Source: an optimization exercise on an open RTL-to-GDS flow (aim: small area, a short achievable clock period and few clock cycles per item). Production flows keep margins and buffers that such runs may drop.
RTL that was checked went through simulation tests only; none was proved equivalent to the original.
Some runs may be left out. An edit can pass the tests and still lose a function that they never use.
For runs 2, 3 and 5, only the layout was checked, not whether the RTL still works.

`config.mk`:
```
export PLATFORM = sky130hd
export DESIGN_NAME = mcalu
export DESIGN_NICKNAME = mcalu
export VERILOG_FILES = /design/flow/design.v
export SDC_FILE = /design/flow/constraint.sdc
export NUM_CORES = 4
export LEC_CHECK = 0
export CAP_MARGIN = 20
export CORE_MARGIN = 2
export CORE_UTILIZATION = 40
export SLEW_MARGIN = 20
```
`design.v`:
```
module flop #(
  parameter width=1
  )(
  input clk,
  input rst,
  input set,
  input enable, 
  input [width-1:0] d,
  output reg [width-1:0] q);
  always @(posedge clk) begin
    if (enable)
      q <= d;
    if (set)
      q <= {width{1'b1}};
    if (rst)
      q <= 0;
  end
endmodule
module decoder #(
  parameter BITS = 1
  )(
  input  [BITS-1:0]      in,
  output [(1<<BITS)-1:0] out);
  genvar i;
  generate
    for (i = 0; i < (1<<BITS); i=i+1) begin : dec
      assign out[i] = (in == i);
    end
  endgenerate
endmodule
module premux #(
  parameter W = 32,
  parameter N = 16
  )(
  input [N-1:0]     sel,
  input [(N*W)-1:0] in,
  output [W-1:0]    out);
  /*verilator lint_off UNOPTFLAT*/
  wire [W-1:0] steps [0:N];
  genvar i;
  generate
    for(i = 0; i < N; i=i+1) begin : premux_gen
      assign steps[i+1] = steps[i] | ({W{sel[i]}} & in[i*W+:W]);
    end
  endgenerate
  /*verilator lint_on UNOPTFLAT*/
  assign steps[0] = 0;
  assign out = steps[N];
endmodule
module mux #(
  parameter W = 32,
  parameter N = 16
  )(
  input [$clog2(N)-1:0] sel,
  input [(N*W)-1:0]     in,
  output [W-1:0]        out);
  wire [N-1:0] sel_onehot;
  decoder #($clog2(N)) decoder(
    .in(sel),
    .out(sel_onehot));
  premux #(W,N) premux(
    .sel(sel_onehot),
    .in(in),
    .out(out));
endmodule
module rca #(
  parameter W = 32
  )(
  input          sub,
  input [W-1:0]  a,
  input [W-1:0]  b,
  output [W-1:0] c);
  wire [W-1:0] op1 = a;
  wire [W-1:0] op2 = b ^ {W{sub}};
  wire [W-1:0] g = op1 & op2;
  wire [W-1:0] p = op1 ^ op2;
  /*verilator lint_off UNOPTFLAT*/
  wire [W:0] carry;
  assign carry = {g | (p & carry[W-1:0]), sub};
  /*verilator lint_on UNOPTFLAT*/
  assign c = p ^ carry[W-1:0];
endmodule
/*verilator lint_off WIDTH*/
/*verilator lint_off UNOPTFLAT*/
module shf #(
  parameter W = 32,
  parameter RIGHT = 1
  )(
  input                  sgn,
  input [W-1:0]          a,
  input [$clog2(W)-1:0]  b,
  output [W-1:0]         c);
  localparam B = $clog2(W);
  wire [(W*3)-1:0] shf_acc [B:0];
  wire [W-1:0] oz = -(sgn & RIGHT & a[W-1]);
  assign shf_acc[0] = {oz, a, {W{1'b0}}};
  genvar i;
  generate
    if (RIGHT)
      for (i = 0; i < B; i = i + 1) begin : rshf_outer
        wire [W-1:0] shf_i;
        mux #(32, 2) rshf_mux (.sel(b[i]),
            .in({shf_acc[i][(W+(2**i)) +: W], shf_acc[i][W +: W]}),
            .out(shf_i));
        assign shf_acc[i+1] = {oz , shf_i, {W{1'b0}}};
      end
    else
      for (i = 0; i < B; i = i + 1) begin : lshf_outer
        wire [W-1:0] shf_i;
        mux #(32, 2) lshf_mux (.sel(b[i]),
            .in({shf_acc[i][(W-(2**i)) +: W], shf_acc[i][W +: W]}),
            .out(shf_i));
        assign shf_acc[i+1] = {oz, shf_i, {W{1'b0}}};
      end
  endgenerate
  assign c = shf_acc[B][W+:W]; 
endmodule
/*verilator lint_on UNOPTFLAT*/
/*verilator lint_on WIDTH*/
/*verilator lint_off WIDTH*/
/*verilator lint_off UNOPTFLAT*/
module cmp_ls #(
  parameter W = 32
  )(
  input          sgn,
  input [W-1:0]  a,
  input [W-1:0]  b,
  output [W-1:0] out);
  wire [W-1:0] found;
  wire [W-1:0] cmp_res;
  assign found[W-1] = a[W-1] ^ b[W-1];
  assign cmp_res[W-1] = ~a[W-1] & b[W-1];
  genvar i;
  generate
    for (i = W-2; i >= 0; i=i-1) begin : cmp_gen
      assign found[i] = found[i+1] | (a[i] ^ b[i]);
      mux #(1, 2) cmp_res_mux (.sel(found[i+1]), .in({cmp_res[i+1], ~a[i] & b[i]}), .out(cmp_res[i]));
    end
  endgenerate
  wire opp_sgn = found[W-1];
  assign out = {31'b0, cmp_res[0] ^ (sgn & opp_sgn & ~(a == b))};
endmodule
/*verilator lint_on UNOPTFLAT*/
/*verilator lint_on WIDTH*/
/*verilator lint_off WIDTH*/
/*verilator lint_off UNOPTFLAT*/
module privector #(
  parameter BITS = 32,
  parameter SEARCH_BIT = 1
  )(
  input [BITS-1:0] in,
  output invalid,
  output  [BITS-1:0] out);
  wire [BITS-1:0] partial_out [$clog2(BITS):0];
  wire [BITS-1:0] found [$clog2(BITS):0];
  genvar i;      
  generate
    if (SEARCH_BIT) begin
      assign partial_out[0] = in;
      assign found[0] = in;
    end else begin
      assign partial_out[0] = ~in;
      assign found[0] = ~in;
    end
  endgenerate
  localparam B = BITS - 1;
  generate
    for (i = 0; i < $clog2(BITS); i = i + 1) begin : prienc_outer
      genvar j;
      localparam base_prop = BITS - (1 << i); 
      localparam bit_mask = 1 << i;
      for (j = 0; j < BITS; j = j + 1) begin : prienc_inner
        localparam prop_idx = ((j >> i) << i) | bit_mask; 
        if (~j & bit_mask) begin
          assign partial_out[i+1][B-j] = ~found[i][B-prop_idx] & partial_out[i][B-j];
          assign found[i+1][B-j] = found[i][B-prop_idx] | found[i][B-j];
        end else begin 
          assign partial_out[i+1][B-j] = partial_out[i][B-j];
          assign found[i+1][B-j] = found[i][B-j];
        end
      end
    end
  endgenerate
  assign out = partial_out[$clog2(BITS)];
  assign invalid = ~|partial_out[0];
endmodule
/*verilator lint_on UNOPTFLAT*/
/*verilator lint_on WIDTH*/
module encoder #(
  parameter BITS = 1
  )(
  input [BITS-1:0]          in,
  output                    invalid,
  output [$clog2(BITS)-1:0] out);
  assign invalid = ~|in;
  /*verilator lint_off WIDTH*/
  wire [(BITS>>1)-1:0] encode_bits [$clog2(BITS)-1:0];
  genvar i;
  genvar k;
  generate
    for (i = 0; i < BITS; i=i+1) begin : enc_outer
      genvar j;
      for (j = 0; j < $clog2(BITS); j=j+1) begin : enc_inner
        localparam k = ((i >> (j+1)) << j) | (i & ((1 << j)-1));
        if ((i >> j) & 1) 
          assign encode_bits[j][k] = in[i];
      end
    end
    for (i = 0; i < $clog2(BITS); i=i+1) begin : enc_assign
      assign out[i] = |encode_bits[i];
    end
  endgenerate
  /*verilator lint_on WIDTH*/
endmodule
module alu_simple(
  input [4:0]       op,
  input [31:0]      op1,
  input [31:0]      op2,
  output [31:0] sc_result);
  wire [31:0] p_vector;
  wire p_vec_zero;
  privector #(32, 1) p_vector_prippf (.in(op1 & ~op2), .invalid(p_vec_zero),
    .out(p_vector));
  wire [4:0] p_index;
  encoder #(32) p_index_enc (.in(p_vector), .invalid(), .out(p_index));
  wire [31:0] add_res;
  rca #(32) adder(.sub(op[3]), .a(op1), .b(op2), .c(add_res));  
  wire [31:0] sll_res;
  shf #(32, 0) lshf(.sgn(1'b0), .a(op1), .b(op2[4:0]), .c(sll_res));  
  wire [31:0] slt_res;
  cmp_ls #(32) slt (.sgn(1'b1), .a(op1), .b(op2), .out(slt_res));
  wire [31:0] sltu_res;
  cmp_ls #(32) sltu(.sgn(1'b0), .a(op1), .b(op2), .out(sltu_res));
  wire [31:0] xorseq_res;
  mux #(32, 2) xor_mux (.sel(op[3]), .in({{31'b0,op1 == op2}, op1^op2}), .out(xorseq_res));  
  wire [31:0] srl_res;
  shf #(32, 1) rshf(.sgn(op[3]), .a(op1), .b(op2[4:0]), .c(srl_res));
  wire [31:0] or_res = op1 | op2;
  wire [31:0] and_res = op1 & op2;
  wire [31:0] basic_res;
  mux #(32, 8) basic_alu_mux (.sel(op[2:0]), 
    .in({and_res, or_res, srl_res, xorseq_res, sltu_res, slt_res, sll_res, add_res}),
    .out(basic_res));
  wire [31:0] pfind_res = {p_vec_zero, 26'b0, p_index};
  wire [31:0] pclear_res = op1 ^ p_vector;
  wire [31:0] prio_res;
  mux #(32, 2) prio_mux (.sel(op[0]), .in({pclear_res, pfind_res}), .out(prio_res));
  mux #(32, 2) sc_result_mux (.sel(op[4]), .in({prio_res, basic_res}), .out(sc_result));
endmodule
module mul(
  input         clk,
  input         rst,
  input         req,
  input [1:0]   op,
  input [31:0]  op1,
  input [31:0]  op2,
  output        done,
  output [31:0] result,
  input         stall);
  wire        x0;
  wire [3:0]  iter;
  wire [65:0] acc;
  wire [1:0]  state;
  wire INIT_STATE = ~|state;
  wire PROG_STATE = state[0];
  wire PROG_FINAL_STATE = state[1];
  wire op1_sgn = op1[31] & (op[1] ^ op[0]);
  wire [65:0] acc_se = $signed(acc) >>> 2;
  wire x2, x1;
  wire single, double, neg;
  assign {x2, x1} = acc[1:0];
  assign single = x1 ^ x0;
  assign double = ((~x2 & x1 & x0) | (x2 & (~x1) & (~x0)));
  assign neg = x2;
  wire [33:0] pp_single = { {2{op1_sgn}}, op1 };
  wire [33:0] pp_double = { op1_sgn, op1, 1'b0 };
  wire [33:0] pp_unsigned;
  wire [33:0] pp_signed = {34{neg}} ^ pp_unsigned;
  premux #(34, 2) pp_unsigned_mux (.sel({double, single}), 
      .in({pp_double, pp_single}), .out(pp_unsigned));
  wire [33:0] pp_final = {34{x0 & ~(~op[1] & op[0])}} & {2'b0, op1};
  wire [33:0] ptl_prod_i;
  mux #(34, 2) ptl_prod_i_mux (.sel(PROG_FINAL_STATE),
      .in({pp_final, pp_signed}), .out(ptl_prod_i));
  wire [35:0] ptl_prod = {ptl_prod_i,1'b0,x0};
  wire        x0_c;
  wire [3:0]  iter_c;
  wire [65:0] acc_c;
  wire [1:0]  next_state;
  wire [63:0] mul_result = acc_c[63:0];
  assign done = PROG_FINAL_STATE;
  mux #(32, 2) result_mux (.sel(|op[1:0]), .in(mul_result), .out(result));
  wire iter_done = ~|iter[3:1] & iter[0];
  wire state_enable = (INIT_STATE & req) | (PROG_STATE & iter_done) | (PROG_FINAL_STATE & ~stall);
  flop #(2) state_flop (.clk(clk), .rst(rst), .set(1'b0), .enable(state_enable), .d(next_state), 
      .q(state));
  assign next_state = {PROG_STATE, INIT_STATE};
  flop x0_flop (.clk(clk), .rst(INIT_STATE), .set(1'b0), .enable(PROG_STATE), .d(x0_c), .q(x0));
  assign x0_c = acc[1] & state[0];
  flop #(4) iter_flop (.clk(clk), .rst(INIT_STATE), .set(1'b0), .enable(PROG_STATE), 
      .d(iter_c), .q(iter));
    rca #(.W(4)) iter_c_adder ( 
        .sub (1'b1), 
        .a (iter), 
        .b (4'h1), 
        .c (iter_c)); 
;
  wire [35:0] acc_sum;
    rca #(.W(36)) acc_sum_adder ( 
        .sub (1'b0), 
        .a (acc_se[65:30]), 
        .b (ptl_prod), 
        .c (acc_sum)); 
;
  flop #(66) acc_flop (.clk(clk), .rst(1'b0), .set(1'b0), .enable(~PROG_FINAL_STATE),
      .d(acc_c), .q(acc));
  wire [65:0] acc_init = {34'b0, op2};
  wire [65:0] acc_prog = {acc_sum, acc_se[29:0]};
  mux #(66, 2) acc_c_mux (.sel(~INIT_STATE), .in({acc_prog, acc_init}), .out(acc_c));
endmodule
module div(
  input         clk,
  input         rst,
  input         req,
  input [1:0]   op,
  input [31:0]  op1,
  input [31:0]  op2,
  output        done,
  output [31:0] result,
  input         stall);
  wire [4:0]  d_iter;
  wire [63:0] d_acc;
  wire [1:0]  d_state;
  wire dvd_sgn = op1[31] & ~op[0];
  wire [31:0] op1_2c;
    rca #(.W(32)) op1_2c_adder ( 
        .sub (1'b0), 
        .a (~op1), 
        .b (32'b1), 
        .c (op1_2c)); 
;
  wire [31:0] dvd;
  mux #(32, 2) dvd_mux (.sel(dvd_sgn), .in({op1_2c, op1}), .out(dvd));
  wire dsor_sgn = op2[31] & ~op[0];
  wire [33:0] dsor_inv = {2'b00, op2};
  wire [33:0] dsor_2c;
    rca #(.W(34)) dsor_2c_adder ( 
        .sub (1'b0), 
        .a (~dsor_inv), 
        .b (34'b1), 
        .c (dsor_2c)); 
;
  wire [33:0] dsor;
  mux #(34, 2) dsor_mux (.sel(dsor_sgn), .in({{2'b11, op2}, dsor_2c}), .out(dsor));
  wire [33:0] ptl_rem = {1'b0,d_acc[63:31]};
  wire [33:0] cmp_res;
    rca #(.W(34)) cmp_res_adder ( 
        .sub (1'b0), 
        .a (ptl_rem), 
        .b (dsor), 
        .c (cmp_res)); 
;
  wire [31:0] ptl_rem_n;
  mux #(32, 2) ptl_rem_n_mux (.sel(cmp_res[33]), .in({ptl_rem[31:0], cmp_res[31:0]}), 
    .out(ptl_rem_n));
  wire [31:0] d_shf = {d_acc[30:0],~cmp_res[33]};
  wire [31:0] div_result;
  mux #(32, 2) div_result_mux (.sel(op[1]), .in(d_acc), .out(div_result));
  wire INIT_STATE = ~|d_state;
  wire PROG_STATE = d_state[0];
  wire PROG_FINAL_STATE = d_state[1];
  wire invert_result = dvd_sgn ^ (~op[1] & dsor_sgn);
  wire [31:0] div_result_2c;
    rca #(.W(32)) div_result_2c_adder ( 
        .sub (1'b0), 
        .a (~div_result), 
        .b (1), 
        .c (div_result_2c)); 
;
  assign done = PROG_FINAL_STATE;
  mux #(32, 2) result_mux (.sel(invert_result), .in({div_result_2c, div_result}), .out(result));
  wire [4:0]  d_iter_c;
  wire [63:0] d_acc_c;
  wire [1:0]  d_next_state;
  wire iter_done = ~|d_iter[4:1] & d_iter[0];
  wire d_state_enable = (INIT_STATE & req) | (PROG_STATE & iter_done) | (PROG_FINAL_STATE & ~stall);
  flop #(2) d_state_flop (.clk(clk), .rst(rst), .set(1'b0), .enable(d_state_enable),
      .d(d_next_state), .q(d_state));
  assign d_next_state = {PROG_STATE, INIT_STATE};
  flop #(5) d_iter_flop (.clk(clk), .rst(INIT_STATE), .set(1'b0), .enable(PROG_STATE),
      .d(d_iter_c), .q(d_iter));
    rca #(.W(5)) d_iter_c_adder ( 
        .sub (1'b1), 
        .a (d_iter), 
        .b (5'h1), 
        .c (d_iter_c)); 
;
  flop #(64) d_acc_flop (.clk(clk), .rst(1'b0), .set(1'b0), .enable(~PROG_FINAL_STATE),
      .d(d_acc_c), .q(d_acc));
  wire [63:0] d_acc_init = {32'b0, dvd};
  wire [63:0] d_acc_prog = {ptl_rem_n, d_shf};
  mux #(64, 2) d_acc_c_mux (.sel(~INIT_STATE), .in({d_acc_prog, d_acc_init}), .out(d_acc_c));
endmodule
module mcalu(
  input             clk,
  input             rst,
  input             exers_mcalu_issue,
  input [4:0]       exers_mcalu_op,
  input [6:0]       exers_robid,
  input [5:0]       exers_rd,
  input [31:0]      exers_op1,
  input [31:0]      exers_op2,
  output            mcalu_stall,
  output            mcalu_valid,
  output            mcalu_error,
  output [4:0]      mcalu_ecause,
  output [6:0]      mcalu_robid,
  output [5:0]      mcalu_rd,
  output [31:0]     mcalu_result,
  input             wb_mcalu_stall,
  input             rob_flush);
  wire        valid;
  wire [4:0]  op;
  wire [6:0]  robid;
  wire [5:0]  rd;
  wire [31:0] op1;
  wire [31:0] op2;
  flop valid_flop (.clk(clk), .set(1'b0), .rst(rst|rob_flush), .enable(~mcalu_stall),
    .d(exers_mcalu_issue), .q(valid));
  flop #(5) op_flop (.clk(clk), .set(1'b0), .rst(1'b0), .enable(~mcalu_stall),
    .d(exers_mcalu_op), .q(op));
  flop #(7) robid_flop (.clk(clk), .set(1'b0), .rst(1'b0), .enable(~mcalu_stall),
    .d(exers_robid), .q(robid));
  flop #(6) rd_flop (.clk(clk), .set(1'b0), .rst(1'b0), .enable(~mcalu_stall),
    .d(exers_rd), .q(rd));
  flop #(32) op1_flop (.clk(clk), .set(1'b0), .rst(1'b0), .enable(~mcalu_stall),
    .d(exers_op1), .q(op1));
  flop #(32) op2_flop (.clk(clk), .set(1'b0), .rst(1'b0), .enable(~mcalu_stall),
    .d(exers_op2), .q(op2));
  wire        mul_done, div_done;
  wire [31:0] sc_result, mul_result, div_result;
  wire is_mc_op = &op[4:3];
  wire done = ~is_mc_op | mul_done | div_done;
  assign mcalu_valid = valid & done;
  assign mcalu_error = 0;
  assign mcalu_ecause = 0;
  assign mcalu_robid = robid;
  assign mcalu_rd = rd;
  assign mcalu_stall = valid & (~done | wb_mcalu_stall);
  wire [31:0] comp_result;
  mux #(32, 2) comp_result_flop (.sel(op[2]), .in({div_result, mul_result}), .out(comp_result));
  mux #(32, 2) mcalu_result_flop (.sel(is_mc_op), .in({comp_result, sc_result}), .out(mcalu_result));
  alu_simple sc_alu(
    .op(op),
    .op1(op1),
    .op2(op2),
    .sc_result(sc_result));
  mul mul(
    .clk(clk),
    .rst(rst | rob_flush),
    .req(valid & is_mc_op & ~op[2]),
    .op(op[1:0]),
    .op1(op1),
    .op2(op2),
    .done(mul_done),
    .result(mul_result),
    .stall(wb_mcalu_stall));
  div div(
    .clk(clk),
    .rst(rst | rob_flush),
    .req(valid & is_mc_op & op[2]),
    .op(op[1:0]),
    .op1(op1),
    .op2(op2),
    .done(div_done),
    .result(div_result),
    .stall(wb_mcalu_stall));
endmodule
```
`constraint.sdc`:
```
create_clock -name core_clock -period 20.0 [get_ports {clk}]
set_input_delay 4.0000 -clock core_clock [delete_from_list [all_inputs] [get_ports {clk}]]
set_output_delay 4.0000 -clock core_clock [all_outputs]
set_load 0.01 [all_outputs]
```
`run.sh`:
```
#!/bin/bash
# synth_recipe.tcl (not shown) runs the flow's synth.tcl, then flattens the netlist and writes it again
# the make line also repeats each setting of config.mk as NAME=value (left out here)
make -C /OpenROAD-flow-scripts/flow DESIGN_CONFIG=/design/flow/config.mk WORK_HOME=/design/flow/orfs CLKGATE_MAP_FILE= SYNTH_SCRIPT=/design/flow/synth_recipe.tcl finish
```
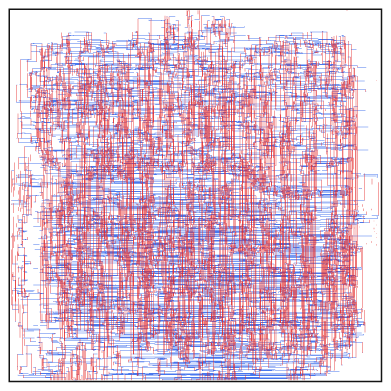
run_1/layers.png
Drawn at 1.5 px/micron. Two of the layers only.
[M2] red | wire length: 44.6 mm
[M1] blue | wire length: 43.3 mm

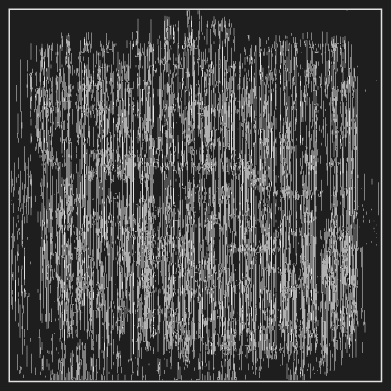
run_1/m2.png
Drawn at 1.5 px/micron.
wire length on this layer: 44.6 mm
nets with wire on the layer: 2,373
main direction: vertical
longest straight run: 146 microns

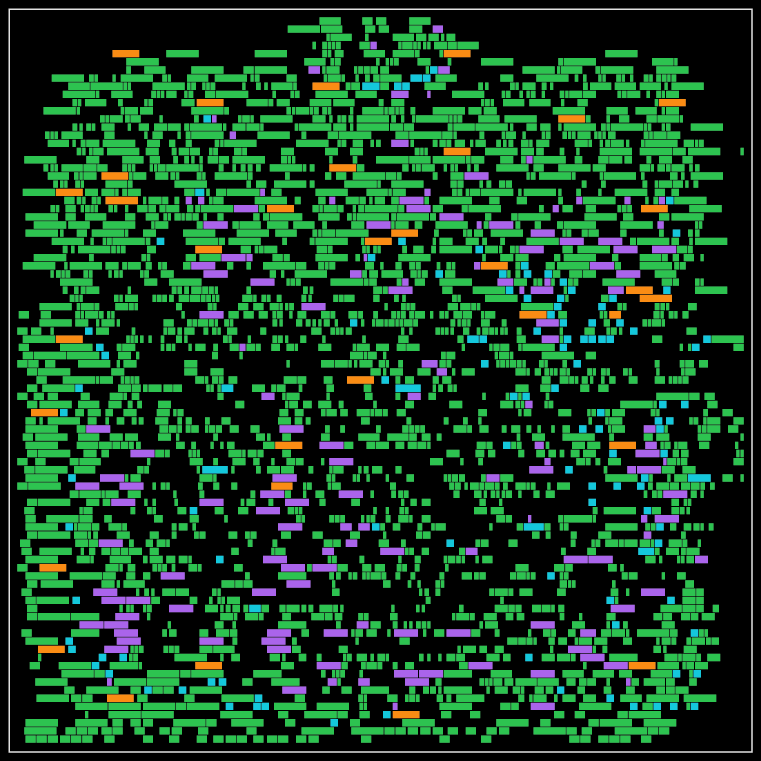
run_1/sizing.png
Drawn at 3 px/micron.
[x3 and x4] cyan | cells: 120
[x6 and larger] orange | cells: 33
[x1 and smaller] green | cells: 2,311
[x2] purple | cells: 147

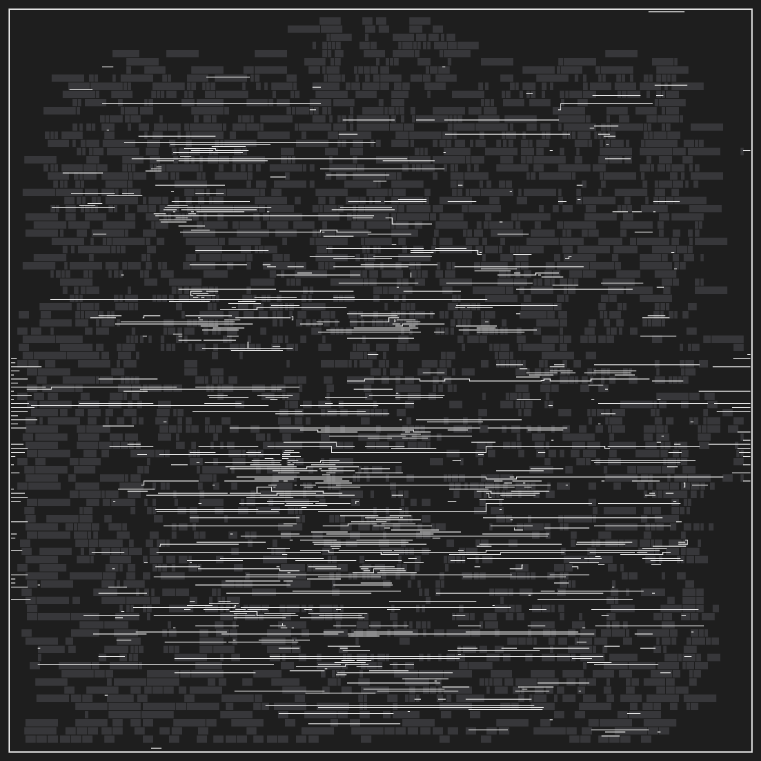
run_1/m3.png
Drawn at 3 px/micron.
nets with wire on the layer: 387
longest straight run: 145 microns
wire length on this layer: 9,640 microns
share of all routed wire: 9.3%

-- run 1: kinds of logic after synthesis --
kind of cell | after synthesis
buffers and inverters | 318
DFF | 227
and+or+nand+nor | 710
muxes | 169
other | 1
xor gates and xnor gates | 73
AOI/OAI and AO/OA | 678
adders and majority gates | 350
-- run 1: metal layers --
| layer | share of wire | track usage | up-vias | wire length (microns) |
|---|---|---|---|---|
| li1 | - | - | 9366 | - |
| met1 | 0.42 | 0.464 | 10400 | 43300 |
| met2 | 0.43 | 0.507 | 1214 | 44600 |
| met3 | 0.093 | 0.0675 | 211 | 9640 |
| met4 | 0.057 | 0.165 | 4 | 5950 |
| met5 | 0.00025 | 0 | - | 26 |
-- run 1: per-stage QoR --
step                      setup TNS [ns]
after floorplan                        0
after global placement            -0.261
after detailed placement          -0.710
after CTS                              0
after global routing                   0
final                                  0
-- run 1: cells in the final DEF (no fill, tap or decap), types with 30 or more instances in the layout --
cell and count:
ha_1 232, xnor2_1 37, fa_2 32, clkdlybuf4s50_1 131, a22oi_1 32, inv_1 97
o211ai_1 30, and2_1 37, edfxtp_1 212, nand2_1 289, o22ai_1 34, mux4_2 53
fa_1 62, xor2_1 33, a21oi_1 210, mux2i_1 91, buf_4 108, o21ai_0 203
nor2_1 213, a221oi_1 44
-- run 1: critical path: cells and delay by family, from the launching register on --
| kind | cells | cell delay, ns |
|---|---|---|
| adder cells (fa/ha/maj) | 32 | 12.76 |
| AO/OA/AOI/OAI | 3 | 0.66 |
| flip-flops | 1 | 0.43 |
| buffers and inverters | 3 | 0.59 |
| multiplexers | 1 | 0.07 |
| AND/OR/NAND/NOR | 2 | 0.33 |
-- run 1: repair_timing --
| item | in CTS | in global routing |
|---|---|---|
| hold endpoints to repair | 0 | 0 |
| resized for setup | 23 | 19 |
| pin swaps | 2 | 2 |
| setup endpoints to repair | 3 | 3 |
-- run 1: sequential cells by signal, indices dropped and copies added (netlist names) --
register / count
op_flop.q: 5
mul.state_flop.q: 2
mul.x0_flop.q: 1
mul.acc_flop.q: 66
mul.iter_flop.q: 4
div.d_state_flop.q: 2
rd_flop.q: 6
op1_flop.q: 32
div.d_acc_flop.q: 64
div.d_iter_flop.q: 5
robid_flop.q: 7
op2_flop.q: 32
valid_flop.q: 1
-- run 1: worst max-delay path by stage --
| stage | startpoint | end | slack (ns) |
|---|---|---|---|
| after detailed placement | mul.acc_flop.q[0]$_DFFE_PN_ | mcalu_result[31] | -0.47 |
| after global placement | mul.acc_flop.q[0]$_DFFE_PN_ | mcalu_result[31] | -0.24 |
| after floorplan | op_flop.q[1]$_DFFE_PN_ | mcalu_result[31] | 0.01 |
| after global routing | mul.acc_flop.q[0]$_DFFE_PN_ | mcalu_result[31] | 0.006 |
| final | mul.acc_flop.q[0]$_DFFE_PN_ | mcalu_result[31] | 0.55 |
| after CTS | op1_flop.q[0]$_DFFE_PN_ | mcalu_result[30] | 0.004 |
-- run 1: layout make-up --
| cell class | count | share of cell area |
|---|---|---|
| Inverter | 103 | 0.0144 |
| Timing Repair Buffer | 242 | 0.0799 |
| Clock inverter | 19 | 0.00585 |
| Sequential cell | 227 | 0.248 |
| Clock buffer | 34 | 0.0276 |
| Multi-Input combinational cell | 1986 | 0.589 |
| Antenna cell | 1 | 0.0000929 |
| Tap cell | 773 | 0.0359 |
==> summary.txt, run 1 <==
status complete, no violations; Hold Path Depth 2; Synth Area in Adders 0.213; sequential-to-total area share from yosys stat 0.282; post-synthesis mux area share 0.109; antenna-violating nets left 0; r2r setup slk roughly 2.7 ns; Tmin final between 15 and 20 ns; RSZ-0062 raised after global routing false; max-cap violations 0; 1st-iter DRT viols about 2,600; drt total wl roughly 100,000 microns; Post-DP Area around 26,000 sq um; Async SR Flop Fraction 0; Final Hold Viols 0; total gr overflow 0; initial antenna violation count 6; Slew Viols, Final 0; hold slack roughly 0.47 ns; net total in the final layout 3,003; crit start category register; post-CTS setup buffers 0; Worst-Margin Slew roughly 1.1 ns; area leader, netlist edfxtp_1; Ports 140; WP data arrival 15.45 ns; Die Ht roughly 250 microns; CP max-delay cell fa_1; min-delay src div.d_iter_flop.q[1]$_SDFFE_PP0P_; Post-Syn Area 23,600 sq um; FF-to-FF path depth between 40 and 50; FMAX slightly above 50 MHz; synthesized flop and latch total 227; pre-CTS setup slack -0.473 ns; GP Congestion around 1.0; CTS Root Buffer Type clkbuf_16; Vias/cell roughly 6.3; Total Routing Usage GR 0.338; final setup margin 0.554 ns; area delta synth->final 13.9%; starting density of the core 0.403; # fillers between 5,000 and 6,000; top-count cell post-synth nand2_1; Setup-failing EPs final 0; Worst R2R Start op_flop.q[0]$_DFFE_PN_; Sequential Area ~6700 sq um; fin area approximately 27,000 sq um; CTS H-tree lvls 1; synthesized netlist cell count ~2,500; CP dominant cell by count fa_2; dpl hpwl roughly 77,000 microns; Worst-Skew Late Latency approximately 0.62 ns; maximum clock insertion buffer count 3; most instantiated cells after synthesis nand2_1 (291), ha_1 (233), nor2_1 (217); RR Endpoint div.d_acc_flop.q[48]$_DFFE_PN_; Setup Skew between 0.04 and 0.05 ns; relative max-transition margin 0.282; total CTS buffers 29; simple-gate share of the synthesized area 0.137; fin cells approximately 3,400; global-route wire length before repair ~150,000 microns; die width between 200 and 250 microns; largest family of logic cells by synthesized area adder cells; Post-synth EDFFs 212; largest net degree at the start of global routing 96; synth warn 19; max incr delay on CP 0.51 ns; Post-Synth XOR/XNOR Area 0.0270; Post-CTS Hold Buffers 0; count of cell types in the netlist 87; crit path kind reg -> out; compound-gate portion of the synthesized area 0.176; Crit. End Element output port; WHS Endpoint div.d_iter_flop.q[1]$_SDFFE_PP0P_; final core occ 0.459; period utilisation layout 0.972; routed len/inst between 30 and 40 microns; detailed-route DRC error count 0; syn avg cell area ~9.4 sq um; Hold Path Class reg -> reg; Core Area 58,700 sq um; DR pass1 iterations 8; site row count 89; clock edge transition at the registers on the reported setup and hold paths 0.06 ns; via count 21,200; clk sinks 227; top cells by area, synth edfxtp_1 (27%), ha_1 (12%), fa_1 (8.0%), mux4_2 (5.0%), nand2_1 (4.6%); vias in the first global route around 20,000; placed insts roughly 3,300; WP data required 16.00 ns; Port Buffers 133; ratio of cells with drive above 1 in the final layout 0.115; area share of the largest cell type after synthesis 0.269; top_reg_cell synth edfxtp_1; die footprint ~61,000 sq um; critical-path maximum fanout 2; Multi-input gate area about 16,000 sq um; clock tree from TritonCTS built
Testbench counts for the RTL of run 1, summed over its fixed seeds: cycles 50,245, items 3,200.
run_1/routed.png
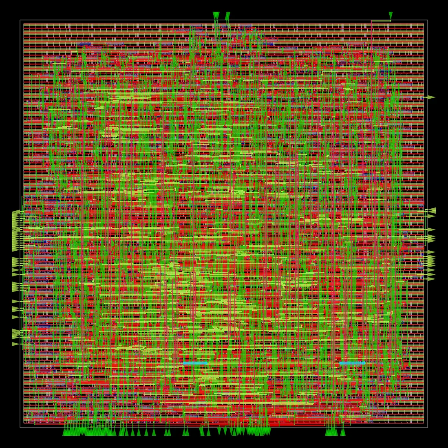

==> run 2: a larger rewrite; changed files in full <==
==> design.v <==
module mcalu(
  input             clk,
  input             rst,
  input             exers_mcalu_issue,
  input [4:0]       exers_mcalu_op,
  input [6:0]       exers_robid,
  input [5:0]       exers_rd,
  input [31:0]      exers_op1,
  input [31:0]      exers_op2,
  output            mcalu_stall,
  output            mcalu_valid,
  output            mcalu_error,
  output [4:0]      mcalu_ecause,
  output [6:0]      mcalu_robid,
  output [5:0]      mcalu_rd,
  output [31:0]     mcalu_result,
  input             wb_mcalu_stall,
  input             rob_flush);
  localparam ST_EX  = 2'd0;   
  localparam ST_IT  = 2'd1;   
  localparam ST_FIN = 2'd2;   
  localparam ST_C9  = 2'd3;   
  reg        stall_q;
  reg        v_ir;
  reg [4:0]  op;
  reg [6:0]  robid;
  reg [5:0]  rd;
  reg [31:0] A, B;
  reg [3:0]  bx;
  reg [32:0] H;
  reg        x0;
  reg        bs;
  reg [1:0]  st;
  reg [3:0]  cnt;
  reg        nq;
  reg        cin;
  reg        v_o;
  reg [31:0] res_o;
  reg [6:0]  robid_o;
  reg [5:0]  rd_o;
  assign mcalu_stall  = stall_q;
  assign mcalu_valid  = v_o;
  assign mcalu_error  = 1'b0;
  assign mcalu_ecause = 5'b0;
  assign mcalu_robid  = robid_o;
  assign mcalu_rd     = rd_o;
  assign mcalu_result = res_o;
  wire kill   = rst | rob_flush;
  wire is_md  = op[4] & op[3];
  wire is_mul = is_md & ~op[2];
  wire is_div = is_md & op[2];
  wire s_ex  = (st == ST_EX);
  wire s_it  = (st == ST_IT);
  wire s_fin = (st == ST_FIN);
  wire s_c9  = (st == ST_C9);
  function [31:0] rev32(input [31:0] x);
    integer i;
    begin
      for (i = 0; i < 32; i = i + 1) rev32[i] = x[31-i];
    end
  endfunction
  function [5:0] clz32(input [31:0] x);
    integer i;
    reg found;
    begin
      clz32 = 6'd32;
      found = 1'b0;
      for (i = 31; i >= 0; i = i - 1)
        if (!found && x[i]) begin
          clz32 = 31 - i;
          found = 1'b1;
        end
    end
  endfunction
  wire        sub  = op[3] | (op[1] & ~op[2]);
  wire [32:0] asum = {1'b0, A} + {1'b0, B ^ {32{sub}}} + {32'b0, sub};
  wire        lt_u = ~asum[32];
  wire        lt_s = (A[31] ^ B[31]) ? A[31] : asum[31];
  wire        sa     = ~op[0] & A[31];
  wire        nb     = ~op[0] & B[31];
  wire [5:0]  lza    = clz32(A ^ {32{sa}});
  wire [5:0]  lzb    = clz32(B ^ {32{nb}});
  wire [6:0]  kc     = {1'b0, lzb} - {1'b0, lza} + {6'b0, sa};
  wire        b_zero = ~|B;
  wire        early  = kc[6] | b_zero;
  wire [4:0]  kcl    = kc[5] ? 5'd31 : kc[4:0];
  wire        sh_left = ~op[2];
  wire [31:0] sx_lo   = is_div ? (B ^ {32{~nb}}) : (sh_left ? A : rev32(A));
  wire        sh_fill = is_div ? ~nb : (~sh_left & op[3] & A[31]);
  wire [4:0]  sh_amt  = is_div ? (kcl | 5'd1) : B[4:0];
  reg  [35:0] sh_out;
  integer si;
  always @(*) begin
    sh_out = {{4{is_div}}, sx_lo};
    for (si = 0; si < 5; si = si + 1)
      if (sh_amt[si]) sh_out = (sh_out << (1 << si)) | ((36'd1 << (1 << si)) - 36'd1) & {36{sh_fill}};
  end
  wire [31:0] sh_res = sh_left ? sh_out[31:0] : rev32(sh_out[31:0]);
  wire [31:0] px = A & ~B;
  reg  [31:0] pseen;
  integer pi;
  always @(*) begin
    pseen[0] = 1'b0;
    for (pi = 1; pi < 32; pi = pi + 1) pseen[pi] = pseen[pi-1] | px[pi-1];
  end
  wire [31:0] pm = px & ~pseen;
  reg  [4:0]  pidx;
  integer pj;
  always @(*) begin
    pidx = 5'd0;
    for (pj = 0; pj < 32; pj = pj + 1)
      pidx = pidx | ({5{pm[pj]}} & pj[4:0]);
  end
  reg [31:0] alu_res;
  always @(*) begin
    if (op[4])
      alu_res = op[0] ? (A ^ pm) : {~|px, 26'b0, pidx};
    else
      case (op[2:0])
        3'd0: alu_res = asum[31:0];
        3'd1: alu_res = sh_res;
        3'd2: alu_res = {31'b0, lt_s};
        3'd3: alu_res = {31'b0, lt_u};
        3'd4: alu_res = op[3] ? {31'b0, A == B} : (A ^ B);
        3'd5: alu_res = sh_res;
        3'd6: alu_res = A | B;
        default: alu_res = A & B;
      endcase
  end
  wire        ma_sgn = (op[1] ^ op[0]) & A[31];
  wire [36:0] m1 = {{5{ma_sgn}}, A};
  wire [36:0] m2 = {m1[35:0], 1'b0};
  wire [4:0]  mb = s_c9 ? 5'b00001 : {B[3:0], x0};
  wire d0_neg = mb[2];
  wire d0_one = mb[1] ^ mb[0];
  wire d0_two = (mb[2] & ~mb[1] & ~mb[0]) | (~mb[2] & mb[1] & mb[0]);
  wire d1_neg = mb[4];
  wire d1_one = mb[3] ^ mb[2];
  wire d1_two = (mb[4] & ~mb[3] & ~mb[2]) | (~mb[4] & mb[3] & mb[2]);
  wire [36:0] mag0 = ({37{d0_one}} & m1) | ({37{d0_two}} & m2);
  wire [36:0] mag1 = ({37{d1_one}} & m1) | ({37{d1_two}} & m2);
  wire [36:0] pp0  = mag0 ^ {37{d0_neg}};
  wire [36:0] pp1  = {(mag1[34:0] ^ {35{d1_neg}}), 1'b0, d0_neg};
  wire [36:0] hx   = {{4{H[32]}}, H};
  wire [36:0] msum = hx + pp0 + pp1 + {34'b0, d1_neg, 2'b0};
  wire        need9 = op[1] & bs;
  wire [31:0] mlo_n = {msum[3:0], B[31:4]};
  wire [36:0] e0   = {bx[3], bx, B};
  wire [36:0] e1   = {bx[3], bx[3], bx, B[31:1]};
  wire [36:0] t1   = {5'b0, A} + e0 + {36'b0, cin};
  wire        q1   = ~t1[36];
  wire [31:0] r1   = q1 ? t1[31:0] : A;
  wire [36:0] t2   = {5'b0, r1} + e1 + {36'b0, cin};
  wire        q2   = ~t2[36];
  wire [31:0] r2   = q2 ? t2[31:0] : r1;
  wire [31:0] qn   = {H[29:0], q1, q2};
  wire [31:0] xsel    = (is_div & op[1]) ? A : ((is_mul & ~op[1] & ~op[0]) ? B : H[31:0]);
  wire [31:0] neg_in  = s_fin ? xsel : A;
  wire        neg_do  = s_fin ? (is_div & nq) : sa;
  wire [31:0] neg_out = (neg_in ^ {32{neg_do}}) + {31'b0, neg_do};
  wire [31:0] early_res = op[1] ? A : (b_zero ? {{31{~sa}}, 1'b1} : 32'b0);
  wire fin_mul = is_mul & ((s_ex & (cnt == 4'd7) & ~need9) | s_c9 | s_fin);
  wire fin_div = is_div & ((s_ex & early) | (s_it & (cnt == 4'd0) & ~nq) | s_fin);
  wire fin     = v_ir & (~is_md | fin_mul | fin_div);
  wire nq_set  = op[1] ? sa : (sa ^ nb);
  wire fc_mul  = is_mul & ((s_ex & (((cnt == 4'd6) & ~need9) | (cnt == 4'd7))) | s_c9 | s_fin);
  wire fc_div  = is_div & ((s_ex & (early | ((kcl[4:1] == 4'd0) & ~nq_set))) |
                           (s_it & (((cnt == 4'd1) & ~nq) | (cnt == 4'd0))) | s_fin);
  wire fc      = ~is_md | fc_mul | fc_div;
  wire blocked = v_o & wb_mcalu_stall;
  wire or_free = ~blocked;
  wire produce = fin & or_free;
  reg [31:0] res_src;
  always @(*) begin
    if (~is_md)
      res_src = alu_res;
    else if (s_fin)
      res_src = neg_out;
    else if (is_div)
      res_src = s_ex ? early_res : (op[1] ? r2 : qn);
    else if (s_c9)
      res_src = msum[31:0];
    else
      res_src = (op[1:0] == 2'b00) ? mlo_n : msum[35:4];
  end
  wire md_in   = exers_mcalu_op[4] & exers_mcalu_op[3];
  wire stall_n = ~kill & (stall_q ? (blocked | (~fin & ~fc))
                                  : (exers_mcalu_issue & (md_in | v_ir | blocked)));
  wire v_ir_n  = ~kill & (stall_q ? ~produce : exers_mcalu_issue);
  wire v_o_n   = ~kill & (produce | blocked);
  always @(posedge clk) begin
    stall_q <= stall_n;
    v_ir    <= v_ir_n;
    v_o     <= v_o_n;
    if (~stall_q) begin
      op    <= exers_mcalu_op;
      robid <= exers_robid;
      rd    <= exers_rd;
      A     <= exers_op1;
      B     <= exers_op2;
      bs    <= exers_op2[31];
      st    <= ST_EX;
      cnt   <= 4'd0;
      H     <= 33'b0;
      x0    <= 1'b0;
    end else if (is_mul) begin
      if (s_ex) begin
        H   <= msum[36:4];
        B   <= mlo_n;
        x0  <= B[3];
        cnt <= cnt + 4'd1;
        if (cnt == 4'd7) st <= need9 ? ST_C9 : ST_FIN;
      end
    end else if (is_div) begin
      if (s_ex) begin
        if (~early) begin
          A   <= neg_out;
          {bx, B} <= sh_out;
          cin <= ~nb;
          nq  <= nq_set;
          cnt <= kcl[4:1];
          st  <= ST_IT;
        end
      end else if (s_it) begin
        A   <= r2;
        {bx, B} <= {bx[3], bx[3], bx, B[31:2]};
        H   <= {1'b0, qn};
        cnt <= cnt - 4'd1;
        if (cnt == 4'd0) st <= ST_FIN;
      end
    end
    if (or_free) begin
      res_o   <= res_src;
      robid_o <= robid;
      rd_o    <= rd;
    end
  end
endmodule
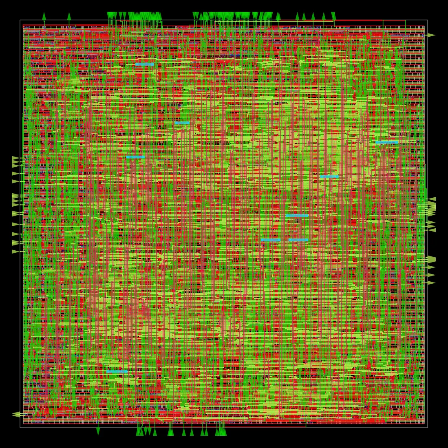
run_2/routed.png
wl on met1: 77,500 microns
WL met2: 83,500 microns
drt total wl: 208,000 microns
routed len/inst: 39.6 microns
Max Used Layer: met5

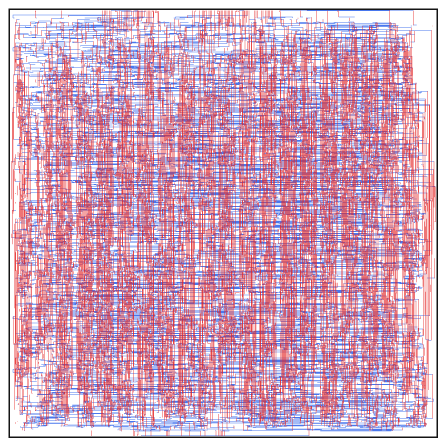
run_2/layers.png
Drawn at 1.5 px/micron. Two of the layers only.
[M2] red | wire length: 83.5 mm
[M1] blue | wire length: 77.5 mm

==> summary.txt, run 2 <==
top cells by area, synth edfxtp_1 (13%), ha_1 (9.9%), xnor2_1 (7.3%), a21oi_1 (6.0%), o21ai_0 (5.5%) (was edfxtp_1 (27%), ha_1 (12%), fa_1 (8.0%), mux4_2 (5.0%), nand2_1 (4.6%)); r2r setup slk 9.02 ns (was 2.67 ns); Ports 140 (unchanged); Post-Syn Area 31,400 sq um (was 23,600 sq um); Final Hold Viols 0 (unchanged); dpl hpwl 155,000 microns (was 77,400 microns); syn avg cell area 7.40 sq um (was 9.36 sq um); post-CTS setup buffers 0 (unchanged); area delta synth->final 10.2% (was 13.9%); clk sinks 177 (was 227); clock edge transition at the registers on the reported setup and hold paths 0.09 ns (was 0.06 ns); Slew Viols, Final 0 (unchanged); Total Routing Usage GR 0.497 (was 0.338); area share of the largest cell type after synthesis 0.128 (was 0.269); global-route wire length before repair 283,000 microns (was 148,000 microns); count of cell types in the netlist 100 (was 87); placed insts 5,222 (was 3,331); synth warn 1 (was 19); synthesized netlist cell count 4,248 (was 2,526); antenna-violating nets left 0 (unchanged); via count 38,000 (was 21,200); crit path kind reg -> reg (was reg -> out); CTS H-tree lvls 4 (was 1); critical-path maximum fanout 31 (was 2); Biggest register H (was mul.acc_flop.q); period utilisation layout 0.549 (was 0.972); Async SR Flop Fraction 0 (unchanged); total gr overflow 0 (unchanged); Worst-Margin Slew 1.38 ns (was 1.07 ns); die footprint 80,800 sq um (was 61,100 sq um); Vias/cell 7.23 (was 6.25); Post-CTS Hold Buffers 0 (unchanged); # fillers 8,171 (was 5,597); relative max-transition margin 0.0728 (was 0.282); die width 284 microns (was 247 microns); maximum clock insertion buffer count 2 (was 3); Port Buffers 133 (unchanged); Crit. End Element register (was output port); max-cap violations 0 (unchanged); Setup-failing EPs final 0 (unchanged); Setup Skew 0.0334 ns (was 0.0441 ns); most common cell after layout, fill and taps aside nand2_1 (unchanged); site row count 102 (was 89); Post-synth EDFFs 134 (was 212); Core Area 77,600 sq um (was 58,700 sq um); ratio of cells with drive above 1 in the final layout 0.0794 (was 0.115); net total in the final layout 4,582 (was 3,003); largest net degree at the start of global routing 65 (was 96); WP data required 20.27 ns (was 16.00 ns); Worst-Skew Late Latency 0.54 ns (was 0.62 ns); 1st-iter DRT viols 6,518 (was 2,587); clock tree from TritonCTS built (unchanged); top-count cell post-synth nand2_1 (unchanged); commonest non-fill, non-tap cells in the layout nand2_1 (399), nor2_1 (386), a21oi_1 (378), o21ai_0 (342), xnor2_1 (261) (was nand2_1 (289), ha_1 (232), nor2_1 (213), edfxtp_1 (212), a21oi_1 (210)); # resized after CTS 0 (was 23); Die Ht 284 microns (was 247 microns); status complete, no violations (unchanged); initial antenna violation count 20 (was 6); Largest register FFs 33 (was 66); area leader, netlist edfxtp_1 (unchanged); RSZ-0062 raised after global routing false (unchanged); total CTS buffers 17 (was 29); vias in the first global route 34,400 (was 20,500); FMAX 91.1 MHz (was 51.4 MHz); sequential-to-total area share from yosys stat 0.155 (was 0.282); fin cells 5,262 (was 3,385); Setup TNS Final 0 ns (unchanged); Tmin final 10.98 ns (was 19.45 ns); DR pass1 iterations 9 (was 8); synthesized flop and latch total 177 (was 227); CTS Root Buffer Type clkbuf_16 (unchanged); most instantiated cells after synthesis nand2_1 (403), nor2_1 (396), a21oi_1 (378) (was nand2_1 (291), ha_1 (233), nor2_1 (217)); GP Congestion 1.13 (was 1.03); detailed-route DRC error count 0 (unchanged); starting density of the core 0.405 (was 0.403); Hold Path Class reg -> reg (unchanged); top_reg_cell synth edfxtp_1 (unchanged); WP data arrival 11.25 ns (was 15.45 ns); crit start category register (unchanged)
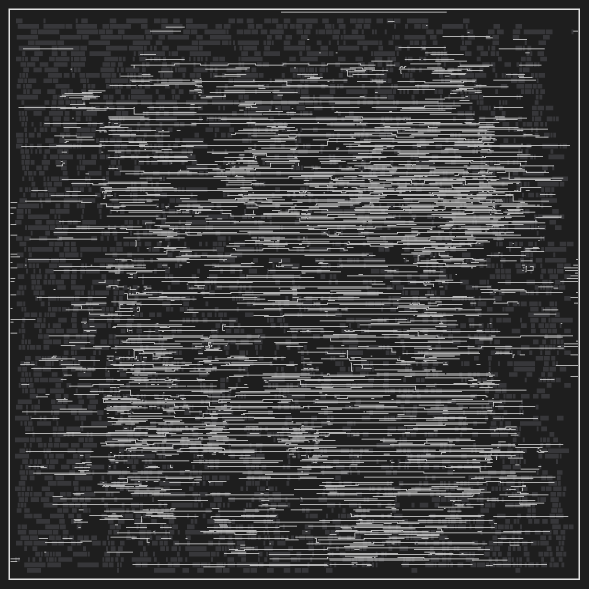
run_2/m3.png
Drawn at 2 px/micron.
wire length on this layer: 29.0 mm
main direction: horizontal
longest straight run: 184 microns
nets with wire on the layer: 810
share of all routed wire: 14%

run 2: final timing paths:
kind | depth (start not counted) | start | endpoint
worst min-delay path | 0 | rd[0]$_DFFE_PN_ | rd_o[0]$_DFFE_PN_
worst max-delay path | 24 | B[8]$_DFFE_PP_ | res_o[19]$_DFFE_PN_
worst min register to register | 0 | rd[0]$_DFFE_PN_ | rd_o[0]$_DFFE_PN_
worst max register to register | 24 | B[8]$_DFFE_PP_ | res_o[19]$_DFFE_PN_
run 2: kinds of logic (layout without fill, tap and decap cells):
kind of cell / after synthesis / after routing / synth area share
adders and majority gates: 290 / 290 / 0.126
AOI/OAI and AO/OA: 1504 / 1504 / 0.310
other: 1 / 10 / 0.000119
DFF: 177 / 177 / 0.155
muxes: 171 / 171 / 0.0676
xor gates and xnor gates: 318 / 318 / 0.0886
and+or+nand+nor: 1300 / 1300 / 0.191
buffers and inverters: 487 / 452 / 0.0614
run 2: area by class of cell:
class / count / area (sq um) / area share
flip-flops and latches: 177 / 4890 / 0.141
repair buffers: 291 / 2520 / 0.0728
clock buffers: 18 / 429 / 0.0124
inverters: 129 / 485 / 0.0140
diodes: 4 / 10.0 / 0.000289
clock inverters: 14 / 188 / 0.00542
multi-input cells: 3589 / 24800 / 0.716
well taps: 1040 / 1300 / 0.0376
run 2: metrics by stage:
stage	worst slack (ns)	cell area, sq um	utilization	hold WS (ns)
2_1_floorplan	12.25	31400	-	0.400
3_3_place_gp	9.73	33900	0.437	0.401
3_5_place_dp	9.72	33900	0.437	0.405
4_1_cts	9.68	34500	0.445	0.426
5_1_grt	8.91	34600	0.446	0.433
6_report	9.02	34600	0.446	0.426
run 2: critical path, stage by stage, from the launching register on:
cell	delay (ns)
edfxtp_1	1.08
clkinv_1	0.92
ha_1	0.69
a21oi_1	0.17
o21ai_0	0.21
a21oi_1	0.49
a21oi_1	0.20
o21a_1	0.44
or2_2	0.74
o21ai_0	0.72
fa_1	0.35
inv_1	0.07
fa_1	0.42
nand2b_1	0.19
a21oi_1	0.25
o21ai_0	0.24
a21bo_2	0.31
o211ai_1	0.22
and2_1	0.35
buf_4	0.40
nor2_1	0.09
a221oi_1	0.57
a21oi_1	0.14
o31ai_1	0.93
or4b_1	0.50
run 2: metal layers:
layer	global-route usage	routed length [microns]	share of wire
met1	0.616	77500	0.37
met2	0.708	83500	0.40
met3	0.184	29000	0.14
met4	0.344	18300	0.088
met5	0	105	0.00050
run_2/sizing.png
Drawn at 3 px/micron.
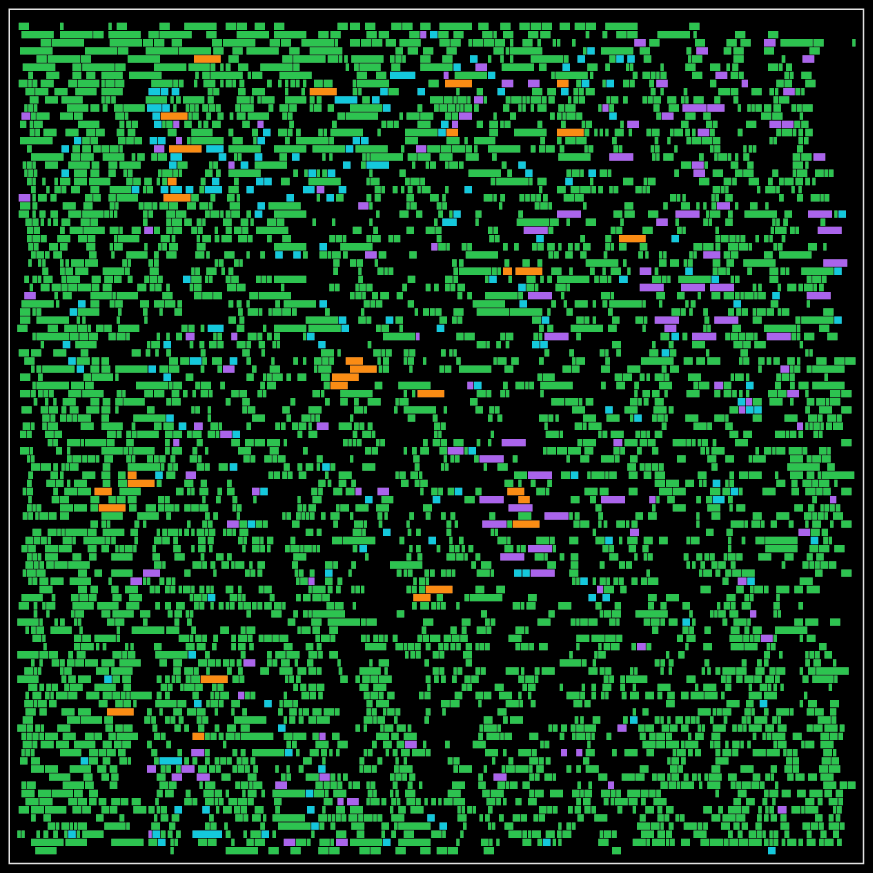

==> inputs of run 3 (changes only) <==
--- a/design.v
+++ b/design.v
@@ -73,7 +73,8 @@
     end
   endfunction
   wire        sub  = op[3] | (op[1] & ~op[2]);
-  wire [32:0] asum = {1'b0, A} + {1'b0, B ^ {32{sub}}} + {32'b0, sub};
+  wire [32:0] asum;
+  bkadd #(33) u_asum (.a({1'b0, A}), .b({1'b0, B ^ {32{sub}}}), .ci(sub), .s(asum));
   wire        lt_u = ~asum[32];
   wire        lt_s = (A[31] ^ B[31]) ? A[31] : asum[31];
   wire        sa     = ~op[0] & A[31];
@@ -140,17 +141,22 @@
   wire [36:0] mag0 = ({37{d0_one}} & m1) | ({37{d0_two}} & m2);
   wire [36:0] mag1 = ({37{d1_one}} & m1) | ({37{d1_two}} & m2);
   wire [36:0] pp0  = mag0 ^ {37{d0_neg}};
-  wire [36:0] pp1  = {(mag1[34:0] ^ {35{d1_neg}}), 1'b0, d0_neg};
+  wire [36:0] pp1  = {(mag1[34:0] ^ {35{d1_neg}}), d1_neg, d1_neg};
   wire [36:0] hx   = {{4{H[32]}}, H};
-  wire [36:0] msum = hx + pp0 + pp1 + {34'b0, d1_neg, 2'b0};
+  wire [36:0] cs_s = hx ^ pp0 ^ pp1;
+  wire [36:0] cs_c = {(hx[35:0] & pp0[35:0]) | (hx[35:0] & pp1[35:0]) | (pp0[35:0] & pp1[35:0]), d0_neg};
+  wire [36:0] msum;
+  bkadd #(37) u_msum (.a(cs_s), .b(cs_c), .ci(d1_neg), .s(msum));
   wire        need9 = op[1] & bs;
   wire [31:0] mlo_n = {msum[3:0], B[31:4]};
   wire [36:0] e0   = {bx[3], bx, B};
   wire [36:0] e1   = {bx[3], bx[3], bx, B[31:1]};
-  wire [36:0] t1   = {5'b0, A} + e0 + {36'b0, cin};
+  wire [36:0] t1;
+  bkadd #(37) u_t1 (.a({5'b0, A}), .b(e0), .ci(cin), .s(t1));
   wire        q1   = ~t1[36];
   wire [31:0] r1   = q1 ? t1[31:0] : A;
-  wire [36:0] t2   = {5'b0, r1} + e1 + {36'b0, cin};
+  wire [36:0] t2;
+  bkadd #(37) u_t2 (.a({5'b0, r1}), .b(e1), .ci(cin), .s(t2));
   wire        q2   = ~t2[36];
   wire [31:0] r2   = q2 ? t2[31:0] : r1;
   wire [31:0] qn   = {H[29:0], q1, q2};
@@ -213,14 +219,13 @@
       end
     end else if (is_div) begin
       if (s_ex) begin
-        if (~early) begin
-          A   <= neg_out;
-          {bx, B} <= sh_out;
-          cin <= ~nb;
-          nq  <= nq_set;
-          cnt <= kcl[4:1];
-          st  <= ST_IT;
-        end
+        A   <= neg_out;
+        {bx, B} <= sh_out;
+        H   <= {1'b0, {32{b_zero}}};
+        cin <= ~nb;
+        nq  <= nq_set;
+        cnt <= kcl[4:1];
+        st  <= early ? ST_FIN : ST_IT;
       end else if (s_it) begin
         A   <= r2;
         {bx, B} <= {bx[3], bx[3], bx, B[31:2]};
@@ -236,3 +241,30 @@
     end
   end
 endmodule
+module bkadd #(parameter W = 32) (
+  input  [W-1:0] a,
+  input  [W-1:0] b,
+  input          ci,
+  output [W-1:0] s);
+  localparam L = $clog2(W);
+  wire [W-1:0] g0 = a & b;
+  wire [W-1:0] p0 = a ^ b;
+  reg  [W-1:0] G, P;
+  integer i, d;
+  always @(*) begin
+    G = g0;
+    P = p0;
+    G[0] = g0[0] | (p0[0] & ci);
+    for (d = 1; d < W; d = d * 2)
+      for (i = 2*d - 1; i < W; i = i + 2*d) begin
+        G[i] = G[i] | (P[i] & G[i-d]);
+        P[i] = P[i] & P[i-d];
+      end
+    for (d = (1 << (L-1)); d >= 1; d = d / 2)
+      for (i = 3*d - 1; i < W; i = i + 2*d) begin
+        G[i] = G[i] | (P[i] & G[i-d]);
+        P[i] = P[i] & P[i-d];
+      end
+  end
+  assign s = p0 ^ {G[W-2:0], ci};
+endmodule
--- a/config.mk
+++ b/config.mk
@@ -5,7 +5,7 @@
 export SDC_FILE = /design/flow/constraint.sdc
 export NUM_CORES = 4
 export LEC_CHECK = 0
-export CAP_MARGIN = 20
+export CAP_MARGIN = 50
 export CORE_MARGIN = 2
 export CORE_UTILIZATION = 40
-export SLEW_MARGIN = 20
+export SLEW_MARGIN = 80
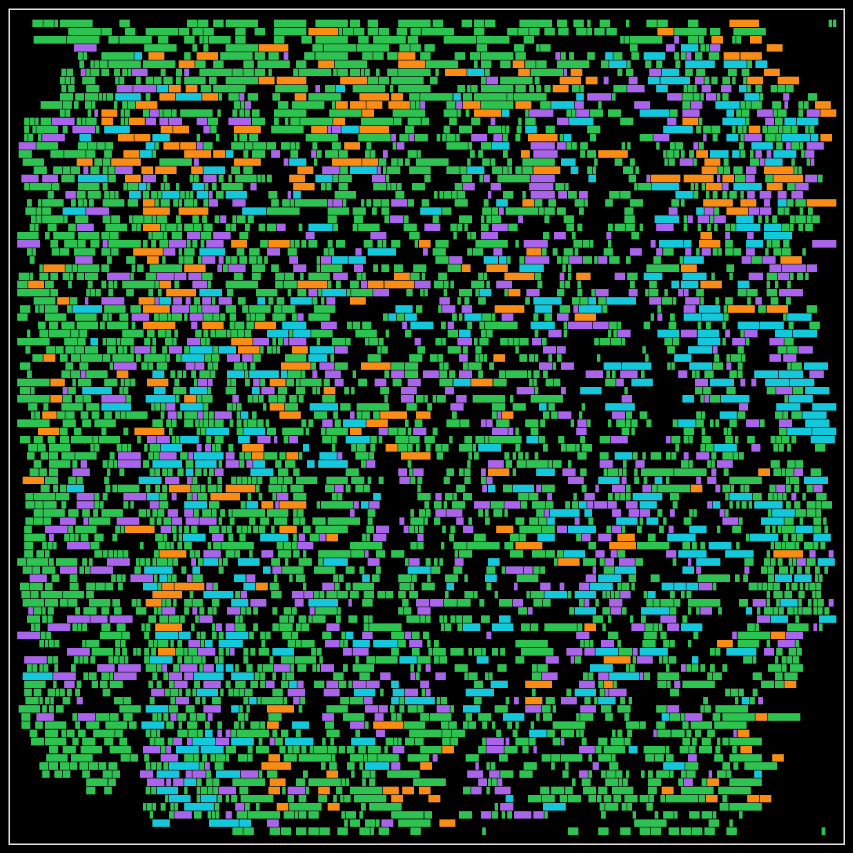
run_3/sizing.png
Drawn at 3 px/micron.
[x1 and smaller] green | cells: 3,047
[x6 and larger] orange | cells: 229
[x2] purple | cells: 641
[x3 and x4] cyan | cells: 347

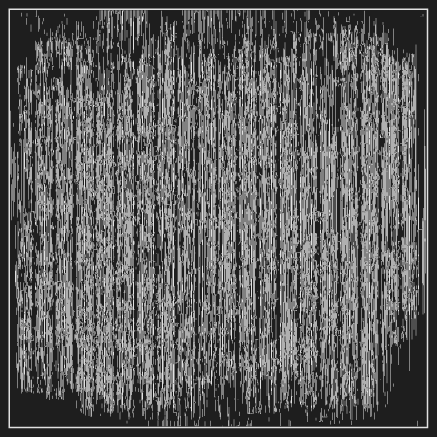
run_3/m2.png
Drawn at 1.5 px/micron.
nets with wire on the layer: 3,847
longest straight run: 136 microns
main direction: vertical
share of all routed wire: 41%
wire length on this layer: 78.5 mm

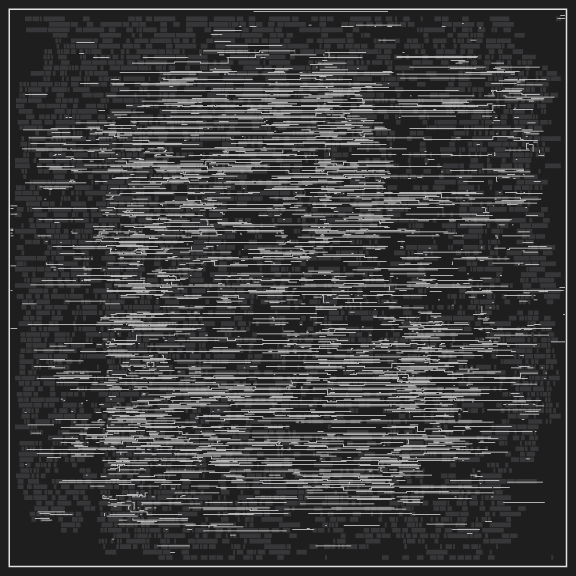
run_3/m3.png
Drawn at 2 px/micron.
wire length on this layer: 25.0 mm
main direction: horizontal
longest straight run: 169 microns
share of all routed wire: 13%
nets with wire on the layer: 841

==> summary.txt, run 3 <==
status complete, no violations (unchanged); clock edge transition at the registers on the reported setup and hold paths 0.09 ns (about the same); Setup TNS Final 0 ns (unchanged); Worst-Skew Late Latency 0.56 ns (was 0.54 ns); hold slack 0.420 ns (was 0.426 ns); RSZ-0062 raised after global routing false (unchanged); # fillers 6,684 (was 8,171); critical-path maximum fanout 25 (was 31); vias in the first global route 35,300 (was 34,400); detailed-route DRC error count 0 (unchanged); min-delay src robid[3]$_DFFE_PN_ (was rd[0]$_DFFE_PN_); Total Routing Usage GR 0.486 (was 0.497); area leader, netlist edfxtp_1 (unchanged); Post-synth EDFFs 134 (unchanged); # resized after CTS 0 (unchanged); Hold Path Depth 0 (unchanged); drt total wl 193,000 microns (was 208,000 microns); Ports 140 (unchanged); CP max-delay cell or3_2 (was edfxtp_1); r2r setup slk 10.32 ns (was 9.02 ns); 1st-iter DRT viols 5,685 (was 6,518); ratio of cells with drive above 1 in the final layout 0.285 (was 0.0794); largest net degree at the start of global routing 38 (was 65); site row count 100 (was 102); Multi-input gate area 28,600 sq um (was 24,800 sq um); initial antenna violation count 5 (was 20); worst path bufs/invs 18 (was 3); GP Congestion 1.09 (was 1.13); placed insts 5,159 (was 5,222); crit path kind reg -> reg (unchanged); Worst R2R Start op[0]$_DFFE_PN_ (was B[8]$_DFFE_PP_); period utilisation layout 0.484 (was 0.549); via count 37,400 (was 38,000); WP data required 20.25 ns (was 20.27 ns); Vias/cell 7.13 (was 7.23); total gr overflow 0 (unchanged); Core Area 74,300 sq um (was 77,600 sq um); dpl hpwl 149,000 microns (was 155,000 microns); top-count cell post-synth a21oi_1 (was nand2_1); starting density of the core 0.404 (was 0.405); Final Hold Viols 0 (unchanged); CTS Root Buffer Type clkbuf_16 (unchanged); RR Endpoint res_o[17]$_DFFE_PN_ (was res_o[19]$_DFFE_PN_); Tmin final 9.68 ns (was 10.98 ns); post-CTS setup buffers 0 (unchanged); Biggest register H (unchanged); Hold Path Class reg -> reg (unchanged); synthesized netlist cell count 3,938 (was 4,248); Sequential Area 4930 sq um (was 4890 sq um); max incr delay on CP 0.60 ns (was 1.08 ns); FF-to-FF path depth 37 (was 24); net total in the final layout 4,655 (was 4,582); area delta synth->final 41.2% (was 10.2%); Die Ht 278 microns (was 284 microns); clk sinks 177 (unchanged); FMAX 103 MHz (was 91.1 MHz); CTS H-tree lvls 4 (unchanged); Async SR Flop Fraction 0 (unchanged); top_reg_cell synth edfxtp_1 (unchanged); Post-CTS Hold Buffers 0 (unchanged); delay-heaviest family, CP buffers and inverters (was compound AO/OA/AOI/OAI gates); synth warn 3 (was 1); top cells by area, synth edfxtp_1 (13%), ha_1 (8.8%), fa_1 (7.0%), xnor2_1 (6.4%), a21oi_1 (6.2%) (was edfxtp_1 (13%), ha_1 (9.9%), xnor2_1 (7.3%), a21oi_1 (6.0%), o21ai_0 (5.5%)); sequential-to-total area share from yosys stat 0.163 (was 0.155); maximum clock insertion buffer count 2 (unchanged); Crit. End Element register (unchanged); syn avg cell area 7.62 sq um (was 7.40 sq um); Post-Syn Area 30,000 sq um (was 31,400 sq um); fin cells 5,241 (was 5,262); most common cell after layout, fill and taps aside nand2_1 (unchanged); die footprint 77,200 sq um (was 80,800 sq um); antenna-violating nets left 0 (unchanged); CP startpoint op[0]$_DFFE_PN_ (was B[8]$_DFFE_PP_); count of cell types in the netlist 99 (was 100); clock tree from TritonCTS built (unchanged); crit start category register (unchanged); Setup-failing EPs final 0 (unchanged); Setup Skew 0.0449 ns (was 0.0334 ns); Largest register FFs 33 (unchanged); die width 278 microns (was 284 microns); commonest non-fill, non-tap cells in the layout nand2_1 (318), a21oi_1 (307), nor2_1 (226), o21ai_0 (217), ha_1 (190) (was nand2_1 (399), nor2_1 (386), a21oi_1 (378), o21ai_0 (342), xnor2_1 (261)); global-route wire length before repair 267,000 microns (was 283,000 microns); WP data arrival 9.93 ns (was 11.25 ns); routed len/inst 36.8 microns (was 39.6 microns); Slew Viols, Final 0 (unchanged); DR pass1 iterations 6 (was 9); WHS Endpoint robid_o[3]$_DFFE_PN_ (was rd_o[0]$_DFFE_PN_)
-- run 3: through the flow --
step / instance area, sq um / util / worst slack (ns)
detailed placement: 40300 / 0.543 / 10.74
global route: 42300 / 0.570 / 10.09
CTS: 41000 / 0.552 / 10.69
global placement: 32600 / 0.438 / 11.03
finish: 42400 / 0.570 / 10.32
floorplan: 30000 / - / 13.14
-- run 3: cells by family (layout without fill, tap and decap cells) --
family / Yosys count / in the layout / share of synthesized area
other: 1 / 14 / 0.000125
xor gates and xnor gates: 275 / 275 / 0.0803
buffers and inverters: 490 / 811 / 0.0644
muxes: 138 / 138 / 0.0522
AOI/OAI and AO/OA: 1477 / 1477 / 0.314
DFF: 177 / 177 / 0.163
adders and majority gates: 317 / 317 / 0.159
and+or+nand+nor: 1063 / 1063 / 0.168
-- run 3: final cells by class --
class                           instances  share of cell area
Inverter                              154              0.0148
Sequential cell                       177               0.116
Timing Repair Buffer                  625               0.150
Clock inverter                         14             0.00493
Antenna cell                            8            0.000473
Multi-Input combinational cell       3276               0.674
Clock buffer                           18              0.0106
Tap cell                              969              0.0286
-- run 3: worst max-delay path by stage --
stage,endpoint,slack (ns),depth (start not counted)
2_1_floorplan,res_o[31]$_DFFE_PN_,13.14,29
3_3_place_gp,res_o[17]$_DFFE_PN_,11.03,25
3_5_place_dp,res_o[17]$_DFFE_PN_,10.74,36
4_1_cts,res_o[17]$_DFFE_PN_,10.69,36
5_1_grt,res_o[21]$_DFFE_PN_,10.09,33
6_report,res_o[17]$_DFFE_PN_,10.32,37
-- run 3: per-layer routing --
| metal | wire [microns] | track usage |
|---|---|---|
| met1 | 70900 | 0.599 |
| met2 | 78500 | 0.697 |
| met5 | 0 | 0 |
| met3 | 25000 | 0.165 |
| met4 | 18400 | 0.366 |
run_3/layers.png
Drawn at 1.5 px/micron. Two of the layers only.
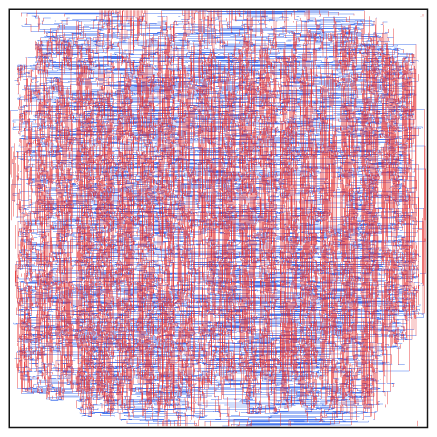

==> run 4: a larger rewrite; changed files in full <==
==> design.v <==
module mcalu(
  input             clk,
  input             rst,
  input             exers_mcalu_issue,
  input [4:0]       exers_mcalu_op,
  input [6:0]       exers_robid,
  input [5:0]       exers_rd,
  input [31:0]      exers_op1,
  input [31:0]      exers_op2,
  output            mcalu_stall,
  output            mcalu_valid,
  output            mcalu_error,
  output [4:0]      mcalu_ecause,
  output [6:0]      mcalu_robid,
  output [5:0]      mcalu_rd,
  output [31:0]     mcalu_result,
  input             wb_mcalu_stall,
  input             rob_flush);
  localparam ST_EX  = 2'd0;   
  localparam ST_IT  = 2'd1;   
  localparam ST_FIN = 2'd2;   
  localparam ST_C9  = 2'd3;   
  reg        stall_q;
  reg        v_ir;
  reg [4:0]  op;
  reg [6:0]  robid;
  reg [5:0]  rd;
  reg [31:0] A, B;
  reg [3:0]  bx;
  reg [32:0] H;
  reg        x0;
  reg        bs;
  reg [1:0]  st;
  reg [4:0]  cnt;
  reg        nq;
  reg        cin;
  reg        v_o;
  reg [31:0] res_o;
  reg [6:0]  robid_o;
  reg [5:0]  rd_o;
  assign mcalu_stall  = stall_q;
  assign mcalu_valid  = v_o;
  assign mcalu_error  = 1'b0;
  assign mcalu_ecause = 5'b0;
  assign mcalu_robid  = robid_o;
  assign mcalu_rd     = rd_o;
  assign mcalu_result = res_o;
  wire kill   = rst | rob_flush;
  wire is_md  = op[4] & op[3];
  wire is_mul = is_md & ~op[2];
  wire is_div = is_md & op[2];
  wire s_ex  = (st == ST_EX);
  wire s_it  = (st == ST_IT);
  wire s_fin = (st == ST_FIN);
  wire s_c9  = (st == ST_C9);
  function [31:0] rev32(input [31:0] x);
    integer i;
    begin
      for (i = 0; i < 32; i = i + 1) rev32[i] = x[31-i];
    end
  endfunction
  wire        sub  = op[3] | (op[1] & ~op[2]);
  wire [36:0] asum;
  bkadd #(37) u_asum (.a({5'b0, A}),
                      .b(is_div ? {bx[3], bx, B} : {5'b0, B ^ {32{sub}}}),
                      .ci(is_div ? cin : sub), .s(asum));
  wire        lt_u = ~asum[32];
  wire        lt_s = (A[31] ^ B[31]) ? A[31] : asum[31];
  wire        sa     = ~op[0] & A[31];
  wire        nb     = ~op[0] & B[31];
  wire [5:0]  lza, lzb;
  lzc32 u_lza (.x(A ^ {32{sa}}), .n(lza));
  lzc32 u_lzb (.x(B ^ {32{nb}}), .n(lzb));
  wire [6:0]  kc     = {1'b0, lzb} - {1'b0, lza} + {6'b0, sa};
  wire        b_zero = ~|B;
  wire        early  = kc[6] | b_zero;
  wire [4:0]  kcl    = kc[5] ? 5'd31 : kc[4:0];
  wire        sh_left = ~op[2];
  wire [31:0] sx_lo   = is_div ? (B ^ {32{~nb}}) : (sh_left ? A : rev32(A));
  wire        sh_fill = is_div ? ~nb : (~sh_left & op[3] & A[31]);
  wire [4:0]  sh_amt  = is_div ? kcl : B[4:0];
  reg  [35:0] sh_out;
  integer si;
  always @(*) begin
    sh_out = {{4{is_div}}, sx_lo};
    for (si = 0; si < 5; si = si + 1)
      if (sh_amt[si]) sh_out = (sh_out << (1 << si)) | ((36'd1 << (1 << si)) - 36'd1) & {36{sh_fill}};
  end
  wire [31:0] sh_res = sh_left ? sh_out[31:0] : rev32(sh_out[31:0]);
  wire [31:0] px = A & ~B;
  reg  [31:0] pseen;
  integer pi;
  always @(*) begin
    pseen[0] = 1'b0;
    for (pi = 1; pi < 32; pi = pi + 1) pseen[pi] = pseen[pi-1] | px[pi-1];
  end
  wire [31:0] pm = px & ~pseen;
  reg  [4:0]  pidx;
  integer pj;
  always @(*) begin
    pidx = 5'd0;
    for (pj = 0; pj < 32; pj = pj + 1)
      pidx = pidx | ({5{pm[pj]}} & pj[4:0]);
  end
  wire [2:0]  f = op[2:0];
  wire [31:0] alu_res =
      op[4]      ? (op[0] ? (A ^ pm) : {~|px, 26'b0, pidx}) :
      (f == 3'd0) ? asum[31:0] :
      (f == 3'd2) ? {31'b0, lt_s} :
      (f == 3'd3) ? {31'b0, lt_u} :
      (f == 3'd4) ? (op[3] ? {31'b0, A == B} : (A ^ B)) :
      (f == 3'd6) ? (A | B) :
      (f == 3'd7) ? (A & B) :
                    sh_res;
  wire        ma_sgn = (op[1] ^ op[0]) & A[31];
  wire [36:0] m1 = {{5{ma_sgn}}, A};
  wire [36:0] m2 = {m1[35:0], 1'b0};
  wire [4:0]  mb = s_c9 ? 5'b00001 : {B[3:0], x0};
  wire d0_neg = mb[2];
  wire d0_one = mb[1] ^ mb[0];
  wire d0_two = (mb[2] & ~mb[1] & ~mb[0]) | (~mb[2] & mb[1] & mb[0]);
  wire d1_neg = mb[4];
  wire d1_one = mb[3] ^ mb[2];
  wire d1_two = (mb[4] & ~mb[3] & ~mb[2]) | (~mb[4] & mb[3] & mb[2]);
  wire [36:0] mag0 = ({37{d0_one}} & m1) | ({37{d0_two}} & m2);
  wire [36:0] mag1 = ({37{d1_one}} & m1) | ({37{d1_two}} & m2);
  wire [36:0] pp0  = mag0 ^ {37{d0_neg}};
  wire [36:0] pp1  = {(mag1[34:0] ^ {35{d1_neg}}), d1_neg, d1_neg};
  wire [36:0] hx   = {{4{H[32]}}, H};
  wire [36:0] cs_s = hx ^ pp0 ^ pp1;
  wire [36:0] cs_c = {(hx[35:0] & pp0[35:0]) | (hx[35:0] & pp1[35:0]) | (pp0[35:0] & pp1[35:0]), d0_neg};
  wire [36:0] msum;
  bkadd #(37) u_msum (.a(cs_s), .b(cs_c), .ci(d1_neg), .s(msum));
  wire        need9 = op[1] & bs;
  wire [31:0] mlo_n = {msum[3:0], B[31:4]};
  wire        q1   = ~asum[36];
  wire [31:0] r1   = q1 ? asum[31:0] : A;
  wire [31:0] qn   = {H[30:0], q1};
  wire [31:0] xsel    = (is_div & op[1]) ? A : ((is_mul & ~op[1] & ~op[0]) ? B : H[31:0]);
  wire [31:0] neg_in  = s_fin ? xsel : A;
  wire        neg_do  = s_fin ? (is_div & nq) : sa;
  wire [31:0] neg_out = (neg_in ^ {32{neg_do}}) + {31'b0, neg_do};
  wire [31:0] early_res = op[1] ? A : (b_zero ? {{31{~sa}}, 1'b1} : 32'b0);
  wire fin_mul = is_mul & ((s_ex & (cnt == 5'd7) & ~need9) | s_c9 | s_fin);
  wire fin_div = is_div & ((s_ex & early) | (s_it & (cnt == 5'd0) & ~nq) | s_fin);
  wire fin     = v_ir & (~is_md | fin_mul | fin_div);
  wire nq_set  = op[1] ? sa : (sa ^ nb);
  wire fc_mul  = is_mul & ((s_ex & (((cnt == 5'd6) & ~need9) | (cnt == 5'd7))) | s_c9 | s_fin);
  wire fc_div  = is_div & ((s_ex & (early | ((kcl == 5'd0) & ~nq_set))) |
                           (s_it & (((cnt == 5'd1) & ~nq) | (cnt == 5'd0))) | s_fin);
  wire fc      = ~is_md | fc_mul | fc_div;
  wire blocked = v_o & wb_mcalu_stall;
  wire or_free = ~blocked;
  wire produce = fin & or_free;
  reg [31:0] res_src;
  always @(*) begin
    if (~is_md)
      res_src = alu_res;
    else if (s_fin)
      res_src = neg_out;
    else if (is_div)
      res_src = s_ex ? early_res : (op[1] ? r1 : qn);
    else if (s_c9)
      res_src = msum[31:0];
    else
      res_src = (op[1:0] == 2'b00) ? mlo_n : msum[35:4];
  end
  wire md_in   = exers_mcalu_op[4] & exers_mcalu_op[3];
  wire stall_n = ~kill & (stall_q ? (blocked | (~fin & ~fc))
                                  : (exers_mcalu_issue & (md_in | v_ir | blocked)));
  wire v_ir_n  = ~kill & (stall_q ? ~produce : exers_mcalu_issue);
  wire v_o_n   = ~kill & (produce | blocked);
  always @(posedge clk) begin
    stall_q <= stall_n;
    v_ir    <= v_ir_n;
    v_o     <= v_o_n;
    if (~stall_q) begin
      op    <= exers_mcalu_op;
      robid <= exers_robid;
      rd    <= exers_rd;
      A     <= exers_op1;
      B     <= exers_op2;
      bs    <= exers_op2[31];
      st    <= ST_EX;
      cnt   <= 5'd0;
      H     <= 33'b0;
      x0    <= 1'b0;
    end else if (is_mul) begin
      if (s_ex) begin
        H   <= msum[36:4];
        B   <= mlo_n;
        x0  <= B[3];
        cnt <= cnt + 5'd1;
        if (cnt == 5'd7) st <= need9 ? ST_C9 : ST_FIN;
      end
    end else if (is_div) begin
      if (s_ex) begin
        A   <= neg_out;
        {bx, B} <= sh_out;
        H   <= {1'b0, {32{b_zero}}};
        cin <= ~nb;
        nq  <= nq_set;
        cnt <= kcl;
        st  <= early ? ST_FIN : ST_IT;
      end else if (s_it) begin
        A   <= r1;
        {bx, B} <= {bx[3], bx, B[31:1]};
        H   <= {1'b0, qn};
        cnt <= cnt - 5'd1;
        if (cnt == 5'd0) st <= ST_FIN;
      end
    end
    if (or_free) begin
      res_o   <= res_src;
      robid_o <= robid;
      rd_o    <= rd;
    end
  end
endmodule
module bkadd #(parameter W = 32) (
  input  [W-1:0] a,
  input  [W-1:0] b,
  input          ci,
  output [W-1:0] s);
  localparam L = $clog2(W);
  wire [W-1:0] g0 = a & b;
  wire [W-1:0] p0 = a ^ b;
  reg  [W-1:0] G, P;
  integer i, d;
  always @(*) begin
    G = g0;
    P = p0;
    G[0] = g0[0] | (p0[0] & ci);
    for (d = 1; d < W; d = d * 2)
      for (i = 2*d - 1; i < W; i = i + 2*d) begin
        G[i] = G[i] | (P[i] & G[i-d]);
        P[i] = P[i] & P[i-d];
      end
    for (d = (1 << (L-1)); d >= 1; d = d / 2)
      for (i = 3*d - 1; i < W; i = i + 2*d) begin
        G[i] = G[i] | (P[i] & G[i-d]);
        P[i] = P[i] & P[i-d];
      end
  end
  assign s = p0 ^ {G[W-2:0], ci};
endmodule
module lzc32 (
  input  [31:0] x,
  output [5:0]  n);
  wire        z16 = ~|x[31:16];
  wire [15:0] y16 = z16 ? x[15:0] : x[31:16];
  wire        z8  = ~|y16[15:8];
  wire [7:0]  y8  = z8 ? y16[7:0] : y16[15:8];
  wire        z4  = ~|y8[7:4];
  wire [3:0]  y4  = z4 ? y8[3:0] : y8[7:4];
  wire        z2  = ~|y4[3:2];
  wire [1:0]  y2  = z2 ? y4[1:0] : y4[3:2];
  wire        z1  = ~y2[1];
  wire        zz  = ~|x;
  assign n = zz ? 6'd32 : {1'b0, z16, z8, z4, z2, z1};
endmodule
==> config.mk <==
export PLATFORM = sky130hd
export DESIGN_NAME = mcalu
export DESIGN_NICKNAME = mcalu
export VERILOG_FILES = /design/flow/design.v
export SDC_FILE = /design/flow/constraint.sdc
export NUM_CORES = 4
export LEC_CHECK = 0
export CAP_MARGIN = 20
export CORE_MARGIN = 2
export CORE_UTILIZATION = 40
export SLEW_MARGIN = 20
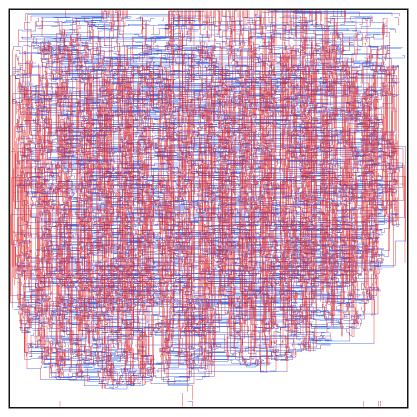
run_4/layers.png
Drawn at 1.5 px/micron. Two of the layers only.
[M1] blue | wire length: 59.2 mm
[M2] red | wire length: 65.9 mm

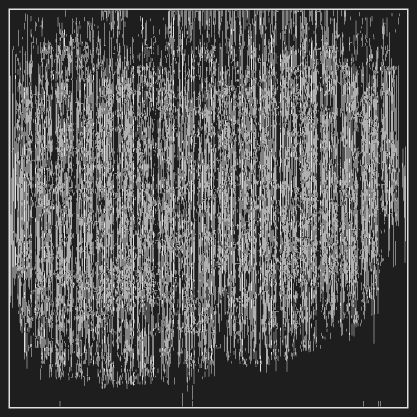
run_4/m2.png
Drawn at 1.5 px/micron.
share of all routed wire: 38%
nets with wire on the layer: 3,087
main direction: vertical

==> summary.txt, run 4 <==
Async SR Flop Fraction 0 (unchanged); Port Buffers 133 (unchanged); status complete, no violations (unchanged); CTS Root Buffer Type clkbuf_16 (unchanged); Post-Syn Area 27,200 sq um (was 30,000 sq um); top cells by area, synth edfxtp_1 (15%), ha_1 (8.4%), xnor2_1 (7.7%), a21oi_1 (7.1%), o21ai_0 (5.7%) (was edfxtp_1 (13%), ha_1 (8.8%), fa_1 (7.0%), xnor2_1 (6.4%), a21oi_1 (6.2%)); period utilisation layout 0.501 (was 0.484); 1st-iter DRT viols 6,363 (was 5,685); DR pass1 iterations 11 (was 6); site row count 95 (was 100); total gr overflow 0 (unchanged); max-cap violations 0 (unchanged); Slew Viols, Final 0 (unchanged); Worst-Margin Slew 1.33 ns; max incr delay on CP 0.82 ns (was 0.60 ns); Worst-Skew Late Latency 0.53 ns (was 0.56 ns); # resized after CTS 0 (unchanged); clk sinks 178 (was 177); antenna-violating nets left 0 (unchanged); count of cell types in the netlist 109 (was 99); WP data required 20.31 ns (was 20.25 ns); total CTS buffers 17 (unchanged); dpl hpwl 124,000 microns (was 149,000 microns); Core Area 67,300 sq um (was 74,300 sq um); detailed-route DRC error count 0 (unchanged); Setup-failing EPs final 0 (unchanged); sequential-to-total area share from yosys stat 0.180 (was 0.163); # fillers 6,946 (was 6,684); syn avg cell area 7.59 sq um (was 7.62 sq um); met3 Track Usage GR 0.237 (was 0.165); Final Hold Viols 0 (unchanged); most common cell after layout, fill and taps aside a21oi_1 (was nand2_1); top_reg_cell synth edfxtp_1 (unchanged); crit start category register (unchanged); synth warn 2 (was 3); Crit. End Element register (unchanged); GP Congestion 1.13 (was 1.09); post-CTS setup buffers 0 (unchanged); relative max-transition margin 0.112; top-count cell post-synth a21oi_1 (unchanged); synthesized flop and latch total 178 (was 177); initial antenna violation count 27 (was 5); Setup Skew 0.0183 ns (was 0.0449 ns); maximum clock insertion buffer count 2 (unchanged); routing usage on met2 0.649 (was 0.697); largest net degree at the start of global routing 58 (was 38); net total in the final layout 3,893 (was 4,655); Biggest register H (unchanged); clock tree from TritonCTS built (unchanged); delay-heaviest family, CP compound AO/OA/AOI/OAI gates (was buffers and inverters); critical-path maximum fanout 24 (was 25); area share of the largest cell type after synthesis 0.148 (was 0.134); most instantiated cells after synthesis a21oi_1 (386), o21ai_0 (311), nand2_1 (300) (was a21oi_1 (371), o21ai_0 (367), nand2_1 (341)); synthesized netlist cell count 3,579 (was 3,938); ratio of cells with drive above 1 in the final layout 0.0788 (was 0.285); area delta synth->final 10.8% (was 41.2%); Largest register FFs 33 (unchanged); Post-DP Area 29,500 sq um (was 40,300 sq um); Hold Path Class reg -> reg (unchanged); Tmin final 10.03 ns (was 9.68 ns); global-route wire length before repair 237,000 microns (was 267,000 microns); CP dominant cell by count a211oi_1; FMAX 99.7 MHz (was 103 MHz); die width 265 microns (was 278 microns); WP data arrival 10.34 ns (was 9.93 ns); drt total wl 173,000 microns (was 193,000 microns); clock edge transition at the registers on the reported setup and hold paths 0.08 ns (was 0.09 ns); CP max-delay cell a21o_1 (was or3_2); die footprint 70,100 sq um (was 77,200 sq um); GRT busiest layer met2 (unchanged)
Testbench counts for the RTL of run 4, summed over its fixed seeds: cycles 15,601, items 3,200.
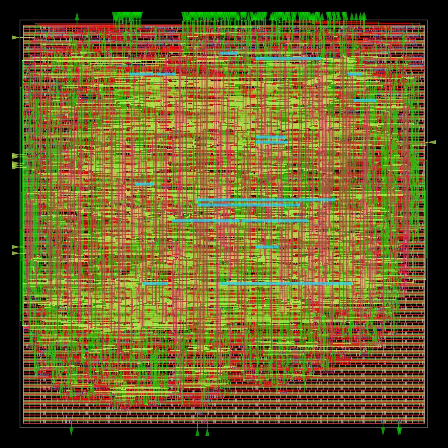
run_4/routed.png
Total Routing Usage GR: 0.479
DR WL met3: 27,600 microns
routed len/inst: 38.9 microns
via count: 33,000
wl on met1: 59,200 microns

run 4: cell families after synthesis:
| kind of cell | Yosys count | share of synthesized area |
|---|---|---|
| AOI/OAI and AO/OA | 1326 | 0.310 |
| xor gates and xnor gates | 259 | 0.0835 |
| adders and majority gates | 255 | 0.137 |
| buffers and inverters | 463 | 0.0687 |
| DFF | 178 | 0.180 |
| muxes | 138 | 0.0559 |
| other | 1 | 0.000138 |
| and+or+nand+nor | 959 | 0.164 |
run 4: final timing paths:
| check | slack (ns) | startpoint | depth (start not counted) | end |
|---|---|---|---|---|
| worst min register to register | 0.42 | rd[0]$_DFFE_PN_ | 0 | rd_o[0]$_DFFE_PN_ |
| worst max register to register | 9.97 | op[0]$_DFFE_PN_ | 25 | res_o[2]$_DFFE_PN_ |
| worst min-delay path | 0.42 | rd[0]$_DFFE_PN_ | 0 | rd_o[0]$_DFFE_PN_ |
| worst max-delay path | 9.97 | op[0]$_DFFE_PN_ | 25 | res_o[2]$_DFFE_PN_ |
run 4: through the flow:
step	utilization	instances	worst slack, ns	hold slack, ns
2_1_floorplan	-	3584	13.20	0.400
3_3_place_gp	0.438	4403	10.63	0.400
3_5_place_dp	0.438	4403	10.64	0.405
4_1_cts	0.447	4435	10.62	0.422
5_1_grt	0.447	4439	9.85	0.430
6_report	0.448	4455	9.97	0.422
run 4: layout make-up:
cell class                 instances  area (sq um)  area share
timing repair buffer             269          2350      0.0781
sequential                       178          4910       0.163
inverter                         142           533      0.0177
clock inverter                    15           140     0.00465
clock buffer                      17           425      0.0141
multi-input combinational       2943         20600       0.685
antenna                           18          45.0     0.00150
tap                              873          1090      0.0363
run 4: layer usage:
| layer | share of wire | wire length (microns) | vias to the layer above |
|---|---|---|---|
| met5 | 0.0028 | 486 | - |
| met4 | 0.12 | 20000 | 32 |
| met3 | 0.16 | 27600 | 1051 |
| met2 | 0.38 | 65900 | 3060 |
| met1 | 0.34 | 59200 | 15700 |
| li1 | - | - | 13200 |
run_4/m3.png
Drawn at 2 px/micron.
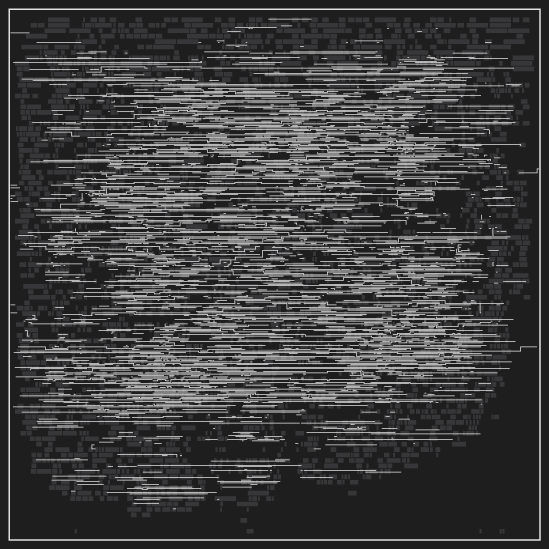

==> run 5: a larger rewrite; changed files in full <==
==> design.v <==
module mcalu(
  input             clk,
  input             rst,
  input             exers_mcalu_issue,
  input [4:0]       exers_mcalu_op,
  input [6:0]       exers_robid,
  input [5:0]       exers_rd,
  input [31:0]      exers_op1,
  input [31:0]      exers_op2,
  output            mcalu_stall,
  output            mcalu_valid,
  output            mcalu_error,
  output [4:0]      mcalu_ecause,
  output [6:0]      mcalu_robid,
  output [5:0]      mcalu_rd,
  output [31:0]     mcalu_result,
  input             wb_mcalu_stall,
  input             rob_flush);
  localparam ST_EX  = 3'd0;   
  localparam ST_IT  = 3'd1;   
  localparam ST_FIN = 3'd2;   
  localparam ST_C9  = 3'd3;   
  localparam ST_D1  = 3'd4;   
  reg        stall_q;
  reg        v_ir;
  reg [4:0]  op;
  reg [6:0]  robid;
  reg [5:0]  rd;
  reg [31:0] A, B;
  reg [3:0]  bx;
  reg [32:0] H;
  reg        x0;
  reg        bs;
  reg [2:0]  st;
  reg [4:0]  cnt;
  reg        nq;
  reg        cin;
  reg [4:0]  kq;
  reg        v_o;
  reg [31:0] res_o;
  reg [6:0]  robid_o;
  reg [5:0]  rd_o;
  assign mcalu_stall  = stall_q;
  assign mcalu_valid  = v_o;
  assign mcalu_error  = 1'b0;
  assign mcalu_ecause = 5'b0;
  assign mcalu_robid  = robid_o;
  assign mcalu_rd     = rd_o;
  assign mcalu_result = res_o;
  wire kill   = rst | rob_flush;
  wire is_md  = op[4] & op[3];
  wire is_mul = is_md & ~op[2];
  wire is_div = is_md & op[2];
  wire s_ex  = (st == ST_EX);
  wire s_it  = (st == ST_IT);
  wire s_fin = (st == ST_FIN);
  wire s_c9  = (st == ST_C9);
  wire s_d1  = (st == ST_D1);
  function [31:0] rev32(input [31:0] x);
    integer i;
    begin
      for (i = 0; i < 32; i = i + 1) rev32[i] = x[31-i];
    end
  endfunction
  wire        sub  = op[3] | (op[1] & ~op[2]);
  wire [36:0] asum;
  bkadd #(37) u_asum (.a({5'b0, A}),
                      .b(is_div ? {bx[3], bx, B} : {5'b0, B ^ {32{sub}}}),
                      .ci(is_div ? cin : sub), .s(asum));
  wire        lt_u = ~asum[32];
  wire        lt_s = (A[31] ^ B[31]) ? A[31] : asum[31];
  wire        sa     = ~op[0] & A[31];
  wire        nb     = ~op[0] & B[31];
  wire [5:0]  lza, lzb;
  lzc32 u_lza (.x(A ^ {32{sa}}), .n(lza));
  lzc32 u_lzb (.x(B ^ {32{nb}}), .n(lzb));
  wire [6:0]  kc     = {1'b0, lzb} - {1'b0, lza} + {6'b0, sa};
  wire        b_zero = ~|B;
  wire        early  = kc[6] | b_zero;
  wire [4:0]  kcl    = kc[5] ? 5'd31 : kc[4:0];
  wire        sh_left = ~op[2];
  wire [31:0] sx_lo   = is_div ? (B ^ {32{~nb}}) : (sh_left ? A : rev32(A));
  wire        sh_fill = is_div ? ~nb : (~sh_left & op[3] & A[31]);
  wire [4:0]  sh_amt  = is_div ? kq : B[4:0];
  reg  [35:0] sh_out;
  integer si;
  always @(*) begin
    sh_out = {{4{is_div}}, sx_lo};
    for (si = 0; si < 5; si = si + 1)
      if (sh_amt[si]) sh_out = (sh_out << (1 << si)) | ((36'd1 << (1 << si)) - 36'd1) & {36{sh_fill}};
  end
  wire [31:0] sh_res = sh_left ? sh_out[31:0] : rev32(sh_out[31:0]);
  wire [31:0] px = A & ~B;
  reg  [31:0] pseen;
  integer pi;
  always @(*) begin
    pseen[0] = 1'b0;
    for (pi = 1; pi < 32; pi = pi + 1) pseen[pi] = pseen[pi-1] | px[pi-1];
  end
  wire [31:0] pm = px & ~pseen;
  reg  [4:0]  pidx;
  integer pj;
  always @(*) begin
    pidx = 5'd0;
    for (pj = 0; pj < 32; pj = pj + 1)
      pidx = pidx | ({5{pm[pj]}} & pj[4:0]);
  end
  wire [2:0]  f = op[2:0];
  wire        c_alu = ~is_md;
  wire        c_add = c_alu & ~op[4] & (f == 3'd0);
  wire        c_sh  = c_alu & ~op[4] & ((f == 3'd1) | (f == 3'd5));
  wire        c_slt = c_alu & ~op[4] & (f == 3'd2);
  wire        c_slu = c_alu & ~op[4] & (f == 3'd3);
  wire        c_xor = c_alu & ~op[4] & (f == 3'd4) & ~op[3];
  wire        c_seq = c_alu & ~op[4] & (f == 3'd4) & op[3];
  wire        c_or  = c_alu & ~op[4] & (f == 3'd6);
  wire        c_and = c_alu & ~op[4] & (f == 3'd7);
  wire        c_pf  = c_alu & op[4] & ~op[0];
  wire        c_pc  = c_alu & op[4] & op[0];
  wire        ma_sgn = (op[1] ^ op[0]) & A[31];
  wire [40:0] m1 = {{9{ma_sgn}}, A};
  wire [40:0] m2 = {m1[39:0], 1'b0};
  function [2:0] booth(input [2:0] m);
    booth = {(m[2] & ~m[1] & ~m[0]) | (~m[2] & m[1] & m[0]), m[1] ^ m[0], m[2]};
  endfunction
  function [11:0] booth4(input [8:0] m);
    booth4 = {booth(m[8:6]), booth(m[6:4]), booth(m[4:2]), booth(m[2:0])};
  endfunction
  reg  [11:0] bsel;
  wire [40:0] pp0 = (({41{bsel[1]}}  & m1) | ({41{bsel[2]}}  & m2)) ^ {41{bsel[0]}};
  wire [40:0] pp1 = (({41{bsel[4]}}  & m1) | ({41{bsel[5]}}  & m2)) ^ {41{bsel[3]}};
  wire [40:0] pp2 = (({41{bsel[7]}}  & m1) | ({41{bsel[8]}}  & m2)) ^ {41{bsel[6]}};
  wire [40:0] pp3 = (({41{bsel[10]}} & m1) | ({41{bsel[11]}} & m2)) ^ {41{bsel[9]}};
  wire [40:0] hx  = {{8{H[32]}}, H};
  wire [40:0] nv  = {34'b0, bsel[9], 1'b0, bsel[6], 1'b0, bsel[3], 1'b0, bsel[0]};
  wire [40:0] msum = hx + pp0 + {pp1[38:0], 2'b0} + {pp2[36:0], 4'b0} + {pp3[34:0], 6'b0} + nv;
  wire        need9 = op[1] & bs;
  wire [31:0] mlo_n = {msum[7:0], B[31:8]};
  wire        q1   = ~asum[36];
  wire [31:0] r1   = q1 ? asum[31:0] : A;
  wire [31:0] qn   = {H[30:0], q1};
  wire [31:0] xsel    = (is_div & op[1]) ? A : ((is_mul & ~op[1] & ~op[0]) ? B : H[31:0]);
  wire [31:0] neg_in  = s_fin ? xsel : A;
  wire        neg_do  = s_fin ? (is_div & nq) : sa;
  wire [31:0] neg_out = (neg_in ^ {32{neg_do}}) + {31'b0, neg_do};
  wire [31:0] early_res = op[1] ? A : (b_zero ? {{31{~sa}}, 1'b1} : 32'b0);
  wire fin_mul = is_mul & ((s_ex & (cnt == 5'd3) & ~need9) | s_c9 | s_fin);
  wire fin_div = is_div & ((s_ex & early) | (s_it & (cnt == 5'd0) & ~nq) | s_fin);
  wire fin     = v_ir & (~is_md | fin_mul | fin_div);
  wire nq_set  = op[1] ? sa : (sa ^ nb);
  wire fc_mul  = is_mul & ((s_ex & (((cnt == 5'd2) & ~need9) | (cnt == 5'd3))) | s_c9 | s_fin);
  wire fc_div  = is_div & ((s_ex & early) | (s_d1 & (cnt == 5'd0) & ~nq) |
                           (s_it & (((cnt == 5'd1) & ~nq) | (cnt == 5'd0))) | s_fin);
  wire fc      = ~is_md | fc_mul | fc_div;
  wire blocked = v_o & wb_mcalu_stall;
  wire or_free = ~blocked;
  wire produce = fin & or_free;
  wire c_fin = is_md & s_fin;
  wire c_ear = is_div & s_ex;
  wire c_dr  = is_div & s_it & op[1];
  wire c_dq  = is_div & s_it & ~op[1];
  wire c_c9  = is_mul & s_c9;
  wire c_ml  = is_mul & s_ex & (op[1:0] == 2'b00);
  wire c_mh  = is_mul & s_ex & (op[1:0] != 2'b00);
  wire [31:0] res_src =
      ({32{c_add}} & asum[31:0]) |
      ({32{c_sh}}  & sh_res) |
      {31'b0, (c_slt & lt_s) | (c_slu & lt_u) | (c_seq & (A == B))} |
      ({32{c_xor}} & (A ^ B)) |
      ({32{c_or}}  & (A | B)) |
      ({32{c_and}} & (A & B)) |
      ({32{c_pf}}  & {~|px, 26'b0, pidx}) |
      ({32{c_pc}}  & (A ^ pm)) |
      ({32{c_fin}} & neg_out) |
      ({32{c_ear}} & early_res) |
      ({32{c_dr}}  & r1) |
      ({32{c_dq}}  & qn) |
      ({32{c_c9}}  & msum[31:0]) |
      ({32{c_ml}}  & mlo_n) |
      ({32{c_mh}}  & msum[39:8]);
  wire md_in   = exers_mcalu_op[4] & exers_mcalu_op[3];
  wire stall_n = ~kill & (stall_q ? (blocked | (~fin & ~fc))
                                  : (exers_mcalu_issue & (md_in | v_ir | blocked)));
  wire v_ir_n  = ~kill & (stall_q ? ~produce : exers_mcalu_issue);
  wire v_o_n   = ~kill & (produce | blocked);
  always @(posedge clk) begin
    stall_q <= stall_n;
    v_ir    <= v_ir_n;
    v_o     <= v_o_n;
    if (~stall_q) begin
      op    <= exers_mcalu_op;
      robid <= exers_robid;
      rd    <= exers_rd;
      A     <= exers_op1;
      B     <= exers_op2;
      bs    <= exers_op2[31];
      st    <= ST_EX;
      cnt   <= 5'd0;
      H     <= 33'b0;
      x0    <= 1'b0;
      bsel  <= booth4({exers_op2[7:0], 1'b0});
    end else if (is_mul) begin
      if (s_ex) begin
        H   <= msum[40:8];
        B   <= mlo_n;
        x0  <= B[3];
        bsel <= booth4((cnt == 5'd3) ? 9'b000000001 : B[15:7]);
        cnt <= cnt + 5'd1;
        if (cnt == 5'd3) st <= need9 ? ST_C9 : ST_FIN;
      end
    end else if (is_div) begin
      if (s_ex) begin
        A   <= neg_out;
        H   <= {1'b0, {32{b_zero}}};
        cin <= ~nb;
        nq  <= nq_set;
        cnt <= kcl;
        kq  <= kcl;
        st  <= early ? ST_FIN : ST_D1;
      end else if (s_d1) begin
        {bx, B} <= sh_out;
        st  <= ST_IT;
      end else if (s_it) begin
        A   <= r1;
        {bx, B} <= {bx[3], bx, B[31:1]};
        H   <= {1'b0, qn};
        cnt <= cnt - 5'd1;
        if (cnt == 5'd0) st <= ST_FIN;
      end
    end
    if (or_free) begin
      res_o   <= res_src;
      robid_o <= robid;
      rd_o    <= rd;
    end
  end
endmodule
module bkadd #(parameter W = 32) (
  input  [W-1:0] a,
  input  [W-1:0] b,
  input          ci,
  output [W-1:0] s);
  localparam L = $clog2(W);
  wire [W-1:0] g0 = a & b;
  wire [W-1:0] p0 = a ^ b;
  reg  [W-1:0] G, P;
  integer i, d;
  always @(*) begin
    G = g0;
    P = p0;
    G[0] = g0[0] | (p0[0] & ci);
    for (d = 1; d < W; d = d * 2)
      for (i = 2*d - 1; i < W; i = i + 2*d) begin
        G[i] = G[i] | (P[i] & G[i-d]);
        P[i] = P[i] & P[i-d];
      end
    for (d = (1 << (L-1)); d >= 1; d = d / 2)
      for (i = 3*d - 1; i < W; i = i + 2*d) begin
        G[i] = G[i] | (P[i] & G[i-d]);
        P[i] = P[i] & P[i-d];
      end
  end
  assign s = p0 ^ {G[W-2:0], ci};
endmodule
module lzc32 (
  input  [31:0] x,
  output [5:0]  n);
  wire        z16 = ~|x[31:16];
  wire [15:0] y16 = z16 ? x[15:0] : x[31:16];
  wire        z8  = ~|y16[15:8];
  wire [7:0]  y8  = z8 ? y16[7:0] : y16[15:8];
  wire        z4  = ~|y8[7:4];
  wire [3:0]  y4  = z4 ? y8[3:0] : y8[7:4];
  wire        z2  = ~|y4[3:2];
  wire [1:0]  y2  = z2 ? y4[1:0] : y4[3:2];
  wire        z1  = ~y2[1];
  wire        zz  = ~|x;
  assign n = zz ? 6'd32 : {1'b0, z16, z8, z4, z2, z1};
endmodule
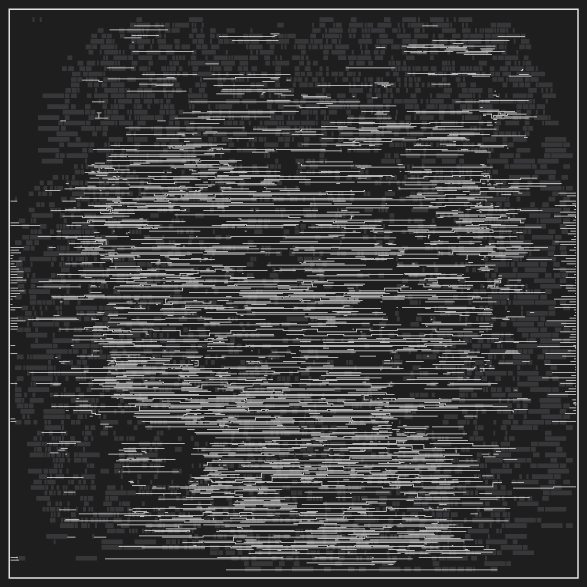
run_5/m3.png
Drawn at 2 px/micron.
longest straight run: 154 microns
main direction: horizontal
nets with wire on the layer: 771

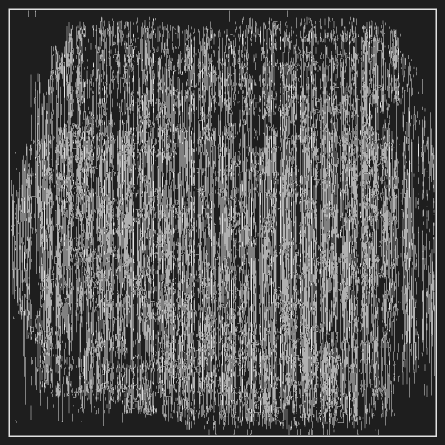
run_5/m2.png
Drawn at 1.5 px/micron.
main direction: vertical
wire length on this layer: 72.8 mm
nets with wire on the layer: 3,421
share of all routed wire: 39%
longest straight run: 136 microns

==> summary.txt, run 5 <==
status complete, no violations (unchanged); area delta synth->final 9.74% (was 10.8%); Die Ht 284 microns (was 265 microns); Crit. End Element register (unchanged); Worst-Skew Late Latency 0.54 ns (was 0.53 ns); site row count 102 (was 95); die width 284 microns (was 265 microns); CP max-delay cell o21ai_1 (was a21o_1); clock edge transition at the registers on the reported setup and hold paths 0.09 ns (was 0.08 ns); WHS Endpoint robid_o[1]$_DFFE_PN_ (was rd_o[0]$_DFFE_PN_); via count 35,200 (was 33,000); Largest register FFs 33 (unchanged); Biggest register H (unchanged); antenna-violating nets left 0 (unchanged); Post-CTS Hold Buffers 0 (unchanged); synthesized netlist cell count 4,018 (was 3,579); area leader, netlist edfxtp_1 (unchanged); max-cap violations 0 (unchanged); sequential-to-total area share from yosys stat 0.173 (was 0.180); RSZ-0062 raised after global routing false (unchanged); Post-DP Area 33,700 sq um (was 29,500 sq um); Core Area 77,500 sq um (was 67,300 sq um); Slew Viols, Final 0 (unchanged); WP data arrival 7.86 ns (was 10.34 ns); post-CTS setup buffers 0 (unchanged); largest net degree at the start of global routing 63 (was 58); Setup-failing EPs final 0 (unchanged); starting density of the core 0.404 (about the same); Async SR Flop Fraction 0 (unchanged); CTS H-tree lvls 4 (unchanged); commonest non-fill, non-tap cells in the layout a21oi_1 (316), nand2_1 (309), xnor2_1 (292), nor2_1 (288), inv_1 (286) (was a21oi_1 (379), o21ai_0 (307), nand2_1 (298), nor2_1 (297), xnor2_1 (239)); critical-path maximum fanout 20 (was 24); detailed-route DRC error count 0 (unchanged); r2r setup slk 12.60 ns (was 9.97 ns); max incr delay on CP 0.87 ns (was 0.82 ns); clk sinks 195 (was 178); Total Routing Usage GR 0.446 (was 0.479); DR pass1 iterations 12 (was 11); Setup TNS Final 0 ns (unchanged); synthesized flop and latch total 195 (was 178); Worst R2R Start A[31]$_DFFE_PP_ (was op[0]$_DFFE_PN_); most common cell after layout, fill and taps aside a21oi_1 (unchanged); clock tree from TritonCTS built (unchanged); # fillers 7,915 (was 6,946); Port Buffers 133 (unchanged); FF-to-FF path depth 27 (was 25); CP dominant cell by count inv_1 (was a211oi_1); ratio of cells with drive above 1 in the final layout 0.0700 (was 0.0788); maximum clock insertion buffer count 2 (unchanged); Tmin final 7.40 ns (was 10.03 ns); Vias/cell 7.02 (was 7.40); count of cell types in the netlist 97 (was 109); worst path bufs/invs 4 (was 2); CP Depth 27 (was 25); area share of the largest cell type after synthesis 0.145 (was 0.148); drt total wl 186,000 microns (was 173,000 microns); min-delay src robid[1]$_DFFE_PN_ (was rd[0]$_DFFE_PN_); Setup Skew 0.0239 ns (was 0.0183 ns); FMAX 135 MHz (was 99.7 MHz); routed len/inst 37.1 microns (was 38.9 microns); fin area 34,300 sq um (was 30,100 sq um); top_reg_cell synth edfxtp_1 (unchanged); most instantiated cells after synthesis a21oi_1 (319), nand2_1 (311), xnor2_1 (293) (was a21oi_1 (386), o21ai_0 (311), nand2_1 (300)); # resized after CTS 0 (unchanged); crit path kind reg -> reg (unchanged); RR Endpoint stall_q$_DFF_P_ (was res_o[2]$_DFFE_PN_); CTS Root Buffer Type clkbuf_16 (unchanged); vias in the first global route 32,000 (was 30,000); Final Hold Viols 0 (unchanged); net total in the final layout 4,400 (was 3,893); Multi-input gate area 23,400 sq um (was 20,600 sq um); dpl hpwl 137,000 microns (was 124,000 microns); Post-Syn Area 31,300 sq um (was 27,200 sq um); delay-heaviest family, CP compound AO/OA/AOI/OAI gates (unchanged); crit start category register (unchanged); Sequential Area 5420 sq um (was 4910 sq um); initial antenna violation count 18 (was 27); period utilisation layout 0.370 (was 0.501); global-route wire length before repair 255,000 microns (was 237,000 microns); Worst-Margin Slew 1.31 ns (was 1.33 ns); die footprint 80,400 sq um (was 70,100 sq um); top-count cell post-synth a21oi_1 (unchanged); GP Congestion 1.12 (was 1.13); Ports 140 (unchanged); 1st-iter DRT viols 6,240 (was 6,363); Post-synth EDFFs 151 (was 134); Hold Path Depth 0 (unchanged); synth warn 2 (unchanged); top cells by area, synth edfxtp_1 (14%), ha_1 (9.1%), xnor2_1 (8.2%), fa_1 (8.0%), a21oi_1 (5.1%) (was edfxtp_1 (15%), ha_1 (8.4%), xnor2_1 (7.7%), a21oi_1 (7.1%), o21ai_0 (5.7%)); total CTS buffers 17 (unchanged); relative max-transition margin 0.128 (was 0.112); total gr overflow 0 (unchanged); Hold Path Class reg -> reg (unchanged); syn avg cell area 7.78 sq um (was 7.59 sq um); WP data required 20.46 ns (was 20.31 ns)
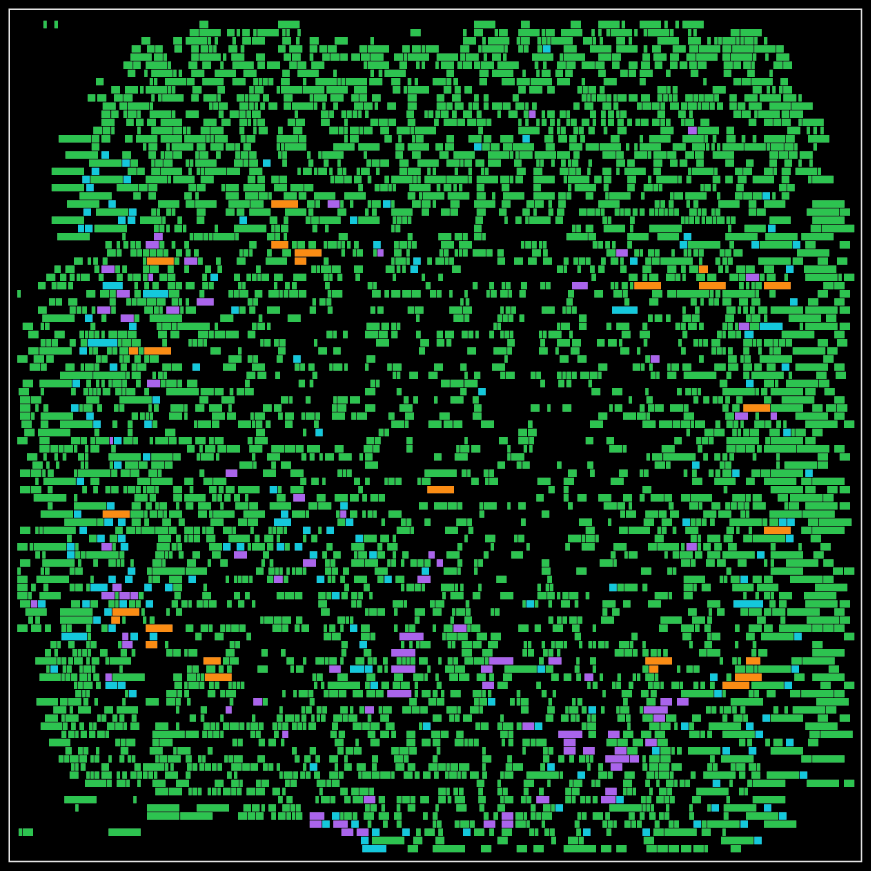
run_5/sizing.png
Drawn at 3 px/micron.
[x2] purple | cells: 84
[x1 and smaller] green | cells: 3,696
[x3 and x4] cyan | cells: 168
[x6 and larger] orange | cells: 26

## run 5: metrics by stage
stage	setup WS (ns)	instances	util	hold WS, ns
after CTS	12.81	5013	0.443	0.424
after global routing	12.03	5014	0.443	0.431
after global placement	12.92	4981	0.435	0.402
final	12.60	5020	0.443	0.427
after floorplan	12.93	4023	-	0.400
after detailed placement	12.84	4981	0.435	0.406
## run 5: worst register-to-register path, delay by kind of cell, from the launching register on
family,cells,cell delay (ns)
buffers and inverters,4,0.87
AOI/OAI and AO/OA,12,3.37
and+or+nand+nor,8,1.93
DFF,1,0.34
adders and majority gates,3,0.83
## run 5: metal layers
layer / part of all wire / GRT usage / wire (microns) / up-vias
met1: 0.39 / 0.588 / 71700 / 17000
met4: 0.075 / 0.264 / 13900 / 14
met3: 0.15 / 0.163 / 27700 / 722
met2: 0.39 / 0.618 / 72800 / 2966
met5: 0.00046 / 0 / 86 / -
li1: - / - / - / 14600
## run 5: how the worst max path moves through the flow
stage,from,to,slack (ns)
finish,A[31]$_DFFE_PP_,stall_q$_DFF_P_,12.60
floorplan,op[2]$_DFFE_PN_,res_o[29]$_DFFE_PN_,12.93
global placement,A[31]$_DFFE_PP_,stall_q$_DFF_P_,12.92
global route,op[0]$_DFFE_PN_,stall_q$_DFF_P_,12.03
CTS,A[31]$_DFFE_PP_,stall_q$_DFF_P_,12.81
detailed placement,op[0]$_DFFE_PN_,stall_q$_DFF_P_,12.84
## run 5: cells by family (layout without fill, tap and decap cells)
family          after synthesis  after routing  share of synthesized area
compound gates             1323           1323                      0.284
xor+xnor                    326            326                     0.0913
fa+ha+maj                   352            352                      0.171
buf+inv                     662            613                     0.0823
flops                       195            195                      0.173
mux                         114            114                     0.0406
other cells                   1             12                   0.000120
simple gates               1045           1045                      0.158
## run 5: layout make-up
| type | count | share of cell area |
|---|---|---|
| Multi-Input combinational cell | 3166 | 0.683 |
| Antenna cell | 6 | 0.000437 |
| Clock inverter | 12 | 0.00346 |
| Timing Repair Buffer | 284 | 0.0718 |
| Tap cell | 1040 | 0.0379 |
| Inverter | 297 | 0.0326 |
| Clock buffer | 20 | 0.0130 |
| Sequential cell | 195 | 0.158 |
run_5/layers.png
Drawn at 1.5 px/micron. Two of the layers only.
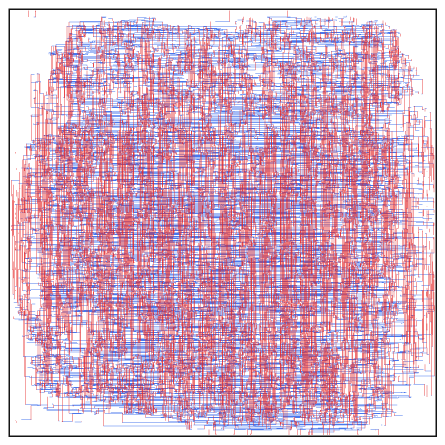

--- run 6: outline of the changes from run 5 ---
design.v: 279 -> 323 lines; modules unchanged: 1
  mcalu: edited, 237 -> 267 lines
  lzc32: edited, 15 -> 20 lines
  lzs32: new, 9 lines
==> module lzs32 as of run 6 <==
module lzs32 (
  input  [31:0] x,
  input         sg,
  output [5:0]  n);
  wire [5:0] nzc, noc;
  lzc32 u_z (.x(x), .n(nzc));
  lzc32 u_o (.x(~x), .n(noc));
  assign n = (sg & x[31]) ? noc : nzc;
endmodule
==> module lzc32 as of run 6 <==
module lzc32 (
  input  [31:0] x,
  output [5:0]  n);
  wire [7:0] nz;
  wire [15:0] pz;
  genvar i;
  generate
    for (i = 0; i < 8; i = i + 1) begin : nib
      wire [3:0] v = x[4*i+3:4*i];
      assign nz[i] = |v;
      assign pz[2*i+1:2*i] = v[3] ? 2'd0 : v[2] ? 2'd1 : v[1] ? 2'd2 : 2'd3;
    end
  endgenerate
  wire [2:0] ln = nz[7] ? 3'd0 : nz[6] ? 3'd1 : nz[5] ? 3'd2 : nz[4] ? 3'd3 :
                  nz[3] ? 3'd4 : nz[2] ? 3'd5 : nz[1] ? 3'd6 : 3'd7;
  wire [1:0] pl = nz[7] ? pz[15:14] : nz[6] ? pz[13:12] : nz[5] ? pz[11:10] :
                  nz[4] ? pz[9:8] : nz[3] ? pz[7:6] : nz[2] ? pz[5:4] :
                  nz[1] ? pz[3:2] : pz[1:0];
  assign n = (|nz) ? {1'b0, ln, pl} : 6'd32;
endmodule
--- a/config.mk
+++ b/config.mk
@@ -6,6 +6,7 @@
 export NUM_CORES = 4
 export LEC_CHECK = 0
+export ABC_AREA = 1
 export CAP_MARGIN = 20
 export CORE_MARGIN = 2
-export CORE_UTILIZATION = 40
+export CORE_UTILIZATION = 55
 export SLEW_MARGIN = 20
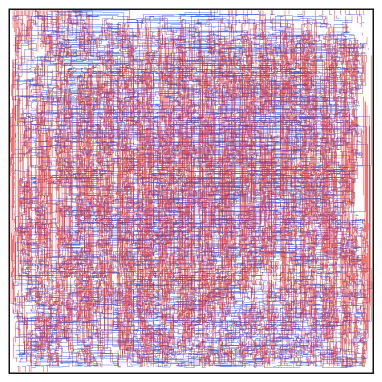
run_6/layers.png
Drawn at 1.5 px/micron. Two of the layers only.
[M2] red | wire length: 63.3 mm
[M1] blue | wire length: 56.3 mm

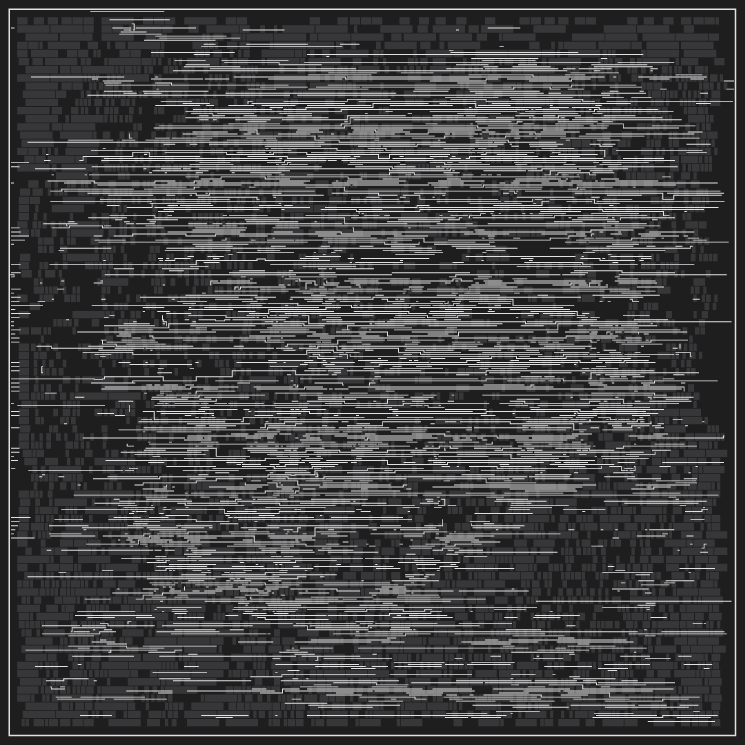
run_6/m3.png
Drawn at 3 px/micron.
longest straight run: 131 microns
nets with wire on the layer: 912
main direction: horizontal
share of all routed wire: 17%

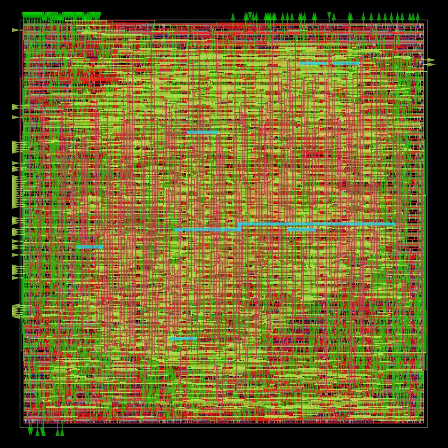
run_6/routed.png
wl on met1: 56,300 microns
Total Routing Usage GR: 0.554

==> summary.txt, run 6 <==
Async SR Flop Fraction 0 (unchanged); Hold Path Class reg -> reg (unchanged); post-CTS setup buffers 0 (unchanged); area share of the largest cell type after synthesis 0.164 (was 0.145); FF-to-FF path depth 20 (was 27); most common cell after layout, fill and taps aside nand2_1 (was a21oi_1); Tmin final 6.77 ns (was 7.40 ns); Core Area 56,100 sq um (was 77,500 sq um); CP startpoint A[2]$_DFFE_PP_ (was A[31]$_DFFE_PP_); initial antenna violation count 20 (was 18); GP Congestion 1.13 (was 1.12); antenna-violating nets left 0 (unchanged); relative max-transition margin 0.0366 (was 0.128); ratio of cells with drive above 1 in the final layout 0.0483 (was 0.0700); hold slack 0.418 ns (was 0.427 ns); Port Buffers 133 (unchanged); routed len/inst 31.5 microns (was 37.1 microns); top cells by area, synth edfxtp_1 (16%), nand2_1 (11%), ha_1 (9.3%), fa_1 (8.1%), inv_1 (6.7%) (was edfxtp_1 (14%), ha_1 (9.1%), xnor2_1 (8.2%), fa_1 (8.0%), a21oi_1 (5.1%)); Biggest register H (unchanged); period utilisation layout 0.338 (was 0.370); RSZ-0062 raised after global routing false (unchanged); most instantiated cells after synthesis nand2_1 (917), inv_1 (553), nand3_1 (395) (was a21oi_1 (319), nand2_1 (311), xnor2_1 (293)); area delta synth->final 9.11% (was 9.74%); dpl hpwl 125,000 microns (was 137,000 microns); Post-CTS Hold Buffers 0 (unchanged); Ports 140 (unchanged); CTS Root Buffer Type clkbuf_16 (unchanged); min-delay src robid[5]$_DFFE_PN_ (was robid[1]$_DFFE_PN_); worst path bufs/invs 3 (was 4); DR pass1 iterations 12 (unchanged); via count 36,600 (was 35,200); drt total wl 167,000 microns (was 186,000 microns); RR Endpoint res_o[19]$_DFFE_PN_ (was stall_q$_DFF_P_); clk sinks 217 (was 195); # resized after CTS 0 (unchanged); sequential-to-total area share from yosys stat 0.195 (was 0.173); 1st-iter DRT viols 7,138 (was 6,240); status complete, no violations (unchanged); Hold Path Depth 0 (unchanged); r2r setup slk 13.23 ns (was 12.60 ns); starting density of the core 0.554 (was 0.404); critical path, cell by cell inv_1 -> o22ai_1 -> xor2_1 -> fa_1 -> inv_1 -> fa_1 -> inv_1 -> fa_1 -> ha_1 -> nand3_1 -> nand3_1 -> nand3_1 -> nand2_1 -> a21oi_1 -> o21ai_0 -> xnor2_1 -> o21ai_0 -> a211oi_1 -> o21a_1 -> nand3_1; crit start category register (unchanged); net total in the final layout 4,936 (was 4,400); synthesized netlist cell count 4,498 (was 4,018); detailed-route DRC error count 0 (unchanged); global-route wire length before repair 235,000 microns (was 255,000 microns); Setup-failing EPs final 0 (unchanged); WP data arrival 7.08 ns (was 7.86 ns); maximum clock insertion buffer count 3 (was 2); total CTS buffers 27 (was 17); Die Ht 242 microns (was 284 microns); FMAX 148 MHz (was 135 MHz); Final Hold Viols 0 (unchanged); top_reg_cell synth edfxtp_1 (unchanged); Post-Syn Area 31,100 sq um (was 31,300 sq um); vias in the first global route 33,300 (was 32,000); crit path kind reg -> reg (unchanged); synth warn 2 (unchanged); largest net degree at the start of global routing 74 (was 63); total gr overflow 0 (unchanged); CTS H-tree lvls 1 (was 4); WP data required 20.31 ns (was 20.46 ns); Slew Viols, Final 0 (unchanged); Setup Skew 0.0381 ns (was 0.0239 ns); clock tree from TritonCTS built (unchanged); count of cell types in the netlist 68 (was 97); WHS Endpoint robid_o[5]$_DFFE_PN_ (was robid_o[1]$_DFFE_PN_); synthesized flop and latch total 217 (was 195); clock edge transition at the registers on the reported setup and hold paths 0.06 ns (was 0.09 ns); Setup TNS Final 0 ns (unchanged); Vias/cell 6.92 (was 7.02); Largest register FFs 33 (unchanged); area leader, netlist edfxtp_1 (unchanged); commonest non-fill, non-tap cells in the layout nand2_1 (916), inv_1 (552), nand3_1 (395), o21ai_0 (354), nor2_1 (268) (was a21oi_1 (316), nand2_1 (309), xnor2_1 (292), nor2_1 (288), inv_1 (286)); max incr delay on CP 0.75 ns (was 0.87 ns); CP max-delay cell a211oi_1 (was o21ai_1); Crit. End Element register (unchanged); Worst-Margin Slew 1.43 ns (was 1.31 ns); die width 242 microns (was 284 microns); CP dominant cell by count nand3_1 (was inv_1); Worst-Skew Late Latency 0.61 ns (was 0.54 ns); syn avg cell area 6.90 sq um (was 7.78 sq um); Post-synth EDFFs 170 (was 151); top-count cell post-synth nand2_1 (was a21oi_1); max-cap violations 0 (unchanged); site row count 87 (was 102); die footprint 58,400 sq um (was 80,400 sq um); critical-path maximum fanout 14 (was 20); Worst R2R Start A[2]$_DFFE_PP_ (was A[31]$_DFFE_PP_); delay-heaviest family, CP compound AO/OA/AOI/OAI gates (unchanged)
Testbench counts for the RTL of run 6, summed over its fixed seeds: cycles 11,809, items 3,200.
==> run 6: layer usage <==
layer | part of all wire | global-route usage
met5 | 0.0013 | 0.0155
met4 | 0.11 | 0.454
met3 | 0.17 | 0.268
met2 | 0.38 | 0.751
met1 | 0.34 | 0.657
==> run 6: worst register-to-register path, stage by stage (launching register included) <==
cell and delay, ns:
edfxtp_1 0.54, inv_1 0.51, o22ai_1 0.21, xor2_1 0.20, fa_1 0.55, inv_1 0.05, fa_1 0.47, inv_1 0.05
fa_1 0.45, ha_1 0.35, nand3_1 0.11, nand3_1 0.24, nand3_1 0.15, nand2_1 0.14, a21oi_1 0.35, o21ai_0 0.26
xnor2_1 0.64, o21ai_0 0.16, a211oi_1 0.75, o21a_1 0.22, nand3_1 0.07
==> run 6: logic make-up after synthesis <==
group,after synthesis,share of synthesized area
other,1,0.000121
AND/OR/NAND/NOR,1777,0.248
XOR/XNOR,279,0.0809
buffers and inverters,827,0.104
adder cells (fa/ha/maj),356,0.174
flip-flops,217,0.195
AO/OA/AOI/OAI,1041,0.199
==> run 6: final cells by class <==
| class | instances | area (sq um) |
|---|---|---|
| sequential | 217 | 6050 |
| clock buffer | 33 | 708 |
| multi-input combinational | 3459 | 21800 |
| inverter | 568 | 2140 |
| antenna | 20 | 50.0 |
| timing repair buffer | 220 | 1990 |
| fill | 5433 | 22200 |
| tap | 756 | 946 |
| clock inverter | 17 | 154 |
==> run 6: how the worst max path moves through the flow <==
stage | to | slack [ns] | cells after the start
2_1_floorplan | lzbq[0]$_DFFE_PN_ | 14.38 | 13
3_3_place_gp | lzbq[1]$_DFFE_PN_ | 13.55 | 13
3_5_place_dp | lzbq[1]$_DFFE_PN_ | 13.55 | 13
4_1_cts | res_o[19]$_DFFE_PN_ | 13.70 | 18
5_1_grt | res_o[21]$_DFFE_PN_ | 13.14 | 21
6_report | res_o[19]$_DFFE_PN_ | 13.23 | 20
==> run 6: through the flow <==
stage               setup slack (ns)  utilization  instance area (sq um)  std cells
global placement               13.55        0.587                  32900       5217
finish                         13.23        0.604                  33900       5290
CTS                            13.70        0.603                  33800       5267
global route                   13.14        0.604                  33800       5270
floorplan                      14.38            -                  31100       4503
detailed placement             13.55        0.587                  32900       5217

## static timing again, ports no longer ideal
In the flow no input, the clock included, has a driving cell. The finished layouts below were timed again as built, in two steps. Step 1 (the two cells are an assumption about what drives the block):
set clk [get_ports {clk}]
set_driving_cell -lib_cell sky130_fd_sc_hd__clkbuf_16 $clk
set_driving_cell -lib_cell sky130_fd_sc_hd__buf_2 [delete_from_list [all_inputs] $clk]
Step 2 moves the port delays by t, midway between the first and last clock arrival at a register: inputs arrive t later, outputs are due t later. That takes back most of the time a late clock gives input paths. Three values: no drivers, after step 1, after step 2; two values: the first two.
run | t (ns) | slack for setup (ns) | worst setup path after step 2 | worst slew at a driven data input, ns | cell pins on the clock port's net
run 1 | 0.667 | 0.554 / 0.489 / 1.157 | register to output | 0.09 | 1
run 2 | 0.579 | 9.019 / 9.019 / 9.019 | register to register | 0.09 | 1
run 3 | 0.595 | 10.318 / 10.318 / 10.318 | register to register | 0.13 | 1
run 4 | 0.587 | 9.974 / 9.974 / 9.974 | register to register | 0.10 | 1
run 5 | 0.595 | 12.599 / 12.599 / 12.599 | register to register | 0.09 | 1
run 6 | 0.661 | 13.230 / 13.230 / 13.230 | register to register | 0.07 | 1
After both steps every run listed still meets setup and hold.
